Background: an optimization exercise with open tools, aiming at small area. Do not read the settings as production practice. RTL that was checked went through simulation tests only; none was proved equivalent to the original. The series may have gaps, and a smaller design here may also do less where the tests do not look. No functional check of the RTL was part of run 1. Power is estimated from default activity; no workload was simulated.

==> flow/design.v <==
module fa (input a, input b, input c, output s, output co);
  assign s = a ^ b ^ c;
  assign co = (a & b) | (a & c) | (b & c);
endmodule
module multiply (
    input             clk,
    input      [26:0] input_a,
    input      [26:0] input_b,
    output reg [26:0] output_q,
    output            underflow
);
wire [17:0] ma = input_a[17:0];
wire [17:0] mb = input_b[17:0];
wire [7:0]  ea = input_a[25:18];
wire [7:0]  eb = input_b[25:18];
wire [8:0]  esum = ea + eb;
assign underflow = esum < 9'd127;
wire s1_0, s2_0, s3_0, ppn_0_0, ppn_0_1, ppn_0_2, ppn_0_3, ppn_0_4, ppn_0_5, ppn_0_6, ppn_0_7, ppn_0_8;
wire ppn_0_9, ppn_0_10, ppn_0_11, ppn_0_12, ppn_0_13, ppn_0_14, ppn_0_15, ppn_0_16, ppn_0_17, ppn_0_18, ppn_0_19, s1_1;
wire s2_1, s3_1, ppn_1_0, ppn_1_1, ppn_1_2, ppn_1_3, ppn_1_4, ppn_1_5, ppn_1_6, ppn_1_7, ppn_1_8, ppn_1_9;
wire ppn_1_10, ppn_1_11, ppn_1_12, ppn_1_13, ppn_1_14, ppn_1_15, ppn_1_16, ppn_1_17, ppn_1_18, ppn_1_19, s1_2, s2_2;
wire s3_2, ppn_2_0, ppn_2_1, ppn_2_2, ppn_2_3, ppn_2_4, ppn_2_5, ppn_2_6, ppn_2_7, ppn_2_8, ppn_2_9, ppn_2_10;
wire ppn_2_11, ppn_2_12, ppn_2_13, ppn_2_14, ppn_2_15, ppn_2_16, ppn_2_17, ppn_2_18, ppn_2_19, s1_3, s2_3, s3_3;
wire ppn_3_0, ppn_3_1, ppn_3_2, ppn_3_3, ppn_3_4, ppn_3_5, ppn_3_6, ppn_3_7, ppn_3_8, ppn_3_9, ppn_3_10, ppn_3_11;
wire ppn_3_12, ppn_3_13, ppn_3_14, ppn_3_15, ppn_3_16, ppn_3_17, ppn_3_18, ppn_3_19, s1_4, s2_4, s3_4, ppn_4_0;
wire ppn_4_1, ppn_4_2, ppn_4_3, ppn_4_4, ppn_4_5, ppn_4_6, ppn_4_7, ppn_4_8, ppn_4_9, ppn_4_10, ppn_4_11, ppn_4_12;
wire ppn_4_13, ppn_4_14, ppn_4_15, ppn_4_16, ppn_4_17, ppn_4_18, ppn_4_19, s1_5, s2_5, s3_5, ppn_5_0, ppn_5_1;
wire ppn_5_2, ppn_5_3, ppn_5_4, ppn_5_5, ppn_5_6, ppn_5_7, ppn_5_8, ppn_5_9, ppn_5_10, ppn_5_11, ppn_5_12, ppn_5_13;
wire ppn_5_14, ppn_5_15, ppn_5_16, ppn_5_17, ppn_5_18, ppn_5_19, s1_6, s2_6, s3_6, ppn_6_0, ppn_6_1, ppn_6_2;
wire ppn_6_3, ppn_6_4, ppn_6_5, ppn_6_6, ppn_6_7, ppn_6_8, ppn_6_9, ppn_6_10, ppn_6_11, ppn_6_12, ppn_6_13, ppn_6_14;
wire ppn_6_15, ppn_6_16, ppn_6_17, ppn_6_18, ppn_6_19, s1_7, s2_7, s3_7, ppn_7_0, ppn_7_1, ppn_7_2, ppn_7_3;
wire ppn_7_4, ppn_7_5, ppn_7_6, ppn_7_7, ppn_7_8, ppn_7_9, ppn_7_10, ppn_7_11, ppn_7_12, ppn_7_13, ppn_7_14, ppn_7_15;
wire ppn_7_16, ppn_7_17, ppn_7_18, ppn_7_19, s1_8, s2_8, s3_8, ppn_8_0, ppn_8_1, ppn_8_2, ppn_8_3, ppn_8_4;
wire ppn_8_5, ppn_8_6, ppn_8_7, ppn_8_8, ppn_8_9, ppn_8_10, ppn_8_11, ppn_8_12, ppn_8_13, ppn_8_14, ppn_8_15, ppn_8_16;
wire ppn_8_17, ppn_8_18, ppn_8_19, is0, ic0, fs0, fc0, fs1, fc1, is1, ic1, fs2;
wire fc2, fs3, fc3, fs4, fc4, fs5, fc5, is2, ic2, fs6, fc6, fs7;
wire fc7, fs8, fc8, fs9, fc9, fs10, fc10, fs11, fc11, fs12, fc12, fs13;
wire fc13, fs14, fc14, fs15, fc15, fs16, fc16, is3, ic3, fs17, fc17, fs18;
wire fc18, is4, ic4, fs19, fc19, fs20, fc20, fs21, fc21, is5, ic5, fs22;
wire fc22, is6, ic6, is7, ic7, fs23, fc23, fs24, fc24, is8, ic8, fs25;
wire fc25, fs26, fc26, fs27, fc27, fs28, fc28, fs29, fc29, fs30, fc30, fs31;
wire fc31, fs32, fc32, fs33, fc33, fs34, fc34, fs35, fc35, fs36, fc36, fs37;
wire fc37, fs38, fc38, fs39, fc39, fs40, fc40, fs41, fc41, fs42, fc42, fs43;
wire fc43, fs44, fc44, fs45, fc45, fs46, fc46, fs47, fc47, fs48, fc48, fs49;
wire fc49, fs50, fc50, fs51, fc51, fs52, fc52, fs53, fc53, fs54, fc54, fs55;
wire fc55, fs56, fc56, fs57, fc57, is9, ic9, fs58, fc58, is10, ic10, is11;
wire ic11, fs59, fc59, fs60, fc60, fs61, fc61, fs62, fc62, fs63, fc63, fs64;
wire fc64, fs65, fc65, fs66, fc66, fs67, fc67, fs68, fc68, fs69, fc69, fs70;
wire fc70, fs71, fc71, fs72, fc72, fs73, fc73, fs74, fc74, fs75, fc75, fs76;
wire fc76, fs77, fc77, fs78, fc78, fs79, fc79, fs80, fc80, fs81, fc81, fs82;
wire fc82, is12, ic12, is13, ic13, fs83, fc83, fs84, fc84, fs85, fc85, fs86;
wire fc86, fs87, fc87, fs88, fc88, fs89, fc89, fs90, fc90, fs91, fc91, fs92;
wire fc92, fs93, fc93, fs94, fc94, fs95, fc95, fs96, fc96, fs97, fc97, fs98;
wire fc98, fs99, fc99, fs100, fc100, fs101, fc101, fs102, fc102, fs103, fc103, fs104;
wire fc104, fs105, fc105, fs106, fc106, fs107, fc107, fs108, fc108, fs109, fc109, fs110;
wire fc110, is14, ic14;
wire [19:0] t;
wire [17:0] tg, tp;
assign t[0] = ma[0];
assign tg[1] = ma[1] & ma[0];
assign tp[1] = ma[1] ^ ma[0];
assign tg[2] = ma[2] & ma[1];
assign tp[2] = ma[2] ^ ma[1];
assign tg[3] = ma[3] & ma[2];
assign tp[3] = ma[3] ^ ma[2];
assign tg[4] = ma[4] & ma[3];
assign tp[4] = ma[4] ^ ma[3];
assign tg[5] = ma[5] & ma[4];
assign tp[5] = ma[5] ^ ma[4];
assign tg[6] = ma[6] & ma[5];
assign tp[6] = ma[6] ^ ma[5];
assign tg[7] = ma[7] & ma[6];
assign tp[7] = ma[7] ^ ma[6];
assign tg[8] = ma[8] & ma[7];
assign tp[8] = ma[8] ^ ma[7];
assign tg[9] = ma[9] & ma[8];
assign tp[9] = ma[9] ^ ma[8];
assign tg[10] = ma[10] & ma[9];
assign tp[10] = ma[10] ^ ma[9];
assign tg[11] = ma[11] & ma[10];
assign tp[11] = ma[11] ^ ma[10];
assign tg[12] = ma[12] & ma[11];
assign tp[12] = ma[12] ^ ma[11];
assign tg[13] = ma[13] & ma[12];
assign tp[13] = ma[13] ^ ma[12];
assign tg[14] = ma[14] & ma[13];
assign tp[14] = ma[14] ^ ma[13];
assign tg[15] = ma[15] & ma[14];
assign tp[15] = ma[15] ^ ma[14];
assign tg[16] = ma[16] & ma[15];
assign tp[16] = ma[16] ^ ma[15];
assign tg[17] = ma[17] & ma[16];
assign tp[17] = ma[17] ^ ma[16];
assign tg[0] = 1'b0;
assign tp[0] = 1'b0;
wire tG0 = tg[1] | (tp[1] & tg[0]);
wire tG1 = tg[3] | (tp[3] & tg[2]);
wire tP1 = tp[3] & tp[2];
wire tG2 = tg[5] | (tp[5] & tg[4]);
wire tP2 = tp[5] & tp[4];
wire tG3 = tg[7] | (tp[7] & tg[6]);
wire tP3 = tp[7] & tp[6];
wire tG4 = tg[9] | (tp[9] & tg[8]);
wire tP4 = tp[9] & tp[8];
wire tG5 = tg[11] | (tp[11] & tg[10]);
wire tP5 = tp[11] & tp[10];
wire tG6 = tg[13] | (tp[13] & tg[12]);
wire tP6 = tp[13] & tp[12];
wire tG7 = tg[15] | (tp[15] & tg[14]);
wire tP7 = tp[15] & tp[14];
wire tG8 = tg[17] | (tp[17] & tg[16]);
wire tP8 = tp[17] & tp[16];
wire tG9 = tG1 | (tP1 & tG0);
wire tG10 = tG3 | (tP3 & tG2);
wire tP10 = tP3 & tP2;
wire tG11 = tG5 | (tP5 & tG4);
wire tP11 = tP5 & tP4;
wire tG12 = tG7 | (tP7 & tG6);
wire tP12 = tP7 & tP6;
wire tG13 = tG10 | (tP10 & tG9);
wire tG14 = tG12 | (tP12 & tG11);
wire tP14 = tP12 & tP11;
wire tG15 = tG14 | (tP14 & tG13);
wire tG16 = tG11 | (tP11 & tG13);
wire tG17 = tG2 | (tP2 & tG9);
wire tG18 = tG4 | (tP4 & tG13);
wire tG19 = tG6 | (tP6 & tG16);
wire tG20 = tG8 | (tP8 & tG15);
wire tG21 = tg[2] | (tp[2] & tG0);
wire tG22 = tg[4] | (tp[4] & tG9);
wire tG23 = tg[6] | (tp[6] & tG17);
wire tG24 = tg[8] | (tp[8] & tG13);
wire tG25 = tg[10] | (tp[10] & tG18);
wire tG26 = tg[12] | (tp[12] & tG16);
wire tG27 = tg[14] | (tp[14] & tG19);
wire tG28 = tg[16] | (tp[16] & tG15);
assign t[1] = tp[1];
assign t[2] = tp[2] ^ tG0;
assign t[3] = tp[3] ^ tG21;
assign t[4] = tp[4] ^ tG9;
assign t[5] = tp[5] ^ tG22;
assign t[6] = tp[6] ^ tG17;
assign t[7] = tp[7] ^ tG23;
assign t[8] = tp[8] ^ tG13;
assign t[9] = tp[9] ^ tG24;
assign t[10] = tp[10] ^ tG18;
assign t[11] = tp[11] ^ tG25;
assign t[12] = tp[12] ^ tG16;
assign t[13] = tp[13] ^ tG26;
assign t[14] = tp[14] ^ tG19;
assign t[15] = tp[15] ^ tG27;
assign t[16] = tp[16] ^ tG15;
assign t[17] = tp[17] ^ tG28;
assign t[18] = ma[17] ^ tG20;
assign t[19] = ma[17] & tG20;
assign s1_0 = mb[0] & ~mb[1];
assign s2_0 = mb[1] & ~mb[0];
assign s3_0 = mb[1] & mb[0];
assign ppn_0_0 = ~((s1_0 & ma[0]) | (s3_0 & t[0]));
assign ppn_0_1 = ~((s1_0 & ma[1]) | (s2_0 & ma[0]) | (s3_0 & t[1]));
assign ppn_0_2 = ~((s1_0 & ma[2]) | (s2_0 & ma[1]) | (s3_0 & t[2]));
assign ppn_0_3 = ~((s1_0 & ma[3]) | (s2_0 & ma[2]) | (s3_0 & t[3]));
assign ppn_0_4 = ~((s1_0 & ma[4]) | (s2_0 & ma[3]) | (s3_0 & t[4]));
assign ppn_0_5 = ~((s1_0 & ma[5]) | (s2_0 & ma[4]) | (s3_0 & t[5]));
assign ppn_0_6 = ~((s1_0 & ma[6]) | (s2_0 & ma[5]) | (s3_0 & t[6]));
assign ppn_0_7 = ~((s1_0 & ma[7]) | (s2_0 & ma[6]) | (s3_0 & t[7]));
assign ppn_0_8 = ~((s1_0 & ma[8]) | (s2_0 & ma[7]) | (s3_0 & t[8]));
assign ppn_0_9 = ~((s1_0 & ma[9]) | (s2_0 & ma[8]) | (s3_0 & t[9]));
assign ppn_0_10 = ~((s1_0 & ma[10]) | (s2_0 & ma[9]) | (s3_0 & t[10]));
assign ppn_0_11 = ~((s1_0 & ma[11]) | (s2_0 & ma[10]) | (s3_0 & t[11]));
assign ppn_0_12 = ~((s1_0 & ma[12]) | (s2_0 & ma[11]) | (s3_0 & t[12]));
assign ppn_0_13 = ~((s1_0 & ma[13]) | (s2_0 & ma[12]) | (s3_0 & t[13]));
assign ppn_0_14 = ~((s1_0 & ma[14]) | (s2_0 & ma[13]) | (s3_0 & t[14]));
assign ppn_0_15 = ~((s1_0 & ma[15]) | (s2_0 & ma[14]) | (s3_0 & t[15]));
assign ppn_0_16 = ~((s1_0 & ma[16]) | (s2_0 & ma[15]) | (s3_0 & t[16]));
assign ppn_0_17 = ~((s1_0 & ma[17]) | (s2_0 & ma[16]) | (s3_0 & t[17]));
assign ppn_0_18 = ~((s2_0 & ma[17]) | (s3_0 & t[18]));
assign ppn_0_19 = ~((s3_0 & t[19]));
assign s1_1 = mb[2] & ~mb[3];
assign s2_1 = mb[3] & ~mb[2];
assign s3_1 = mb[3] & mb[2];
assign ppn_1_0 = ~((s1_1 & ma[0]) | (s3_1 & t[0]));
assign ppn_1_1 = ~((s1_1 & ma[1]) | (s2_1 & ma[0]) | (s3_1 & t[1]));
assign ppn_1_2 = ~((s1_1 & ma[2]) | (s2_1 & ma[1]) | (s3_1 & t[2]));
assign ppn_1_3 = ~((s1_1 & ma[3]) | (s2_1 & ma[2]) | (s3_1 & t[3]));
assign ppn_1_4 = ~((s1_1 & ma[4]) | (s2_1 & ma[3]) | (s3_1 & t[4]));
assign ppn_1_5 = ~((s1_1 & ma[5]) | (s2_1 & ma[4]) | (s3_1 & t[5]));
assign ppn_1_6 = ~((s1_1 & ma[6]) | (s2_1 & ma[5]) | (s3_1 & t[6]));
assign ppn_1_7 = ~((s1_1 & ma[7]) | (s2_1 & ma[6]) | (s3_1 & t[7]));
assign ppn_1_8 = ~((s1_1 & ma[8]) | (s2_1 & ma[7]) | (s3_1 & t[8]));
assign ppn_1_9 = ~((s1_1 & ma[9]) | (s2_1 & ma[8]) | (s3_1 & t[9]));
assign ppn_1_10 = ~((s1_1 & ma[10]) | (s2_1 & ma[9]) | (s3_1 & t[10]));
assign ppn_1_11 = ~((s1_1 & ma[11]) | (s2_1 & ma[10]) | (s3_1 & t[11]));
assign ppn_1_12 = ~((s1_1 & ma[12]) | (s2_1 & ma[11]) | (s3_1 & t[12]));
assign ppn_1_13 = ~((s1_1 & ma[13]) | (s2_1 & ma[12]) | (s3_1 & t[13]));
assign ppn_1_14 = ~((s1_1 & ma[14]) | (s2_1 & ma[13]) | (s3_1 & t[14]));
assign ppn_1_15 = ~((s1_1 & ma[15]) | (s2_1 & ma[14]) | (s3_1 & t[15]));
assign ppn_1_16 = ~((s1_1 & ma[16]) | (s2_1 & ma[15]) | (s3_1 & t[16]));
assign ppn_1_17 = ~((s1_1 & ma[17]) | (s2_1 & ma[16]) | (s3_1 & t[17]));
assign ppn_1_18 = ~((s2_1 & ma[17]) | (s3_1 & t[18]));
assign ppn_1_19 = ~((s3_1 & t[19]));
assign s1_2 = mb[4] & ~mb[5];
assign s2_2 = mb[5] & ~mb[4];
assign s3_2 = mb[5] & mb[4];
assign ppn_2_0 = ~((s1_2 & ma[0]) | (s3_2 & t[0]));
assign ppn_2_1 = ~((s1_2 & ma[1]) | (s2_2 & ma[0]) | (s3_2 & t[1]));
assign ppn_2_2 = ~((s1_2 & ma[2]) | (s2_2 & ma[1]) | (s3_2 & t[2]));
assign ppn_2_3 = ~((s1_2 & ma[3]) | (s2_2 & ma[2]) | (s3_2 & t[3]));
assign ppn_2_4 = ~((s1_2 & ma[4]) | (s2_2 & ma[3]) | (s3_2 & t[4]));
assign ppn_2_5 = ~((s1_2 & ma[5]) | (s2_2 & ma[4]) | (s3_2 & t[5]));
assign ppn_2_6 = ~((s1_2 & ma[6]) | (s2_2 & ma[5]) | (s3_2 & t[6]));
assign ppn_2_7 = ~((s1_2 & ma[7]) | (s2_2 & ma[6]) | (s3_2 & t[7]));
assign ppn_2_8 = ~((s1_2 & ma[8]) | (s2_2 & ma[7]) | (s3_2 & t[8]));
assign ppn_2_9 = ~((s1_2 & ma[9]) | (s2_2 & ma[8]) | (s3_2 & t[9]));
assign ppn_2_10 = ~((s1_2 & ma[10]) | (s2_2 & ma[9]) | (s3_2 & t[10]));
assign ppn_2_11 = ~((s1_2 & ma[11]) | (s2_2 & ma[10]) | (s3_2 & t[11]));
assign ppn_2_12 = ~((s1_2 & ma[12]) | (s2_2 & ma[11]) | (s3_2 & t[12]));
assign ppn_2_13 = ~((s1_2 & ma[13]) | (s2_2 & ma[12]) | (s3_2 & t[13]));
assign ppn_2_14 = ~((s1_2 & ma[14]) | (s2_2 & ma[13]) | (s3_2 & t[14]));
assign ppn_2_15 = ~((s1_2 & ma[15]) | (s2_2 & ma[14]) | (s3_2 & t[15]));
assign ppn_2_16 = ~((s1_2 & ma[16]) | (s2_2 & ma[15]) | (s3_2 & t[16]));
assign ppn_2_17 = ~((s1_2 & ma[17]) | (s2_2 & ma[16]) | (s3_2 & t[17]));
assign ppn_2_18 = ~((s2_2 & ma[17]) | (s3_2 & t[18]));
assign ppn_2_19 = ~((s3_2 & t[19]));
assign s1_3 = mb[6] & ~mb[7];
assign s2_3 = mb[7] & ~mb[6];
assign s3_3 = mb[7] & mb[6];
assign ppn_3_0 = ~((s1_3 & ma[0]) | (s3_3 & t[0]));
assign ppn_3_1 = ~((s1_3 & ma[1]) | (s2_3 & ma[0]) | (s3_3 & t[1]));
assign ppn_3_2 = ~((s1_3 & ma[2]) | (s2_3 & ma[1]) | (s3_3 & t[2]));
assign ppn_3_3 = ~((s1_3 & ma[3]) | (s2_3 & ma[2]) | (s3_3 & t[3]));
assign ppn_3_4 = ~((s1_3 & ma[4]) | (s2_3 & ma[3]) | (s3_3 & t[4]));
assign ppn_3_5 = ~((s1_3 & ma[5]) | (s2_3 & ma[4]) | (s3_3 & t[5]));
assign ppn_3_6 = ~((s1_3 & ma[6]) | (s2_3 & ma[5]) | (s3_3 & t[6]));
assign ppn_3_7 = ~((s1_3 & ma[7]) | (s2_3 & ma[6]) | (s3_3 & t[7]));
assign ppn_3_8 = ~((s1_3 & ma[8]) | (s2_3 & ma[7]) | (s3_3 & t[8]));
assign ppn_3_9 = ~((s1_3 & ma[9]) | (s2_3 & ma[8]) | (s3_3 & t[9]));
assign ppn_3_10 = ~((s1_3 & ma[10]) | (s2_3 & ma[9]) | (s3_3 & t[10]));
assign ppn_3_11 = ~((s1_3 & ma[11]) | (s2_3 & ma[10]) | (s3_3 & t[11]));
assign ppn_3_12 = ~((s1_3 & ma[12]) | (s2_3 & ma[11]) | (s3_3 & t[12]));
assign ppn_3_13 = ~((s1_3 & ma[13]) | (s2_3 & ma[12]) | (s3_3 & t[13]));
assign ppn_3_14 = ~((s1_3 & ma[14]) | (s2_3 & ma[13]) | (s3_3 & t[14]));
assign ppn_3_15 = ~((s1_3 & ma[15]) | (s2_3 & ma[14]) | (s3_3 & t[15]));
assign ppn_3_16 = ~((s1_3 & ma[16]) | (s2_3 & ma[15]) | (s3_3 & t[16]));
assign ppn_3_17 = ~((s1_3 & ma[17]) | (s2_3 & ma[16]) | (s3_3 & t[17]));
assign ppn_3_18 = ~((s2_3 & ma[17]) | (s3_3 & t[18]));
assign ppn_3_19 = ~((s3_3 & t[19]));
assign s1_4 = mb[8] & ~mb[9];
assign s2_4 = mb[9] & ~mb[8];
assign s3_4 = mb[9] & mb[8];
assign ppn_4_0 = ~((s1_4 & ma[0]) | (s3_4 & t[0]));
assign ppn_4_1 = ~((s1_4 & ma[1]) | (s2_4 & ma[0]) | (s3_4 & t[1]));
assign ppn_4_2 = ~((s1_4 & ma[2]) | (s2_4 & ma[1]) | (s3_4 & t[2]));
assign ppn_4_3 = ~((s1_4 & ma[3]) | (s2_4 & ma[2]) | (s3_4 & t[3]));
assign ppn_4_4 = ~((s1_4 & ma[4]) | (s2_4 & ma[3]) | (s3_4 & t[4]));
assign ppn_4_5 = ~((s1_4 & ma[5]) | (s2_4 & ma[4]) | (s3_4 & t[5]));
assign ppn_4_6 = ~((s1_4 & ma[6]) | (s2_4 & ma[5]) | (s3_4 & t[6]));
assign ppn_4_7 = ~((s1_4 & ma[7]) | (s2_4 & ma[6]) | (s3_4 & t[7]));
assign ppn_4_8 = ~((s1_4 & ma[8]) | (s2_4 & ma[7]) | (s3_4 & t[8]));
assign ppn_4_9 = ~((s1_4 & ma[9]) | (s2_4 & ma[8]) | (s3_4 & t[9]));
assign ppn_4_10 = ~((s1_4 & ma[10]) | (s2_4 & ma[9]) | (s3_4 & t[10]));
assign ppn_4_11 = ~((s1_4 & ma[11]) | (s2_4 & ma[10]) | (s3_4 & t[11]));
assign ppn_4_12 = ~((s1_4 & ma[12]) | (s2_4 & ma[11]) | (s3_4 & t[12]));
assign ppn_4_13 = ~((s1_4 & ma[13]) | (s2_4 & ma[12]) | (s3_4 & t[13]));
assign ppn_4_14 = ~((s1_4 & ma[14]) | (s2_4 & ma[13]) | (s3_4 & t[14]));
assign ppn_4_15 = ~((s1_4 & ma[15]) | (s2_4 & ma[14]) | (s3_4 & t[15]));
assign ppn_4_16 = ~((s1_4 & ma[16]) | (s2_4 & ma[15]) | (s3_4 & t[16]));
assign ppn_4_17 = ~((s1_4 & ma[17]) | (s2_4 & ma[16]) | (s3_4 & t[17]));
assign ppn_4_18 = ~((s2_4 & ma[17]) | (s3_4 & t[18]));
assign ppn_4_19 = ~((s3_4 & t[19]));
assign s1_5 = mb[10] & ~mb[11];
assign s2_5 = mb[11] & ~mb[10];
assign s3_5 = mb[11] & mb[10];
assign ppn_5_0 = ~((s1_5 & ma[0]) | (s3_5 & t[0]));
assign ppn_5_1 = ~((s1_5 & ma[1]) | (s2_5 & ma[0]) | (s3_5 & t[1]));
assign ppn_5_2 = ~((s1_5 & ma[2]) | (s2_5 & ma[1]) | (s3_5 & t[2]));
assign ppn_5_3 = ~((s1_5 & ma[3]) | (s2_5 & ma[2]) | (s3_5 & t[3]));
assign ppn_5_4 = ~((s1_5 & ma[4]) | (s2_5 & ma[3]) | (s3_5 & t[4]));
assign ppn_5_5 = ~((s1_5 & ma[5]) | (s2_5 & ma[4]) | (s3_5 & t[5]));
assign ppn_5_6 = ~((s1_5 & ma[6]) | (s2_5 & ma[5]) | (s3_5 & t[6]));
assign ppn_5_7 = ~((s1_5 & ma[7]) | (s2_5 & ma[6]) | (s3_5 & t[7]));
assign ppn_5_8 = ~((s1_5 & ma[8]) | (s2_5 & ma[7]) | (s3_5 & t[8]));
assign ppn_5_9 = ~((s1_5 & ma[9]) | (s2_5 & ma[8]) | (s3_5 & t[9]));
assign ppn_5_10 = ~((s1_5 & ma[10]) | (s2_5 & ma[9]) | (s3_5 & t[10]));
assign ppn_5_11 = ~((s1_5 & ma[11]) | (s2_5 & ma[10]) | (s3_5 & t[11]));
assign ppn_5_12 = ~((s1_5 & ma[12]) | (s2_5 & ma[11]) | (s3_5 & t[12]));
assign ppn_5_13 = ~((s1_5 & ma[13]) | (s2_5 & ma[12]) | (s3_5 & t[13]));
assign ppn_5_14 = ~((s1_5 & ma[14]) | (s2_5 & ma[13]) | (s3_5 & t[14]));
assign ppn_5_15 = ~((s1_5 & ma[15]) | (s2_5 & ma[14]) | (s3_5 & t[15]));
assign ppn_5_16 = ~((s1_5 & ma[16]) | (s2_5 & ma[15]) | (s3_5 & t[16]));
assign ppn_5_17 = ~((s1_5 & ma[17]) | (s2_5 & ma[16]) | (s3_5 & t[17]));
assign ppn_5_18 = ~((s2_5 & ma[17]) | (s3_5 & t[18]));
assign ppn_5_19 = ~((s3_5 & t[19]));
assign s1_6 = mb[12] & ~mb[13];
assign s2_6 = mb[13] & ~mb[12];
assign s3_6 = mb[13] & mb[12];
assign ppn_6_0 = ~((s1_6 & ma[0]) | (s3_6 & t[0]));
assign ppn_6_1 = ~((s1_6 & ma[1]) | (s2_6 & ma[0]) | (s3_6 & t[1]));
assign ppn_6_2 = ~((s1_6 & ma[2]) | (s2_6 & ma[1]) | (s3_6 & t[2]));
assign ppn_6_3 = ~((s1_6 & ma[3]) | (s2_6 & ma[2]) | (s3_6 & t[3]));
assign ppn_6_4 = ~((s1_6 & ma[4]) | (s2_6 & ma[3]) | (s3_6 & t[4]));
assign ppn_6_5 = ~((s1_6 & ma[5]) | (s2_6 & ma[4]) | (s3_6 & t[5]));
assign ppn_6_6 = ~((s1_6 & ma[6]) | (s2_6 & ma[5]) | (s3_6 & t[6]));
assign ppn_6_7 = ~((s1_6 & ma[7]) | (s2_6 & ma[6]) | (s3_6 & t[7]));
assign ppn_6_8 = ~((s1_6 & ma[8]) | (s2_6 & ma[7]) | (s3_6 & t[8]));
assign ppn_6_9 = ~((s1_6 & ma[9]) | (s2_6 & ma[8]) | (s3_6 & t[9]));
assign ppn_6_10 = ~((s1_6 & ma[10]) | (s2_6 & ma[9]) | (s3_6 & t[10]));
assign ppn_6_11 = ~((s1_6 & ma[11]) | (s2_6 & ma[10]) | (s3_6 & t[11]));
assign ppn_6_12 = ~((s1_6 & ma[12]) | (s2_6 & ma[11]) | (s3_6 & t[12]));
assign ppn_6_13 = ~((s1_6 & ma[13]) | (s2_6 & ma[12]) | (s3_6 & t[13]));
assign ppn_6_14 = ~((s1_6 & ma[14]) | (s2_6 & ma[13]) | (s3_6 & t[14]));
assign ppn_6_15 = ~((s1_6 & ma[15]) | (s2_6 & ma[14]) | (s3_6 & t[15]));
assign ppn_6_16 = ~((s1_6 & ma[16]) | (s2_6 & ma[15]) | (s3_6 & t[16]));
assign ppn_6_17 = ~((s1_6 & ma[17]) | (s2_6 & ma[16]) | (s3_6 & t[17]));
assign ppn_6_18 = ~((s2_6 & ma[17]) | (s3_6 & t[18]));
assign ppn_6_19 = ~((s3_6 & t[19]));
assign s1_7 = mb[14] & ~mb[15];
assign s2_7 = mb[15] & ~mb[14];
assign s3_7 = mb[15] & mb[14];
assign ppn_7_0 = ~((s1_7 & ma[0]) | (s3_7 & t[0]));
assign ppn_7_1 = ~((s1_7 & ma[1]) | (s2_7 & ma[0]) | (s3_7 & t[1]));
assign ppn_7_2 = ~((s1_7 & ma[2]) | (s2_7 & ma[1]) | (s3_7 & t[2]));
assign ppn_7_3 = ~((s1_7 & ma[3]) | (s2_7 & ma[2]) | (s3_7 & t[3]));
assign ppn_7_4 = ~((s1_7 & ma[4]) | (s2_7 & ma[3]) | (s3_7 & t[4]));
assign ppn_7_5 = ~((s1_7 & ma[5]) | (s2_7 & ma[4]) | (s3_7 & t[5]));
assign ppn_7_6 = ~((s1_7 & ma[6]) | (s2_7 & ma[5]) | (s3_7 & t[6]));
assign ppn_7_7 = ~((s1_7 & ma[7]) | (s2_7 & ma[6]) | (s3_7 & t[7]));
assign ppn_7_8 = ~((s1_7 & ma[8]) | (s2_7 & ma[7]) | (s3_7 & t[8]));
assign ppn_7_9 = ~((s1_7 & ma[9]) | (s2_7 & ma[8]) | (s3_7 & t[9]));
assign ppn_7_10 = ~((s1_7 & ma[10]) | (s2_7 & ma[9]) | (s3_7 & t[10]));
assign ppn_7_11 = ~((s1_7 & ma[11]) | (s2_7 & ma[10]) | (s3_7 & t[11]));
assign ppn_7_12 = ~((s1_7 & ma[12]) | (s2_7 & ma[11]) | (s3_7 & t[12]));
assign ppn_7_13 = ~((s1_7 & ma[13]) | (s2_7 & ma[12]) | (s3_7 & t[13]));
assign ppn_7_14 = ~((s1_7 & ma[14]) | (s2_7 & ma[13]) | (s3_7 & t[14]));
assign ppn_7_15 = ~((s1_7 & ma[15]) | (s2_7 & ma[14]) | (s3_7 & t[15]));
assign ppn_7_16 = ~((s1_7 & ma[16]) | (s2_7 & ma[15]) | (s3_7 & t[16]));
assign ppn_7_17 = ~((s1_7 & ma[17]) | (s2_7 & ma[16]) | (s3_7 & t[17]));
assign ppn_7_18 = ~((s2_7 & ma[17]) | (s3_7 & t[18]));
assign ppn_7_19 = ~((s3_7 & t[19]));
assign s1_8 = mb[16] & ~mb[17];
assign s2_8 = mb[17] & ~mb[16];
assign s3_8 = mb[17] & mb[16];
assign ppn_8_0 = ~((s1_8 & ma[0]) | (s3_8 & t[0]));
assign ppn_8_1 = ~((s1_8 & ma[1]) | (s2_8 & ma[0]) | (s3_8 & t[1]));
assign ppn_8_2 = ~((s1_8 & ma[2]) | (s2_8 & ma[1]) | (s3_8 & t[2]));
assign ppn_8_3 = ~((s1_8 & ma[3]) | (s2_8 & ma[2]) | (s3_8 & t[3]));
assign ppn_8_4 = ~((s1_8 & ma[4]) | (s2_8 & ma[3]) | (s3_8 & t[4]));
assign ppn_8_5 = ~((s1_8 & ma[5]) | (s2_8 & ma[4]) | (s3_8 & t[5]));
assign ppn_8_6 = ~((s1_8 & ma[6]) | (s2_8 & ma[5]) | (s3_8 & t[6]));
assign ppn_8_7 = ~((s1_8 & ma[7]) | (s2_8 & ma[6]) | (s3_8 & t[7]));
assign ppn_8_8 = ~((s1_8 & ma[8]) | (s2_8 & ma[7]) | (s3_8 & t[8]));
assign ppn_8_9 = ~((s1_8 & ma[9]) | (s2_8 & ma[8]) | (s3_8 & t[9]));
assign ppn_8_10 = ~((s1_8 & ma[10]) | (s2_8 & ma[9]) | (s3_8 & t[10]));
assign ppn_8_11 = ~((s1_8 & ma[11]) | (s2_8 & ma[10]) | (s3_8 & t[11]));
assign ppn_8_12 = ~((s1_8 & ma[12]) | (s2_8 & ma[11]) | (s3_8 & t[12]));
assign ppn_8_13 = ~((s1_8 & ma[13]) | (s2_8 & ma[12]) | (s3_8 & t[13]));
assign ppn_8_14 = ~((s1_8 & ma[14]) | (s2_8 & ma[13]) | (s3_8 & t[14]));
assign ppn_8_15 = ~((s1_8 & ma[15]) | (s2_8 & ma[14]) | (s3_8 & t[15]));
assign ppn_8_16 = ~((s1_8 & ma[16]) | (s2_8 & ma[15]) | (s3_8 & t[16]));
assign ppn_8_17 = ~((s1_8 & ma[17]) | (s2_8 & ma[16]) | (s3_8 & t[17]));
assign ppn_8_18 = ~((s2_8 & ma[17]) | (s3_8 & t[18]));
assign ppn_8_19 = ~((s3_8 & t[19]));
assign is0 = ~(ppn_0_12 ^ ppn_1_10);
assign ic0 = ppn_0_12 | ppn_1_10;
fa u_fa0 (.a(ppn_0_13), .b(ppn_1_11), .c(ppn_2_9), .s(fs0), .co(fc0));
fa u_fa1 (.a(ppn_0_14), .b(ppn_1_12), .c(ppn_2_10), .s(fs1), .co(fc1));
assign is1 = ~(ppn_3_8 ^ ppn_4_6);
assign ic1 = ppn_3_8 | ppn_4_6;
fa u_fa2 (.a(ppn_0_15), .b(ppn_1_13), .c(ppn_2_11), .s(fs2), .co(fc2));
fa u_fa3 (.a(ppn_3_9), .b(ppn_4_7), .c(ppn_5_5), .s(fs3), .co(fc3));
fa u_fa4 (.a(ppn_0_16), .b(ppn_1_14), .c(ppn_2_12), .s(fs4), .co(fc4));
fa u_fa5 (.a(ppn_3_10), .b(ppn_4_8), .c(ppn_5_6), .s(fs5), .co(fc5));
assign is2 = ~(ppn_6_4 ^ ppn_7_2);
assign ic2 = ppn_6_4 | ppn_7_2;
fa u_fa6 (.a(ppn_0_17), .b(ppn_1_15), .c(ppn_2_13), .s(fs6), .co(fc6));
fa u_fa7 (.a(ppn_3_11), .b(ppn_4_9), .c(ppn_5_7), .s(fs7), .co(fc7));
fa u_fa8 (.a(ppn_6_5), .b(ppn_7_3), .c(ppn_8_1), .s(fs8), .co(fc8));
fa u_fa9 (.a(ppn_0_18), .b(ppn_1_16), .c(ppn_2_14), .s(fs9), .co(fc9));
fa u_fa10 (.a(ppn_3_12), .b(ppn_4_10), .c(ppn_5_8), .s(fs10), .co(fc10));
fa u_fa11 (.a(ppn_6_6), .b(ppn_7_4), .c(ppn_8_2), .s(fs11), .co(fc11));
fa u_fa12 (.a(ppn_0_19), .b(ppn_1_17), .c(ppn_2_15), .s(fs12), .co(fc12));
fa u_fa13 (.a(ppn_3_13), .b(ppn_4_11), .c(ppn_5_9), .s(fs13), .co(fc13));
fa u_fa14 (.a(ppn_6_7), .b(ppn_7_5), .c(ppn_8_3), .s(fs14), .co(fc14));
fa u_fa15 (.a(ppn_1_18), .b(ppn_2_16), .c(ppn_3_14), .s(fs15), .co(fc15));
fa u_fa16 (.a(ppn_4_12), .b(ppn_5_10), .c(ppn_6_8), .s(fs16), .co(fc16));
assign is3 = ~(ppn_7_6 ^ ppn_8_4);
assign ic3 = ppn_7_6 | ppn_8_4;
fa u_fa17 (.a(ppn_1_19), .b(ppn_2_17), .c(ppn_3_15), .s(fs17), .co(fc17));
fa u_fa18 (.a(ppn_4_13), .b(ppn_5_11), .c(ppn_6_9), .s(fs18), .co(fc18));
assign is4 = ~(ppn_7_7 ^ ppn_8_5);
assign ic4 = ppn_7_7 | ppn_8_5;
fa u_fa19 (.a(ppn_2_18), .b(ppn_3_16), .c(ppn_4_14), .s(fs19), .co(fc19));
fa u_fa20 (.a(ppn_5_12), .b(ppn_6_10), .c(ppn_7_8), .s(fs20), .co(fc20));
fa u_fa21 (.a(ppn_2_19), .b(ppn_3_17), .c(ppn_4_15), .s(fs21), .co(fc21));
assign is5 = ~(ppn_5_13 ^ ppn_6_11);
assign ic5 = ppn_5_13 | ppn_6_11;
fa u_fa22 (.a(ppn_3_18), .b(ppn_4_16), .c(ppn_5_14), .s(fs22), .co(fc22));
assign is6 = ~(ppn_3_19 ^ ppn_4_17);
assign ic6 = ppn_3_19 | ppn_4_17;
assign is7 = ~(ppn_0_8 ^ ppn_1_6);
assign ic7 = ppn_0_8 | ppn_1_6;
fa u_fa23 (.a(ppn_0_9), .b(ppn_1_7), .c(ppn_2_5), .s(fs23), .co(fc23));
fa u_fa24 (.a(ppn_0_10), .b(ppn_1_8), .c(ppn_2_6), .s(fs24), .co(fc24));
assign is8 = ~(ppn_3_4 ^ ppn_4_2);
assign ic8 = ppn_3_4 | ppn_4_2;
fa u_fa25 (.a(ppn_0_11), .b(ppn_1_9), .c(ppn_2_7), .s(fs25), .co(fc25));
fa u_fa26 (.a(ppn_3_5), .b(ppn_4_3), .c(ppn_5_1), .s(fs26), .co(fc26));
fa u_fa27 (.a(is0), .b(ppn_2_8), .c(ppn_3_6), .s(fs27), .co(fc27));
fa u_fa28 (.a(ppn_4_4), .b(ppn_5_2), .c(ppn_6_0), .s(fs28), .co(fc28));
fa u_fa29 (.a(ic0), .b(fs0), .c(ppn_3_7), .s(fs29), .co(fc29));
fa u_fa30 (.a(ppn_4_5), .b(ppn_5_3), .c(ppn_6_1), .s(fs30), .co(fc30));
fa u_fa31 (.a(fc0), .b(fs1), .c(is1), .s(fs31), .co(fc31));
fa u_fa32 (.a(ppn_5_4), .b(ppn_6_2), .c(ppn_7_0), .s(fs32), .co(fc32));
fa u_fa33 (.a(fc1), .b(ic1), .c(fs2), .s(fs33), .co(fc33));
fa u_fa34 (.a(fs3), .b(ppn_6_3), .c(ppn_7_1), .s(fs34), .co(fc34));
fa u_fa35 (.a(fc2), .b(fc3), .c(fs4), .s(fs35), .co(fc35));
fa u_fa36 (.a(fs5), .b(is2), .c(ppn_8_0), .s(fs36), .co(fc36));
fa u_fa37 (.a(fc4), .b(fc5), .c(ic2), .s(fs37), .co(fc37));
fa u_fa38 (.a(fs6), .b(fs7), .c(fs8), .s(fs38), .co(fc38));
fa u_fa39 (.a(fc6), .b(fc7), .c(fc8), .s(fs39), .co(fc39));
fa u_fa40 (.a(fs9), .b(fs10), .c(fs11), .s(fs40), .co(fc40));
fa u_fa41 (.a(fc9), .b(fc10), .c(fc11), .s(fs41), .co(fc41));
fa u_fa42 (.a(fs12), .b(fs13), .c(fs14), .s(fs42), .co(fc42));
fa u_fa43 (.a(fc12), .b(fc13), .c(fc14), .s(fs43), .co(fc43));
fa u_fa44 (.a(fs15), .b(fs16), .c(is3), .s(fs44), .co(fc44));
fa u_fa45 (.a(fc15), .b(fc16), .c(ic3), .s(fs45), .co(fc45));
fa u_fa46 (.a(fs17), .b(fs18), .c(is4), .s(fs46), .co(fc46));
fa u_fa47 (.a(fc17), .b(fc18), .c(ic4), .s(fs47), .co(fc47));
fa u_fa48 (.a(fs19), .b(fs20), .c(ppn_8_6), .s(fs48), .co(fc48));
fa u_fa49 (.a(fc19), .b(fc20), .c(fs21), .s(fs49), .co(fc49));
fa u_fa50 (.a(is5), .b(ppn_7_9), .c(ppn_8_7), .s(fs50), .co(fc50));
fa u_fa51 (.a(fc21), .b(ic5), .c(fs22), .s(fs51), .co(fc51));
fa u_fa52 (.a(ppn_6_12), .b(ppn_7_10), .c(ppn_8_8), .s(fs52), .co(fc52));
fa u_fa53 (.a(fc22), .b(is6), .c(ppn_5_15), .s(fs53), .co(fc53));
fa u_fa54 (.a(ppn_6_13), .b(ppn_7_11), .c(ppn_8_9), .s(fs54), .co(fc54));
fa u_fa55 (.a(ic6), .b(ppn_4_18), .c(ppn_5_16), .s(fs55), .co(fc55));
fa u_fa56 (.a(ppn_6_14), .b(ppn_7_12), .c(ppn_8_10), .s(fs56), .co(fc56));
fa u_fa57 (.a(ppn_4_19), .b(ppn_5_17), .c(ppn_6_15), .s(fs57), .co(fc57));
assign is9 = ~(ppn_7_13 ^ ppn_8_11);
assign ic9 = ppn_7_13 | ppn_8_11;
fa u_fa58 (.a(ppn_5_18), .b(ppn_6_16), .c(ppn_7_14), .s(fs58), .co(fc58));
assign is10 = ~(ppn_5_19 ^ ppn_6_17);
assign ic10 = ppn_5_19 | ppn_6_17;
assign is11 = ~(ppn_0_6 ^ ppn_1_4);
assign ic11 = ppn_0_6 | ppn_1_4;
fa u_fa59 (.a(ppn_0_7), .b(ppn_1_5), .c(ppn_2_3), .s(fs59), .co(fc59));
fa u_fa60 (.a(is7), .b(ppn_2_4), .c(ppn_3_2), .s(fs60), .co(fc60));
fa u_fa61 (.a(ic7), .b(fs23), .c(ppn_3_3), .s(fs61), .co(fc61));
fa u_fa62 (.a(fc23), .b(fs24), .c(is8), .s(fs62), .co(fc62));
fa u_fa63 (.a(fc24), .b(ic8), .c(fs25), .s(fs63), .co(fc63));
fa u_fa64 (.a(fc25), .b(fc26), .c(fs27), .s(fs64), .co(fc64));
fa u_fa65 (.a(fc27), .b(fc28), .c(fs29), .s(fs65), .co(fc65));
fa u_fa66 (.a(fc29), .b(fc30), .c(fs31), .s(fs66), .co(fc66));
fa u_fa67 (.a(fc31), .b(fc32), .c(fs33), .s(fs67), .co(fc67));
fa u_fa68 (.a(fc33), .b(fc34), .c(fs35), .s(fs68), .co(fc68));
fa u_fa69 (.a(fc35), .b(fc36), .c(fs37), .s(fs69), .co(fc69));
fa u_fa70 (.a(fc37), .b(fc38), .c(fs39), .s(fs70), .co(fc70));
fa u_fa71 (.a(fc39), .b(fc40), .c(fs41), .s(fs71), .co(fc71));
fa u_fa72 (.a(fc41), .b(fc42), .c(fs43), .s(fs72), .co(fc72));
fa u_fa73 (.a(fc43), .b(fc44), .c(fs45), .s(fs73), .co(fc73));
fa u_fa74 (.a(fc45), .b(fc46), .c(fs47), .s(fs74), .co(fc74));
fa u_fa75 (.a(fc47), .b(fc48), .c(fs49), .s(fs75), .co(fc75));
fa u_fa76 (.a(fc49), .b(fc50), .c(fs51), .s(fs76), .co(fc76));
fa u_fa77 (.a(fc51), .b(fc52), .c(fs53), .s(fs77), .co(fc77));
fa u_fa78 (.a(fc53), .b(fc54), .c(fs55), .s(fs78), .co(fc78));
fa u_fa79 (.a(fc55), .b(fc56), .c(fs57), .s(fs79), .co(fc79));
fa u_fa80 (.a(fc57), .b(ic9), .c(fs58), .s(fs80), .co(fc80));
fa u_fa81 (.a(fc58), .b(is10), .c(ppn_7_15), .s(fs81), .co(fc81));
fa u_fa82 (.a(ic10), .b(ppn_6_18), .c(ppn_7_16), .s(fs82), .co(fc82));
assign is12 = ~(ppn_6_19 ^ ppn_7_17);
assign ic12 = ppn_6_19 | ppn_7_17;
assign is13 = ~(ppn_0_4 ^ ppn_1_2);
assign ic13 = ppn_0_4 | ppn_1_2;
fa u_fa83 (.a(ppn_0_5), .b(ppn_1_3), .c(ppn_2_1), .s(fs83), .co(fc83));
fa u_fa84 (.a(is11), .b(ppn_2_2), .c(ppn_3_0), .s(fs84), .co(fc84));
fa u_fa85 (.a(ic11), .b(fs59), .c(ppn_3_1), .s(fs85), .co(fc85));
fa u_fa86 (.a(fc59), .b(fs60), .c(ppn_4_0), .s(fs86), .co(fc86));
fa u_fa87 (.a(fc60), .b(fs61), .c(ppn_4_1), .s(fs87), .co(fc87));
fa u_fa88 (.a(fc61), .b(fs62), .c(ppn_5_0), .s(fs88), .co(fc88));
fa u_fa89 (.a(fc62), .b(fs63), .c(fs26), .s(fs89), .co(fc89));
fa u_fa90 (.a(fc63), .b(fs64), .c(fs28), .s(fs90), .co(fc90));
fa u_fa91 (.a(fc64), .b(fs65), .c(fs30), .s(fs91), .co(fc91));
fa u_fa92 (.a(fc65), .b(fs66), .c(fs32), .s(fs92), .co(fc92));
fa u_fa93 (.a(fc66), .b(fs67), .c(fs34), .s(fs93), .co(fc93));
fa u_fa94 (.a(fc67), .b(fs68), .c(fs36), .s(fs94), .co(fc94));
fa u_fa95 (.a(fc68), .b(fs69), .c(fs38), .s(fs95), .co(fc95));
fa u_fa96 (.a(fc69), .b(fs70), .c(fs40), .s(fs96), .co(fc96));
fa u_fa97 (.a(fc70), .b(fs71), .c(fs42), .s(fs97), .co(fc97));
fa u_fa98 (.a(fc71), .b(fs72), .c(fs44), .s(fs98), .co(fc98));
fa u_fa99 (.a(fc72), .b(fs73), .c(fs46), .s(fs99), .co(fc99));
fa u_fa100 (.a(fc73), .b(fs74), .c(fs48), .s(fs100), .co(fc100));
fa u_fa101 (.a(fc74), .b(fs75), .c(fs50), .s(fs101), .co(fc101));
fa u_fa102 (.a(fc75), .b(fs76), .c(fs52), .s(fs102), .co(fc102));
fa u_fa103 (.a(fc76), .b(fs77), .c(fs54), .s(fs103), .co(fc103));
fa u_fa104 (.a(fc77), .b(fs78), .c(fs56), .s(fs104), .co(fc104));
fa u_fa105 (.a(fc78), .b(fs79), .c(is9), .s(fs105), .co(fc105));
fa u_fa106 (.a(fc79), .b(fs80), .c(ppn_8_12), .s(fs106), .co(fc106));
fa u_fa107 (.a(fc80), .b(fs81), .c(ppn_8_13), .s(fs107), .co(fc107));
fa u_fa108 (.a(fc81), .b(fs82), .c(ppn_8_14), .s(fs108), .co(fc108));
fa u_fa109 (.a(fc82), .b(is12), .c(ppn_8_15), .s(fs109), .co(fc109));
fa u_fa110 (.a(ic12), .b(ppn_7_18), .c(ppn_8_16), .s(fs110), .co(fc110));
assign is14 = ~(ppn_7_19 ^ ppn_8_17);
assign ic14 = ppn_7_19 | ppn_8_17;
wire [35:0] ran = {ppn_8_19, ic14, fc110, fc109, fc108, fc107, fc106, fc105, fc104, fc103, fc102, fc101, fc100, fc99, fc98, fc97, fc96, fc95, fc94, fc93, fc92, fc91, fc90, fc89, fc88, fc87, fc86, fc85, fc84, fc83, ic13, is13, ppn_0_3, ppn_0_2, ppn_0_1, ppn_0_0};
wire [35:0] rbn = {1'b1, ppn_8_18, is14, fs110, fs109, fs108, fs107, fs106, fs105, fs104, fs103, fs102, fs101, fs100, fs99, fs98, fs97, fs96, fs95, fs94, fs93, fs92, fs91, fs90, fs89, fs88, fs87, fs86, fs85, fs84, fs83, ppn_2_0, ppn_1_1, ppn_1_0, 1'b1, 1'b1};
wire [35:0] pr, g, p;
assign p = ran ^ rbn;
assign g = ~(ran | rbn);
wire cG0 = g[1] | (p[1] & g[0]);
wire cG1 = g[3] | (p[3] & g[2]);
wire cP1 = p[3] & p[2];
wire cG2 = g[5] | (p[5] & g[4]);
wire cP2 = p[5] & p[4];
wire cG3 = g[7] | (p[7] & g[6]);
wire cP3 = p[7] & p[6];
wire cG4 = g[9] | (p[9] & g[8]);
wire cP4 = p[9] & p[8];
wire cG5 = g[11] | (p[11] & g[10]);
wire cP5 = p[11] & p[10];
wire cG6 = g[13] | (p[13] & g[12]);
wire cP6 = p[13] & p[12];
wire cG7 = g[15] | (p[15] & g[14]);
wire cP7 = p[15] & p[14];
wire cG8 = g[17] | (p[17] & g[16]);
wire cP8 = p[17] & p[16];
wire cG9 = g[19] | (p[19] & g[18]);
wire cP9 = p[19] & p[18];
wire cG10 = g[21] | (p[21] & g[20]);
wire cP10 = p[21] & p[20];
wire cG11 = g[23] | (p[23] & g[22]);
wire cP11 = p[23] & p[22];
wire cG12 = g[25] | (p[25] & g[24]);
wire cP12 = p[25] & p[24];
wire cG13 = g[27] | (p[27] & g[26]);
wire cP13 = p[27] & p[26];
wire cG14 = g[29] | (p[29] & g[28]);
wire cP14 = p[29] & p[28];
wire cG15 = g[31] | (p[31] & g[30]);
wire cP15 = p[31] & p[30];
wire cG16 = g[33] | (p[33] & g[32]);
wire cP16 = p[33] & p[32];
wire cG17 = g[35] | (p[35] & g[34]);
wire cP17 = p[35] & p[34];
wire cG18 = cG1 | (cP1 & cG0);
wire cG19 = cG3 | (cP3 & cG2);
wire cP19 = cP3 & cP2;
wire cG20 = cG5 | (cP5 & cG4);
wire cP20 = cP5 & cP4;
wire cG21 = cG7 | (cP7 & cG6);
wire cP21 = cP7 & cP6;
wire cG22 = cG9 | (cP9 & cG8);
wire cP22 = cP9 & cP8;
wire cG23 = cG11 | (cP11 & cG10);
wire cP23 = cP11 & cP10;
wire cG24 = cG13 | (cP13 & cG12);
wire cP24 = cP13 & cP12;
wire cG25 = cG15 | (cP15 & cG14);
wire cP25 = cP15 & cP14;
wire cG26 = cG17 | (cP17 & cG16);
wire cP26 = cP17 & cP16;
wire cG27 = cG19 | (cP19 & cG18);
wire cG28 = cG21 | (cP21 & cG20);
wire cP28 = cP21 & cP20;
wire cG29 = cG23 | (cP23 & cG22);
wire cP29 = cP23 & cP22;
wire cG30 = cG25 | (cP25 & cG24);
wire cP30 = cP25 & cP24;
wire cG31 = cG28 | (cP28 & cG27);
wire cG32 = cG30 | (cP30 & cG29);
wire cP32 = cP30 & cP29;
wire cG33 = cG32 | (cP32 & cG31);
wire cG34 = cG29 | (cP29 & cG31);
wire cG35 = cG20 | (cP20 & cG27);
wire cG36 = cG22 | (cP22 & cG31);
wire cG37 = cG24 | (cP24 & cG34);
wire cG38 = cG26 | (cP26 & cG33);
wire cG39 = cG2 | (cP2 & cG18);
wire cG40 = cG4 | (cP4 & cG27);
wire cG41 = cG6 | (cP6 & cG35);
wire cG42 = cG8 | (cP8 & cG31);
wire cG43 = cG10 | (cP10 & cG36);
wire cG44 = cG12 | (cP12 & cG34);
wire cG45 = cG14 | (cP14 & cG37);
wire cG46 = cG16 | (cP16 & cG33);
wire cG47 = g[2] | (p[2] & cG0);
wire cG48 = g[4] | (p[4] & cG18);
wire cG49 = g[6] | (p[6] & cG39);
wire cG50 = g[8] | (p[8] & cG27);
wire cG51 = g[10] | (p[10] & cG40);
wire cG52 = g[12] | (p[12] & cG35);
wire cG53 = g[14] | (p[14] & cG41);
wire cG54 = g[16] | (p[16] & cG31);
wire cG55 = g[18] | (p[18] & cG42);
wire cG56 = g[20] | (p[20] & cG36);
wire cG57 = g[22] | (p[22] & cG43);
wire cG58 = g[24] | (p[24] & cG34);
wire cG59 = g[26] | (p[26] & cG44);
wire cG60 = g[28] | (p[28] & cG37);
wire cG61 = g[30] | (p[30] & cG45);
wire cG62 = g[32] | (p[32] & cG33);
wire cG63 = g[34] | (p[34] & cG46);
assign pr[0] = p[0];
assign pr[1] = p[1] ^ g[0];
assign pr[2] = p[2] ^ cG0;
assign pr[3] = p[3] ^ cG47;
assign pr[4] = p[4] ^ cG18;
assign pr[5] = p[5] ^ cG48;
assign pr[6] = p[6] ^ cG39;
assign pr[7] = p[7] ^ cG49;
assign pr[8] = p[8] ^ cG27;
assign pr[9] = p[9] ^ cG50;
assign pr[10] = p[10] ^ cG40;
assign pr[11] = p[11] ^ cG51;
assign pr[12] = p[12] ^ cG35;
assign pr[13] = p[13] ^ cG52;
assign pr[14] = p[14] ^ cG41;
assign pr[15] = p[15] ^ cG53;
assign pr[16] = p[16] ^ cG31;
assign pr[17] = p[17] ^ cG54;
assign pr[18] = p[18] ^ cG42;
assign pr[19] = p[19] ^ cG55;
assign pr[20] = p[20] ^ cG36;
assign pr[21] = p[21] ^ cG56;
assign pr[22] = p[22] ^ cG43;
assign pr[23] = p[23] ^ cG57;
assign pr[24] = p[24] ^ cG34;
assign pr[25] = p[25] ^ cG58;
assign pr[26] = p[26] ^ cG44;
assign pr[27] = p[27] ^ cG59;
assign pr[28] = p[28] ^ cG37;
assign pr[29] = p[29] ^ cG60;
assign pr[30] = p[30] ^ cG45;
assign pr[31] = p[31] ^ cG61;
assign pr[32] = p[32] ^ cG33;
assign pr[33] = p[33] ^ cG62;
assign pr[34] = p[34] ^ cG46;
assign pr[35] = p[35] ^ cG63;
wire p35 = pr[35];
wire nz = (|ma) & (|mb);
wire [7:0] einc = esum[7:0] + 8'd1;
wire [7:0] e = p35 ? einc : esum[7:0];
wire [17:0] m = p35 ? pr[35:18] : pr[34:17];
always @(posedge clk)
    output_q <= {(input_a[26] ^ input_b[26]) & nz, {~e[7], e[6:0]} & {8{nz}}, m};
endmodule
==> flow/flow/run.sh <==
#!/bin/bash
# Layout flow: the standard flow (standard.sh), except that
#  - synthesis maps the logic with our own ABC script (flow/abc.script) and
#    extracts half adders only inside the design's ha modules (full adders
#    everywhere); otherwise it is the standard flow's synthesis script unchanged;
#  - extra make variables from flow/extra.txt (port buffer cell, power
#    recovery).
# Tool logs are under orfs/logs; make's output goes to make_finish.log.
set -euo pipefail
W=$(pwd)
{
  head -n 1 synth_recipe.tcl
  cat <<'EOT'
proc abc {args} {
  set i [lsearch -exact $args -script]
  if {$i >= 0} { lset args [expr {$i + 1}] $::env(MY_ABC_SCRIPT) }
  yosys abc {*}$args
}
proc extract_fa {args} {
  yosys extract_fa -fa {*}$args
  yosys extract_fa -ha {*}$args ha
}
EOT
  tail -n +2 synth_recipe.tcl
} > my_synth.tcl
export MY_ABC_SCRIPT=$W/flow/abc.script
EXTRA=()
[[ -f flow/extra.txt ]] && mapfile -t EXTRA < flow/extra.txt
bash standard.sh SYNTH_SCRIPT=$W/my_synth.tcl "${EXTRA[@]}" finish > make_finish.log 2>&1
==> flow/flow/abc.script <==
strash
dch
map
topo
stime -c
==> flow/flow/extra.txt <==
BUFFER_PORTS_ARGS=-buffer_cell sky130_fd_sc_hd__buf_1
RECOVER_POWER=100
==> flow/standard.sh <==
#!/bin/bash
# synth_recipe.tcl (not shown) runs the flow's synth.tcl, then flattens the netlist and writes it again
# the make line also repeats each setting of config.mk as NAME=value (left out here)
make -C /OpenROAD-flow-scripts/flow DESIGN_CONFIG=/design/flow/config.mk WORK_HOME=/design/flow/orfs CLKGATE_MAP_FILE= SYNTH_SCRIPT=/design/flow/synth_recipe.tcl "${@:-finish}"
==> flow/config.mk <==
export PLATFORM = sky130hd
export DESIGN_NAME = multiply
export DESIGN_NICKNAME = multiply
export VERILOG_FILES = /design/flow/design.v
export SDC_FILE = /design/flow/constraint.sdc
export NUM_CORES = 4
export LEC_CHECK = 0
export CAP_MARGIN = 20
export CORE_MARGIN = 2
export CORE_UTILIZATION = 40
export PLACE_DENSITY = 0.6
export SLEW_MARGIN = 20
export SYNTH_HIERARCHICAL = 1
export SYNTH_MINIMUM_KEEP_SIZE = 0
==> flow/constraint.sdc <==
create_clock -name core_clock -period 8.5 [get_ports {clk}]
set_input_delay 1.7000 -clock core_clock [delete_from_list [all_inputs] [get_ports {clk}]]
set_output_delay 1.7000 -clock core_clock [all_outputs]
set_load 0.01 [all_outputs]
run_1/congestion.png
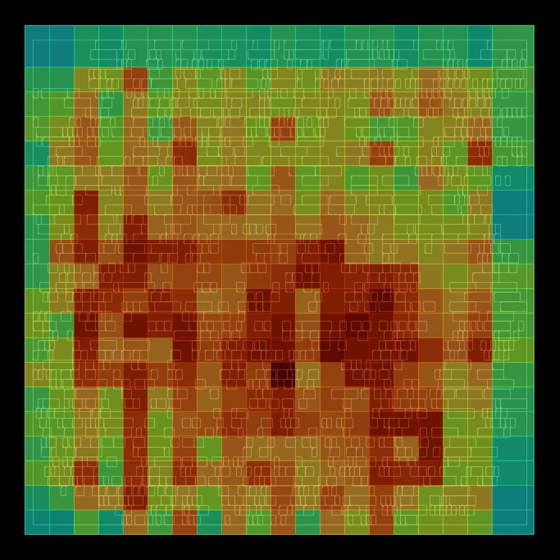
busiest grt layer: met2
met2 usage: 53.1%
WL per Instance: 23.1 um

run_1/layer_met2.png
(4 px per um) Cells faint in the background.
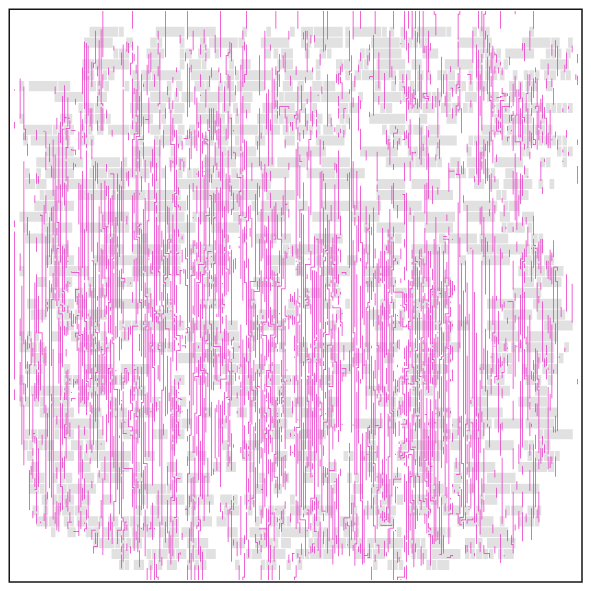
share of all routed wire: 42%
nets with wire on the layer: 1264
wire length on this layer: 15000 um
longest straight run: 89.8 um
vias: 9510
wirelength, routed: 35.8 mm

run_1/wires.png
(3 px per um)
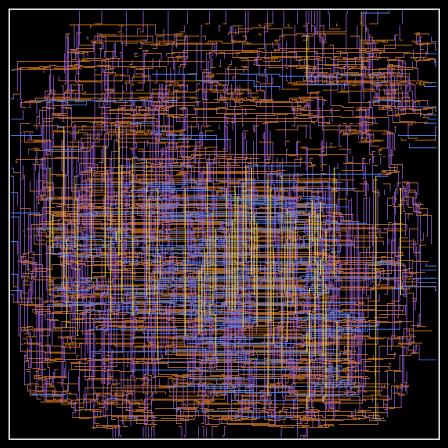
[metal 2] purple | wire length: 15000 um
[metal 1] orange | wire length: 14700 um
[metal 3] blue | wire length: 4070 um
[metal 4] yellow | wire length: 2020 um

==> flow_summary.toml, run 1 <==
[global_routing]
gr-usage-all-layers_pct = 35.3
overflow = 0
grt_max_degree = 21
grt_pass1_wl_mm = 53.6
grt_pass1_vias = 9233
antenna_found_initial = 0

[synth]
synthCells = 1050
ys_ff_latch = 27
synth_top_area_cell = "fa_1"
synth_cell_types = 34
synth.avg_cell_area_um2 = 7.34
yosysWarnings = 8
synth_edf_count = 0
synth_fp_nets = 1234
syn-cell-area_um2 = 7710
ys_seq_area_share_pct = 7.01
synthArstFlopShare_pct = 0
netlist_top_cells_area = "fa_1 (34%), o22ai_1 (10%), a21oi_1 (9.2%)"
synth_top_flop_cell = "dfxtp_1"
netlist.area_leader.share_pct = 33.5

[sta]
max_slew_margin_pct = 30.0
slew_viol_final = 0
clock.fmax_mhz = 125
tightestPinTransition_ns = 1.05
setup_viol = 0
hold_viol_final = 0
finalCriticalPeriod_ns = 8.02
layout_setup_ws_ns = 0.479
fin_hold_ws_ns = 1.70
fin_crit_sh_pct = 94.4

[pwr]
powerDensity_nw_per_um2 = 364
power.leakage_nw = 3.47
ir_worst_vdd_mv = 0.251

[finish]
layoutNonFillerInstCount = 1551
area_delta_synth_final_pct = 25.4
regMostFlops = "output_q"
reg_top3 = "output_q: 27 flops"
diodes = 0
fin_area_um2 = 9660
mostFrequentLayoutCells = "nand2_1 (151), buf_4 (151), a21oi_1 (131)"
largest_reg_flops = 27
drive_gt1_share_pct = 15.4
num-nets-final = 1476
fill_cells = 1915

[min_path]
min_path_cells = 3
min_from = "input_a[26]"
holdPathEnd = "output_q[26]$_DFF_P_"
hold_path_class = "primary input to flip-flop"

[cts]
root_buffer = "clkbuf_16"
numCtsBuffers = 3
cts.sinks = 27
path_clk_slew_ns = 0.07
cts_tree = "built"
h-tree-depth = 1
cts_hold_buf = 0
cts_buffer_depth = 2

[worst_setup_path]
startpoint_type = "primary input"
crit_fanout = 5
crit_slowest_cell = "fa_2"
crit_type = "primary input to flip-flop"
worstSetupStartpoint = "input_a[3]"
cp.arrival_ns = 8.16
slowest_delay_ns = 0.63
crit_required_ns = 8.64
endpoint_kind = "flip-flop"

[placed_design]
hpwlAfterDp_mm = 27.9
placed_area_um2 = 9480
place_worst_setup_slack_ns = -0.285
dpl.cell_count = 1544
place.gp.congestion = 1.15
port_buffers = 82

[floorplanning]
die_w_um = 143
dieArea_um2 = 20400
die_h_um = 143
rows = 50
io_pins = 83
fp.coreArea_um2 = 18800
start_util_pct = 40.9

[routing]
drt_iter0_markers = 1257
ant_nets = 0
vias_per_cell = 6.13
drt_first_pass_iters = 6
route.detailed.drc = 0

[status]
status = "complete, no violations"

[job]
cap_violations = 0
## run 1: worst max-delay path, delay by kind of cell
family	cells	cell delay [ns]
simple gates	9	0.75
xor+xnor	1	0.19
buf+inv	10	1.14
fa+ha+maj	6	2.99
compound gates	9	1.35
## run 1: Yosys cell counts, drive strengths merged, types with 2 or more instances
library cell / number
and2b: 2
a22oi: 26
nor2: 96
xor2: 16
o221ai: 12
a21boi: 3
o21bai: 7
a31oi: 9
o21ai: 66
nand3b: 7
or2: 2
o22ai: 125
o211ai: 5
dfxtp: 27
and2: 9
a21oi: 141
nor4: 6
o221a: 2
nand4: 11
nand3: 33
xnor2: 23
nor3: 4
fa: 129
clkinv: 127
nand2: 153
## run 1: metal layers
metal  GRT usage (%)  wire length, um  vias up  part of all wire [%]
met1            48.0            14700     4465                    41
met5               0                0        -                     0
met2            53.1            15000      650                    42
li1                -                -     4242                     -
met3            8.45             4070      153                    11
met4            16.1             2020        0                   5.7
## run 1: Yosys stat by module, one instance, submodules excluded
module    area (um^2)  flops+latches  cells
multiply         5480             27    939
fa               20.0              0      1
## run 1: final cells by class
| cell class | count | area [um^2] | area share (%) |
|---|---|---|---|
| tap | 260 | 325 | 3.37 |
| inverter | 127 | 477 | 4.93 |
| timing repair buffer | 236 | 1460 | 15.1 |
| sequential | 27 | 541 | 5.60 |
| multi-input combinational | 897 | 6780 | 70.2 |
| clock buffer | 3 | 75.1 | 0.777 |
| clock inverter | 1 | 5.00 | 0.0518 |
## run 1: where the power goes
group | switching [W] | internal, W | leakage [nW] | total [W]
Combinational | 0.00173 | 0.00144 | 3.20 | 0.00318
Clock | 0.0000450 | 0.0000636 | 0.0409 | 0.000109
Sequential | 0.0000142 | 0.000212 | 0.228 | 0.000227
## run 1: cell families after synthesis
group,share of synthesized area [%]
AO/OA/AOI/OAI,30.9
AND/OR/NAND/NOR,18.0
adder cells (fa/ha/maj),33.5
buffers and inverters,6.19
XOR/XNOR,4.43
flip-flops,7.01
## run 1: repair_timing
item,4_1_cts,5_1_grt
hold endpoints to repair,0,0
setup buffers,0,2
endpoints found under the setup margin,0,26
resized for setup,0,34
## run 1: how the worst max path moves through the flow
stage                           end  slack, ns
3_5_place_dp   output_q[15]$_DFF_P_      -0.29
6_report       output_q[11]$_DFF_P_       0.48
5_1_grt        output_q[23]$_DFF_P_    -0.0008
4_1_cts        output_q[15]$_DFF_P_      0.001
2_1_floorplan  output_q[24]$_DFF_P_       0.16
3_3_place_gp   output_q[18]$_DFF_P_      -0.10
## run 1: metrics by stage
stage / total power, W / util [%] / setup TNS, ns
after floorplan: 0.00227 / - / 0
final: 0.00351 / 51.3 / 0
after CTS: 0.00351 / 50.8 / 0
after global placement: 0.00334 / 50.4 / -0.587
after detailed placement: 0.00338 / 50.4 / -4.41
after global routing: 0.00399 / 51.3 / -0.000833
run_1/logic_types.png
(4 px per um)
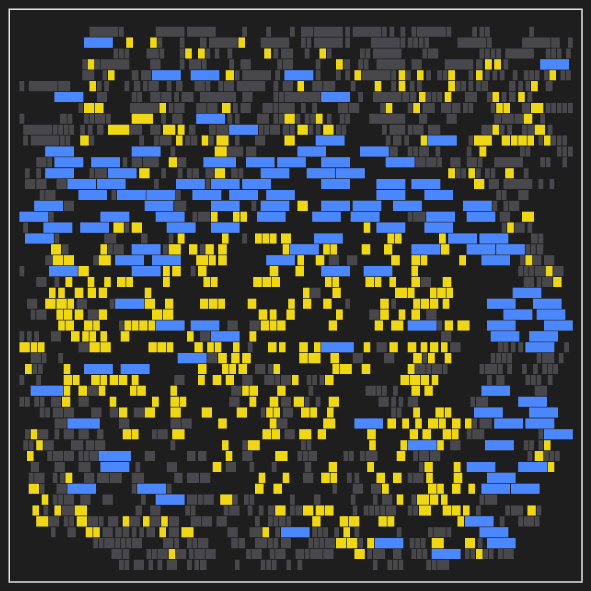

## Run 2: what changed since run 1
--- a/flow/design.v
+++ b/flow/design.v
@@ -3,9 +3,16 @@
   assign co = (a & b) | (a & c) | (b & c);
 endmodule
+module hai (input an, input bn, output sn, output con);
+  assign sn = ~(an ^ bn);
+  assign con = an | bn;
+endmodule
+module sel3 (input s1, input s2, input s3, input a, input b, input c, output y);
+  assign y = ~((s1 & a) | (s2 & b) | (s3 & c));
+endmodule
 module multiply (
     input             clk,
     input      [26:0] input_a,
     input      [26:0] input_b,
-    output reg [26:0] output_q,
+    output     [26:0] output_q,
     output            underflow
 );
@@ -361,16 +368,13 @@
 assign ppn_8_18 = ~((s2_8 & ma[17]) | (s3_8 & t[18]));
 assign ppn_8_19 = ~((s3_8 & t[19]));
-assign is0 = ~(ppn_0_12 ^ ppn_1_10);
-assign ic0 = ppn_0_12 | ppn_1_10;
+hai u_hai0 (.an(ppn_0_12), .bn(ppn_1_10), .sn(is0), .con(ic0));
 fa u_fa0 (.a(ppn_0_13), .b(ppn_1_11), .c(ppn_2_9), .s(fs0), .co(fc0));
 fa u_fa1 (.a(ppn_0_14), .b(ppn_1_12), .c(ppn_2_10), .s(fs1), .co(fc1));
-assign is1 = ~(ppn_3_8 ^ ppn_4_6);
-assign ic1 = ppn_3_8 | ppn_4_6;
+hai u_hai1 (.an(ppn_3_8), .bn(ppn_4_6), .sn(is1), .con(ic1));
 fa u_fa2 (.a(ppn_0_15), .b(ppn_1_13), .c(ppn_2_11), .s(fs2), .co(fc2));
 fa u_fa3 (.a(ppn_3_9), .b(ppn_4_7), .c(ppn_5_5), .s(fs3), .co(fc3));
 fa u_fa4 (.a(ppn_0_16), .b(ppn_1_14), .c(ppn_2_12), .s(fs4), .co(fc4));
 fa u_fa5 (.a(ppn_3_10), .b(ppn_4_8), .c(ppn_5_6), .s(fs5), .co(fc5));
-assign is2 = ~(ppn_6_4 ^ ppn_7_2);
-assign ic2 = ppn_6_4 | ppn_7_2;
+hai u_hai2 (.an(ppn_6_4), .bn(ppn_7_2), .sn(is2), .con(ic2));
 fa u_fa6 (.a(ppn_0_17), .b(ppn_1_15), .c(ppn_2_13), .s(fs6), .co(fc6));
 fa u_fa7 (.a(ppn_3_11), .b(ppn_4_9), .c(ppn_5_7), .s(fs7), .co(fc7));
@@ -384,24 +388,18 @@
 fa u_fa15 (.a(ppn_1_18), .b(ppn_2_16), .c(ppn_3_14), .s(fs15), .co(fc15));
 fa u_fa16 (.a(ppn_4_12), .b(ppn_5_10), .c(ppn_6_8), .s(fs16), .co(fc16));
-assign is3 = ~(ppn_7_6 ^ ppn_8_4);
-assign ic3 = ppn_7_6 | ppn_8_4;
+hai u_hai3 (.an(ppn_7_6), .bn(ppn_8_4), .sn(is3), .con(ic3));
 fa u_fa17 (.a(ppn_1_19), .b(ppn_2_17), .c(ppn_3_15), .s(fs17), .co(fc17));
 fa u_fa18 (.a(ppn_4_13), .b(ppn_5_11), .c(ppn_6_9), .s(fs18), .co(fc18));
-assign is4 = ~(ppn_7_7 ^ ppn_8_5);
-assign ic4 = ppn_7_7 | ppn_8_5;
+hai u_hai4 (.an(ppn_7_7), .bn(ppn_8_5), .sn(is4), .con(ic4));
 fa u_fa19 (.a(ppn_2_18), .b(ppn_3_16), .c(ppn_4_14), .s(fs19), .co(fc19));
 fa u_fa20 (.a(ppn_5_12), .b(ppn_6_10), .c(ppn_7_8), .s(fs20), .co(fc20));
 fa u_fa21 (.a(ppn_2_19), .b(ppn_3_17), .c(ppn_4_15), .s(fs21), .co(fc21));
-assign is5 = ~(ppn_5_13 ^ ppn_6_11);
-assign ic5 = ppn_5_13 | ppn_6_11;
+hai u_hai5 (.an(ppn_5_13), .bn(ppn_6_11), .sn(is5), .con(ic5));
 fa u_fa22 (.a(ppn_3_18), .b(ppn_4_16), .c(ppn_5_14), .s(fs22), .co(fc22));
-assign is6 = ~(ppn_3_19 ^ ppn_4_17);
-assign ic6 = ppn_3_19 | ppn_4_17;
-assign is7 = ~(ppn_0_8 ^ ppn_1_6);
-assign ic7 = ppn_0_8 | ppn_1_6;
+hai u_hai6 (.an(ppn_3_19), .bn(ppn_4_17), .sn(is6), .con(ic6));
+hai u_hai7 (.an(ppn_0_8), .bn(ppn_1_6), .sn(is7), .con(ic7));
 fa u_fa23 (.a(ppn_0_9), .b(ppn_1_7), .c(ppn_2_5), .s(fs23), .co(fc23));
 fa u_fa24 (.a(ppn_0_10), .b(ppn_1_8), .c(ppn_2_6), .s(fs24), .co(fc24));
-assign is8 = ~(ppn_3_4 ^ ppn_4_2);
-assign ic8 = ppn_3_4 | ppn_4_2;
+hai u_hai8 (.an(ppn_3_4), .bn(ppn_4_2), .sn(is8), .con(ic8));
 fa u_fa25 (.a(ppn_0_11), .b(ppn_1_9), .c(ppn_2_7), .s(fs25), .co(fc25));
 fa u_fa26 (.a(ppn_3_5), .b(ppn_4_3), .c(ppn_5_1), .s(fs26), .co(fc26));
@@ -437,11 +435,8 @@
 fa u_fa56 (.a(ppn_6_14), .b(ppn_7_12), .c(ppn_8_10), .s(fs56), .co(fc56));
 fa u_fa57 (.a(ppn_4_19), .b(ppn_5_17), .c(ppn_6_15), .s(fs57), .co(fc57));
-assign is9 = ~(ppn_7_13 ^ ppn_8_11);
-assign ic9 = ppn_7_13 | ppn_8_11;
+hai u_hai9 (.an(ppn_7_13), .bn(ppn_8_11), .sn(is9), .con(ic9));
 fa u_fa58 (.a(ppn_5_18), .b(ppn_6_16), .c(ppn_7_14), .s(fs58), .co(fc58));
-assign is10 = ~(ppn_5_19 ^ ppn_6_17);
-assign ic10 = ppn_5_19 | ppn_6_17;
-assign is11 = ~(ppn_0_6 ^ ppn_1_4);
-assign ic11 = ppn_0_6 | ppn_1_4;
+hai u_hai10 (.an(ppn_5_19), .bn(ppn_6_17), .sn(is10), .con(ic10));
+hai u_hai11 (.an(ppn_0_6), .bn(ppn_1_4), .sn(is11), .con(ic11));
 fa u_fa59 (.a(ppn_0_7), .b(ppn_1_5), .c(ppn_2_3), .s(fs59), .co(fc59));
 fa u_fa60 (.a(is7), .b(ppn_2_4), .c(ppn_3_2), .s(fs60), .co(fc60));
@@ -468,8 +463,6 @@
 fa u_fa81 (.a(fc58), .b(is10), .c(ppn_7_15), .s(fs81), .co(fc81));
 fa u_fa82 (.a(ic10), .b(ppn_6_18), .c(ppn_7_16), .s(fs82), .co(fc82));
-assign is12 = ~(ppn_6_19 ^ ppn_7_17);
-assign ic12 = ppn_6_19 | ppn_7_17;
-assign is13 = ~(ppn_0_4 ^ ppn_1_2);
-assign ic13 = ppn_0_4 | ppn_1_2;
+hai u_hai12 (.an(ppn_6_19), .bn(ppn_7_17), .sn(is12), .con(ic12));
+hai u_hai13 (.an(ppn_0_4), .bn(ppn_1_2), .sn(is13), .con(ic13));
 fa u_fa83 (.a(ppn_0_5), .b(ppn_1_3), .c(ppn_2_1), .s(fs83), .co(fc83));
 fa u_fa84 (.a(is11), .b(ppn_2_2), .c(ppn_3_0), .s(fs84), .co(fc84));
@@ -500,6 +493,5 @@
 fa u_fa109 (.a(fc82), .b(is12), .c(ppn_8_15), .s(fs109), .co(fc109));
 fa u_fa110 (.a(ic12), .b(ppn_7_18), .c(ppn_8_16), .s(fs110), .co(fc110));
-assign is14 = ~(ppn_7_19 ^ ppn_8_17);
-assign ic14 = ppn_7_19 | ppn_8_17;
+hai u_hai14 (.an(ppn_7_19), .bn(ppn_8_17), .sn(is14), .con(ic14));
 wire [35:0] ran = {ppn_8_19, ic14, fc110, fc109, fc108, fc107, fc106, fc105, fc104, fc103, fc102, fc101, fc100, fc99, fc98, fc97, fc96, fc95, fc94, fc93, fc92, fc91, fc90, fc89, fc88, fc87, fc86, fc85, fc84, fc83, ic13, is13, ppn_0_3, ppn_0_2, ppn_0_1, ppn_0_0};
 wire [35:0] rbn = {1'b1, ppn_8_18, is14, fs110, fs109, fs108, fs107, fs106, fs105, fs104, fs103, fs102, fs101, fs100, fs99, fs98, fs97, fs96, fs95, fs94, fs93, fs92, fs91, fs90, fs89, fs88, fs87, fs86, fs85, fs84, fs83, ppn_2_0, ppn_1_1, ppn_1_0, 1'b1, 1'b1};
@@ -636,10 +628,15 @@
 assign pr[34] = p[34] ^ cG46;
 assign pr[35] = p[35] ^ cG63;
-wire p35 = pr[35];
 wire nz = (|ma) & (|mb);
-wire [7:0] einc = esum[7:0] + 8'd1;
-wire [7:0] e = p35 ? einc : esum[7:0];
-wire [17:0] m = p35 ? pr[35:18] : pr[34:17];
-always @(posedge clk)
-    output_q <= {(input_a[26] ^ input_b[26]) & nz, {~e[7], e[6:0]} & {8{nz}}, m};
+reg        q_sign;
+reg [7:0]  q_exp;
+reg [18:0] q_prod;
+always @(posedge clk) begin
+    q_sign <= (input_a[26] ^ input_b[26]) & nz;
+    q_exp  <= {~esum[7], esum[6:0]} & {8{nz}};
+    q_prod <= pr[35:17];
+end
+wire [7:0] e = q_exp + {7'd0, q_prod[18]};
+wire [17:0] m = q_prod[18] ? q_prod[18:1] : q_prod[17:0];
+assign output_q = {q_sign, e, m};
 endmodule
--- a/flow/flow/run.sh
+++ b/flow/flow/run.sh
@@ -1,5 +1,6 @@
 #!/bin/bash
 # Layout flow: the standard flow (standard.sh), except that
-#  - synthesis maps the logic with our own ABC script (flow/abc.script) and
+#  - synthesis maps the small leaf modules (sel3, hai) with an area-oriented
+#    ABC script (flow/abc_leaf.script) and the rest with flow/abc.script, and
 #    extracts half adders only inside the design's ha modules (full adders
 #    everywhere); otherwise it is the standard flow's synthesis script unchanged;
@@ -14,6 +15,9 @@
 proc abc {args} {
   set i [lsearch -exact $args -script]
-  if {$i >= 0} { lset args [expr {$i + 1}] $::env(MY_ABC_SCRIPT) }
-  yosys abc {*}$args
+  set a1 $args; set a2 $args
+  lset a1 [expr {$i + 1}] $::env(MY_ABC_SCRIPT_LEAF)
+  lset a2 [expr {$i + 1}] $::env(MY_ABC_SCRIPT)
+  yosys abc {*}$a1 sel3 hai
+  yosys abc {*}$a2 multiply
 }
 proc extract_fa {args} {
@@ -25,4 +29,5 @@
 } > my_synth.tcl
 export MY_ABC_SCRIPT=$W/flow/abc.script
+export MY_ABC_SCRIPT_LEAF=$W/flow/abc_leaf.script
 EXTRA=()
 [[ -f flow/extra.txt ]] && mapfile -t EXTRA < flow/extra.txt
==> flow/flow/abc.script (replaced) <==
strash
dch
map -D 5000
topo
stime -c
==> flow/flow/abc_leaf.script (new file) <==
strash
dch
amap
topo
stime -c
--- a/flow/config.mk
+++ b/flow/config.mk
@@ -9,4 +9,5 @@
 export CORE_MARGIN = 2
 export CORE_UTILIZATION = 40
+export GPL_TIMING_DRIVEN = 0
 export PLACE_DENSITY = 0.6
 export SLEW_MARGIN = 20
run_2/logic_types.png
(4 px per um)
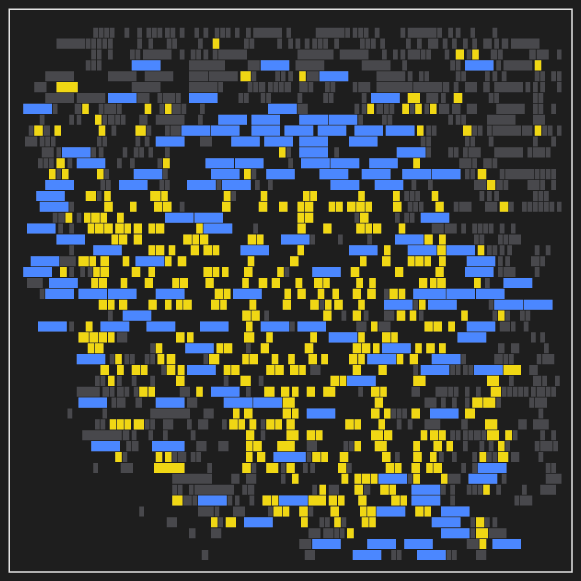
[fa/ha/maj cells] blue | cells: 129 | most used: fa_1 | where: spread over the die
[aoi and oai cells] yellow | cells: 371 | most used: a21oi_1
most common cell after layout, fill and taps aside: a21oi_1
Post-Layout Cell Count: 1356

run_2/flops_by_reg.png
(3 px per um)
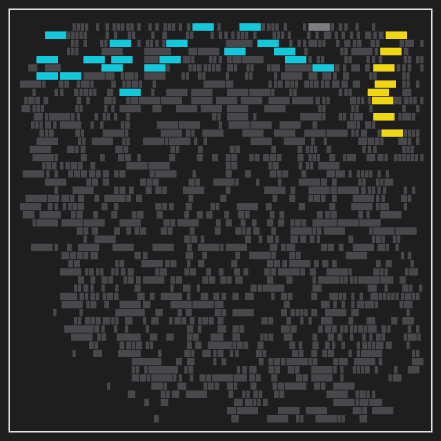
[q_exp] yellow | placed flops: 8 | where: upper right
[q_prod] cyan | placed flops: 19
Util after Layout: 46.9%
Register Area: 561 um^2

run_2/wires.png
(3 px per um)
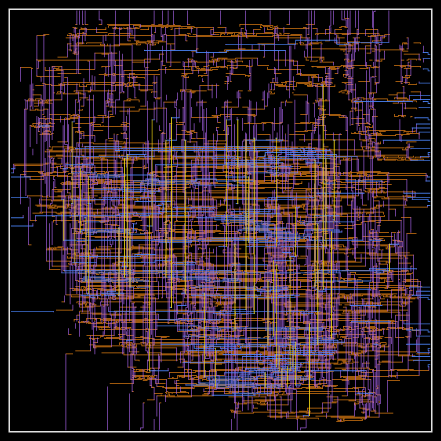
[metal 4] yellow | wire length: 1280 um
[metal 2] purple | wire length: 12400 um
[metal 3] blue | wire length: 3010 um
[metal 1] orange | wire length: 11500 um
wirelength, routed: 28.2 mm
WL per Instance: 20.8 um
Total GRT Usage: 28.8%

==> run 2 against run 1 <==
Against the previous run: still clean; power shrank 25%; setup slack worse by 0.18 ns; clock power rose by 6%; cell area decreased by 12%; synthesized cell count is 2.0% lower; sequential cell count rose by 1; worst hold slack barely moved; non-clock buffer count decreased by 141; cell count decreased by 13%; routed wire length decreased by 21%; combinational power decreased by 29%; area after synthesis down 3.5%; critical endpoint is now q_prod[18]$_DFF_P_; largest cell class unchanged.
==> flow_summary.toml, run 2 <==
[worst_setup_path]
endpoint = "q_prod[18]$_DFF_P_"
endpoint_kind = "flip-flop"
crit_fanout = 18
slowest_delay_ns = 0.64
path_common_cell = "fa_1"
crit_required_ns = 8.65
startpoint_type = "primary input"
cp.arrival_ns = 8.35
crit_type = "primary input to flip-flop"
crit_slowest_cell = "fa_2"
worstSetupStartpoint = "input_a[8]"

[job]
cap_violations = 0

[pwr]
clkPwrFrac_pct = 4.4
switching_share_pct = 53.7
ir_worst_vdd_mv = 0.267
seqPwrFrac_pct = 9.4
combinationalPowerShare_pct = 86.2
internal-power_w = 0.00122
switchingPower_w = 0.00141
power.leakage_nw = 2.83
power.total_w = 0.00264
powerDensity_nw_per_um2 = 311

[finish]
drive_gt1_share_pct = 6.74
regMostFlops = "q_prod"
largest_reg_flops = 19
diodes = 0
area_delta_synth_final_pct = 14.2
reg_top3 = "q_prod: 19 flops, q_exp: 8 flops, q_sign: 1 flops"
mostFrequentLayoutCells = "a21oi_1 (157), nand2_1 (147), o22ai_1 (144)"
num-nets-final = 1312
fin_area_um2 = 8490

[sta]
clock.fmax_mhz = 122
fin_tns_setup_ns = 0
finalCriticalPeriod_ns = 8.21
max_slew_margin_pct = 10.9
slew_viol_final = 0
setup_viol = 0
fin_crit_sh_pct = 96.5
tightestPinTransition_ns = 1.33
hold_viol_final = 0

[floorplanning]
start_util_pct = 41.1
die_w_um = 140
fp.coreArea_um2 = 18100
io_pins = 83
die_h_um = 140
rows = 49

[global_routing]
grt_max_degree = 23
grt_pass1_wl_mm = 44.3
overflow = 0
antenna_found_initial = 0
grt_pass1_vias = 8013

[cts]
numCtsBuffers = 3
cts_hold_buf = 0
cts_buffer_depth = 2
root_buffer = "clkbuf_16"
cts.sinks = 28
cts_tree = "built"
h-tree-depth = 1
path_clk_slew_ns = 0.07

[synth]
synth_top_flop_cell = "dfxtp_1"
ys_seq_area_share_pct = 7.54
synth_compound_area_share_pct = 28.5
synth_most_common_cell = "a21oi_1"
syn-cell-area_um2 = 7430
yosysWarnings = 9
synth_edf_count = 0
ys_ff_latch = 28
netlist.area_leader.share_pct = 34.7
synthXorXnorAreaFrac_pct = 4.71
synth_top_family_by_area = "adder cells"
synthAdderAreaFrac_pct = 34.7
synthArstFlopShare_pct = 0
netlist_top_cells_area = "fa_1 (35%), o22ai_1 (12%), a21oi_1 (11%)"
synth_fp_nets = 1213
synth_cell_types = 26
synth.avg_cell_area_um2 = 7.22
synthCells = 1029
synth_mux_area_share_pct = 0
synth_top_area_cell = "fa_1"
synth_common_cells = "a21oi_1 (165), clkinv_1 (156), nand2_1 (148)"

[placed_design]
port_buffers = 82
placed_area_um2 = 8040
place.gp.congestion = 1.00
hpwlAfterDp_mm = 21.8

[routing]
vias_per_cell = 6.06
drt_first_pass_iters = 5
ant_nets = 0
via_count = 8212
route.detailed.drc = 0
drt_iter0_markers = 905

[status]
status = "complete, no violations"

[min_path]
hold_path_class = "primary input to flip-flop"
[run 2: cell count changes in the layout (fill, tap and decap cells not counted), moves of 6 or more]
| cell | change |
|---|---|
| nand3_1 | -22 |
| o21bai_1 | -7 |
| nor2_1 | +18 |
| buf_4 | -137 |
| a21oi_1 | +26 |
| buf_1 | -12 |
| nand3b_1 | -6 |
| o21ai_0 | -33 |
| o221ai_1 | -11 |
| clkinv_1 | +15 |
| a22oi_1 | -16 |
| o22ai_1 | +19 |
[run 2: cells by family (layout without fill, tap and decap cells)]
kind of cell	count (synthesis)	after routing
AO/OA/AOI/OAI	371	371
AND/OR/NAND/NOR	304	304
buffers and inverters	157	255
adder cells (fa/ha/maj)	129	129
XOR/XNOR	40	40
flip-flops	28	28
[run 2: how the worst min path moves through the flow]
stage                 from              to  cells past startpoint
2_1_floorplan  input_a[26]  q_sign$_DFF_P_                      2
3_3_place_gp   input_a[26]  q_sign$_DFF_P_                      3
3_5_place_dp   input_a[26]  q_sign$_DFF_P_                      3
4_1_cts        input_a[26]  q_sign$_DFF_P_                      3
5_1_grt        input_b[26]  q_sign$_DFF_P_                      3
6_report       input_a[26]  q_sign$_DFF_P_                      3
[run 2: through the flow]
stage / std cells / hold slack [ns] / worst slack, ns
3_3_place_gp: 1340 / 1.96 / -2.07
2_1_floorplan: 1029 / 1.85 / 0.357
3_5_place_dp: 1340 / 1.97 / -2.10
5_1_grt: 1356 / 1.74 / -0.00396
4_1_cts: 1350 / 1.70 / 0.0212
6_report: 1356 / 1.70 / 0.295
[run 2: critical path, delay by kind of cell]
| family | cells | cell delay [ns] |
|---|---|---|
| buffers and inverters | 5 | 0.98 |
| XOR/XNOR | 1 | 0.14 |
| AO/OA/AOI/OAI | 8 | 1.17 |
| AND/OR/NAND/NOR | 11 | 1.33 |
| adder cells (fa/ha/maj) | 6 | 3.03 |
[run 2: area by class of cell]
class / count / area [um^2]
buffer: 1 / 7.51
clock buffer: 4 / 88.8
fill: 1913 / 9600
inverter: 156 / 632
multi-input combinational: 844 / 6460
sequential: 28 / 561
tap: 229 / 287
timing repair buffer: 94 / 454
[run 2: per-module statistics from Yosys (local to each module, per instance)]
module	times used	flip-flops and latches
multiply	1	28
hai	15	0
fa	111	0
[run 2: what timing repair did]
item,in CTS,in global routing
setup endpoints to repair,19,12
pin swaps,6,5
resized for setup,59,28
buffers inserted,6,6
[run 2: power by group through the flow]
stage / registers, W / logic (W) / clock network [W]
after global placement: 0.000251 / 0.00215 / 0
after global routing: 0.000256 / 0.00262 / 0.000124
final: 0.000248 / 0.00227 / 0.000115
after CTS: 0.000249 / 0.00224 / 0.000119
after detailed placement: 0.000251 / 0.00219 / 0
after floorplan: 0.000244 / 0.00167 / 0
[run 2: per-layer routing]
| metal | GRT usage, % | vias to the layer above | wire length (um) |
|---|---|---|---|
| met1 | 39.3 | 3821 | 11500 |
| li1 | - | 3794 | - |
| met5 | 0 | - | 0 |
| met2 | 44.6 | 507 | 12400 |
| met3 | 6.63 | 90 | 3010 |
| met4 | 10.7 | 0 | 1280 |
run_2/congestion.png
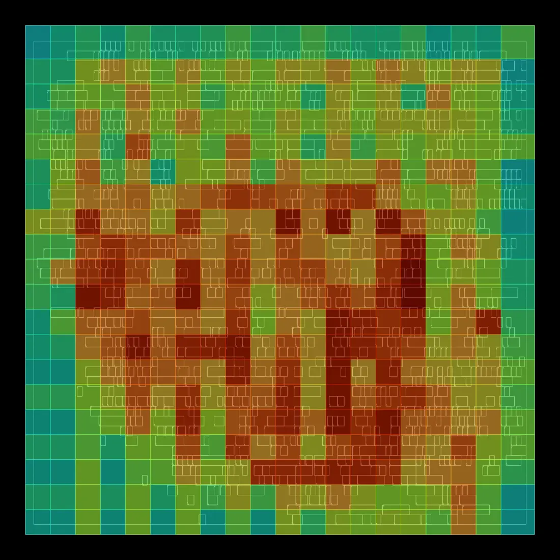

## Run 3: what changed since run 2
--- a/flow/config.mk
+++ b/flow/config.mk
@@ -8,7 +8,7 @@
 export CAP_MARGIN = 20
 export CORE_MARGIN = 2
-export CORE_UTILIZATION = 40
+export CORE_UTILIZATION = 60
 export GPL_TIMING_DRIVEN = 0
-export PLACE_DENSITY = 0.6
+export PLACE_DENSITY = 0.72
 export SLEW_MARGIN = 20
 export SYNTH_HIERARCHICAL = 1
run_3/congestion.png
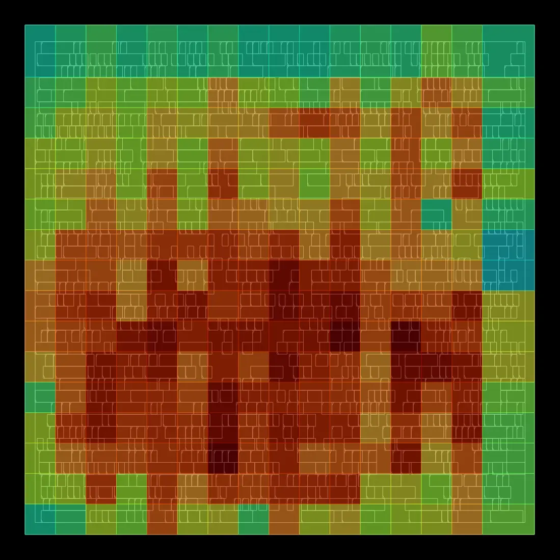
met1 usage: 51.9%
met2 usage: 61.2%
met3 usage: 17.0%
Total GRT Usage: 41.5%
Util after Layout: 69.5%

run_3/logic_types.png
(4 px per um)
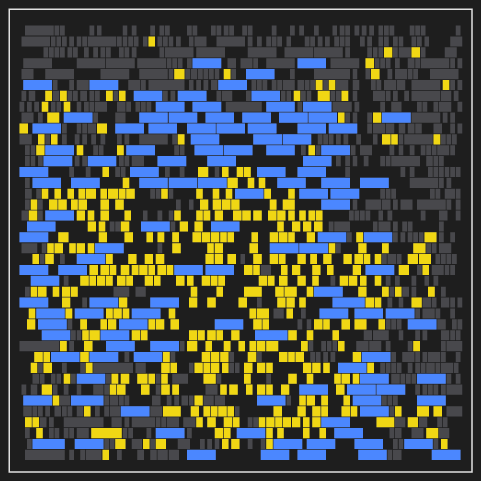
[fa/ha/maj cells] blue | cells: 129 | most used: fa_1 | where: spread over the die
[aoi and oai cells] yellow | cells: 371 | most used: a21oi_1
Post-Layout Cell Count: 1291
multi-input gate share of total cell area: 76.9%

run_3/wires.png
(4 px per um)
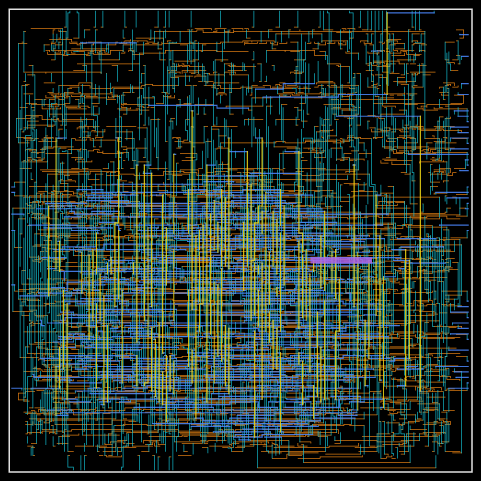
[metal 5] purple | wire length: 13.8 um
[metal 2] cyan | wire length: 11300 um
[metal 1] orange | wire length: 9640 um
[metal 3] blue | wire length: 4140 um
[metal 4] yellow | wire length: 2180 um

==> run 3 against run 2 <==
Against the previous run: sequential cell count did not move; area after synthesis did not move; routed wire length fell by 3.2%; cell count fell by 4.8%; first-iteration DRC count grew 71%; power fell by 0.47%; critical endpoint unchanged; largest power group unchanged.
==> flow_summary.toml, run 3 <==
[synth]
synthAdderAreaFrac_pct = 34.7
synthArstFlopShare_pct = 0
synth_cell_types = 26
ys_seq_area_share_pct = 7.54
synth_common_cells = "a21oi_1 (165), clkinv_1 (156), nand2_1 (148)"
synth_compound_area_share_pct = 28.5
ys_ff_latch = 28
netlist_top_cells_area = "fa_1 (35%), o22ai_1 (12%), a21oi_1 (11%)"
netlist.area_leader.share_pct = 34.7
synthXorXnorAreaFrac_pct = 4.71
synth_mux_area_share_pct = 0
synth_top_flop_cell = "dfxtp_1"
synth_most_common_cell = "a21oi_1"

[worst_setup_path]
crit_type = "primary input to flip-flop"
slowest_delay_ns = 0.56
cp_num_buf_inv = 5
path_common_cell = "fa_1"
startpoint_type = "primary input"
crit_slowest_cell = "fa_2"

[sta]
max_slew_margin_pct = 17.9
slew_viol_final = 0
setup_viol = 0
tightestPinTransition_ns = 1.23
hold_viol_final = 0
fin_tns_setup_ns = 0
fin_hold_ws_ns = 1.74
finalCriticalPeriod_ns = 8.21

[finish]
area_delta_synth_final_pct = 12.7
mostFrequentLayoutCells = "a21oi_1 (158), nand2_1 (148), o22ai_1 (144)"
drive_gt1_share_pct = 6.23
layout_commonest_cell = "a21oi_1"
num-nets-final = 1308
largest_reg_flops = 19
reg_top3 = "q_prod: 19 flops, q_exp: 8 flops, q_sign: 1 flops"

[global_routing]
overflow = 0
grt_max_degree = 23
antenna_found_initial = 1
grt_pass1_vias = 8229

[cts]
h-tree-depth = 1
cts.sinks = 28
cts_buffer_depth = 2
cts_tree = "built"

[status]
status = "complete, no violations"

[routing]
wl_per_cell_um = 21.1
drt_wl_total_mm = 27.3
ant_nets = 0
drt_first_pass_iters = 8

[placed_design]
hpwlAfterDp_mm = 19.9
place_worst_setup_slack_ns = -2.06
port_buffers = 82

[floorplanning]
fp.coreArea_um2 = 12100
start_util_pct = 61.6
die_h_um = 115
io_pins = 83

[min_path]
min_path_cells = 3
hold_path_class = "primary input to flip-flop"
min_from = "input_a[26]"

[pwr]
ir_worst_vdd_mv = 0.354
[run 3: changes by cell type in the layout (fill, tap and decap cells not counted), moves of 2 or more]
cell,delta
clkinv_2,-2
buf_6,+2
clkbuf_2,+2
buf_4,-7
[run 3: what timing repair did]
| item | in CTS | in global routing |
|---|---|---|
| gates resized for setup | 54 | 36 |
| endpoints found under the setup margin | 19 | 10 |
| setup buffers | 5 | 2 |
| pin swaps | 5 | 3 |
[run 3: power breakdown]
group	internal [W]	switching, W	total (W)
clock	0.0000721	0.0000428	0.000115
combinational	0.000916	0.00135	0.00226
sequential	0.000220	0.0000268	0.000247
total	0.00121	0.00142	0.00262
[run 3: per-module statistics from Yosys (local to each module, per instance)]
module / copies in the design / cell area [um^2] / cells / flops+latches
hai: 15 / 16.3 / 4 / 0
fa: 111 / 20.0 / 1 / 0
multiply: 1 / 4970 / 858 / 28
[run 3: layout make-up]
class | count | area [um^2] | area share [%]
plain buffers | 1 | 7.51 | 0.0896
clock buffers | 4 | 88.8 | 1.06
inverters | 156 | 634 | 7.57
multi-input cells | 844 | 6440 | 76.9
flip-flops and latches | 28 | 561 | 6.69
well taps | 168 | 210 | 2.51
repair buffers | 90 | 433 | 5.17
[run 3: worst max-delay path by stage]
stage | start | end | cells after the start
floorplan | input_a[3] | q_prod[18]$_DFF_P_ | 34
global placement | input_a[1] | q_prod[18]$_DFF_P_ | 35
detailed placement | input_a[1] | q_prod[18]$_DFF_P_ | 35
CTS | input_a[5] | q_prod[18]$_DFF_P_ | 33
global route | input_a[3] | q_prod[17]$_DFF_P_ | 34
finish | input_a[12] | q_prod[18]$_DFF_P_ | 30
[run 3: cell families after synthesis]
family                     Yosys count
AOI/OAI and AO/OA                  371
and+or+nand+nor                    304
buffers and inverters              157
adders and majority gates          129
xor gates and xnor gates            40
DFF                                 28
[run 3: per-layer routing]
layer | share of wire [%] | vias up | global-route usage (%)
met4 | 8.0 | 2 | 22.4
met2 | 41 | 787 | 61.2
met5 | 0.048 | - | 0
met3 | 15 | 227 | 17.0
li1 | - | 3783 | -
met1 | 35 | 3953 | 51.9
[run 3: tightest hold or removal path, stage by stage]
cell and delay [ns]:
buf_1 0.10, xnor2_1 0.08, nor2_1 0.09
[run 3: per-stage QoR]
stage	power [W]	instances
after floorplan	0.00191	1029
after global placement	0.00237	1279
after detailed placement	0.00242	1279
after CTS	0.00257	1288
after global routing	0.00295	1291
final	0.00262	1291

-- port drivers added, routing unchanged --
In the flow no input, the clock included, has a driving cell. The finished layouts below were timed again as built, in two steps. Step 1 sets driving cells, clkbuf_16 on the clock port and buf_2 on the other inputs (assumed; they add their load-dependent delay and slew). Step 2, shift: input delay + t, output delay - t, t = (earliest + latest rising clock arrival at the registers) / 2. This alone moves slack from input paths to output paths. Three values: ideal, step 1, step 2; two values: the first two.
run	t, ns	setup WS [ns]	worst setup path at the end	worst data-port slew with drivers (ns)
run 1	0.298	0.479 / 0.494 / 0.196	input to register	0.06
run 2	0.292	0.295 / 0.300 / 0.008	input to register	0.04
run 3	0.294	0.294 / 0.305 / 0.011	input to register	0.05
After both steps every run listed still meets setup and hold. For run 2, which loses most, drivers alone change the setup slack by +0.005 ns; drivers and shift together by -0.287 ns.
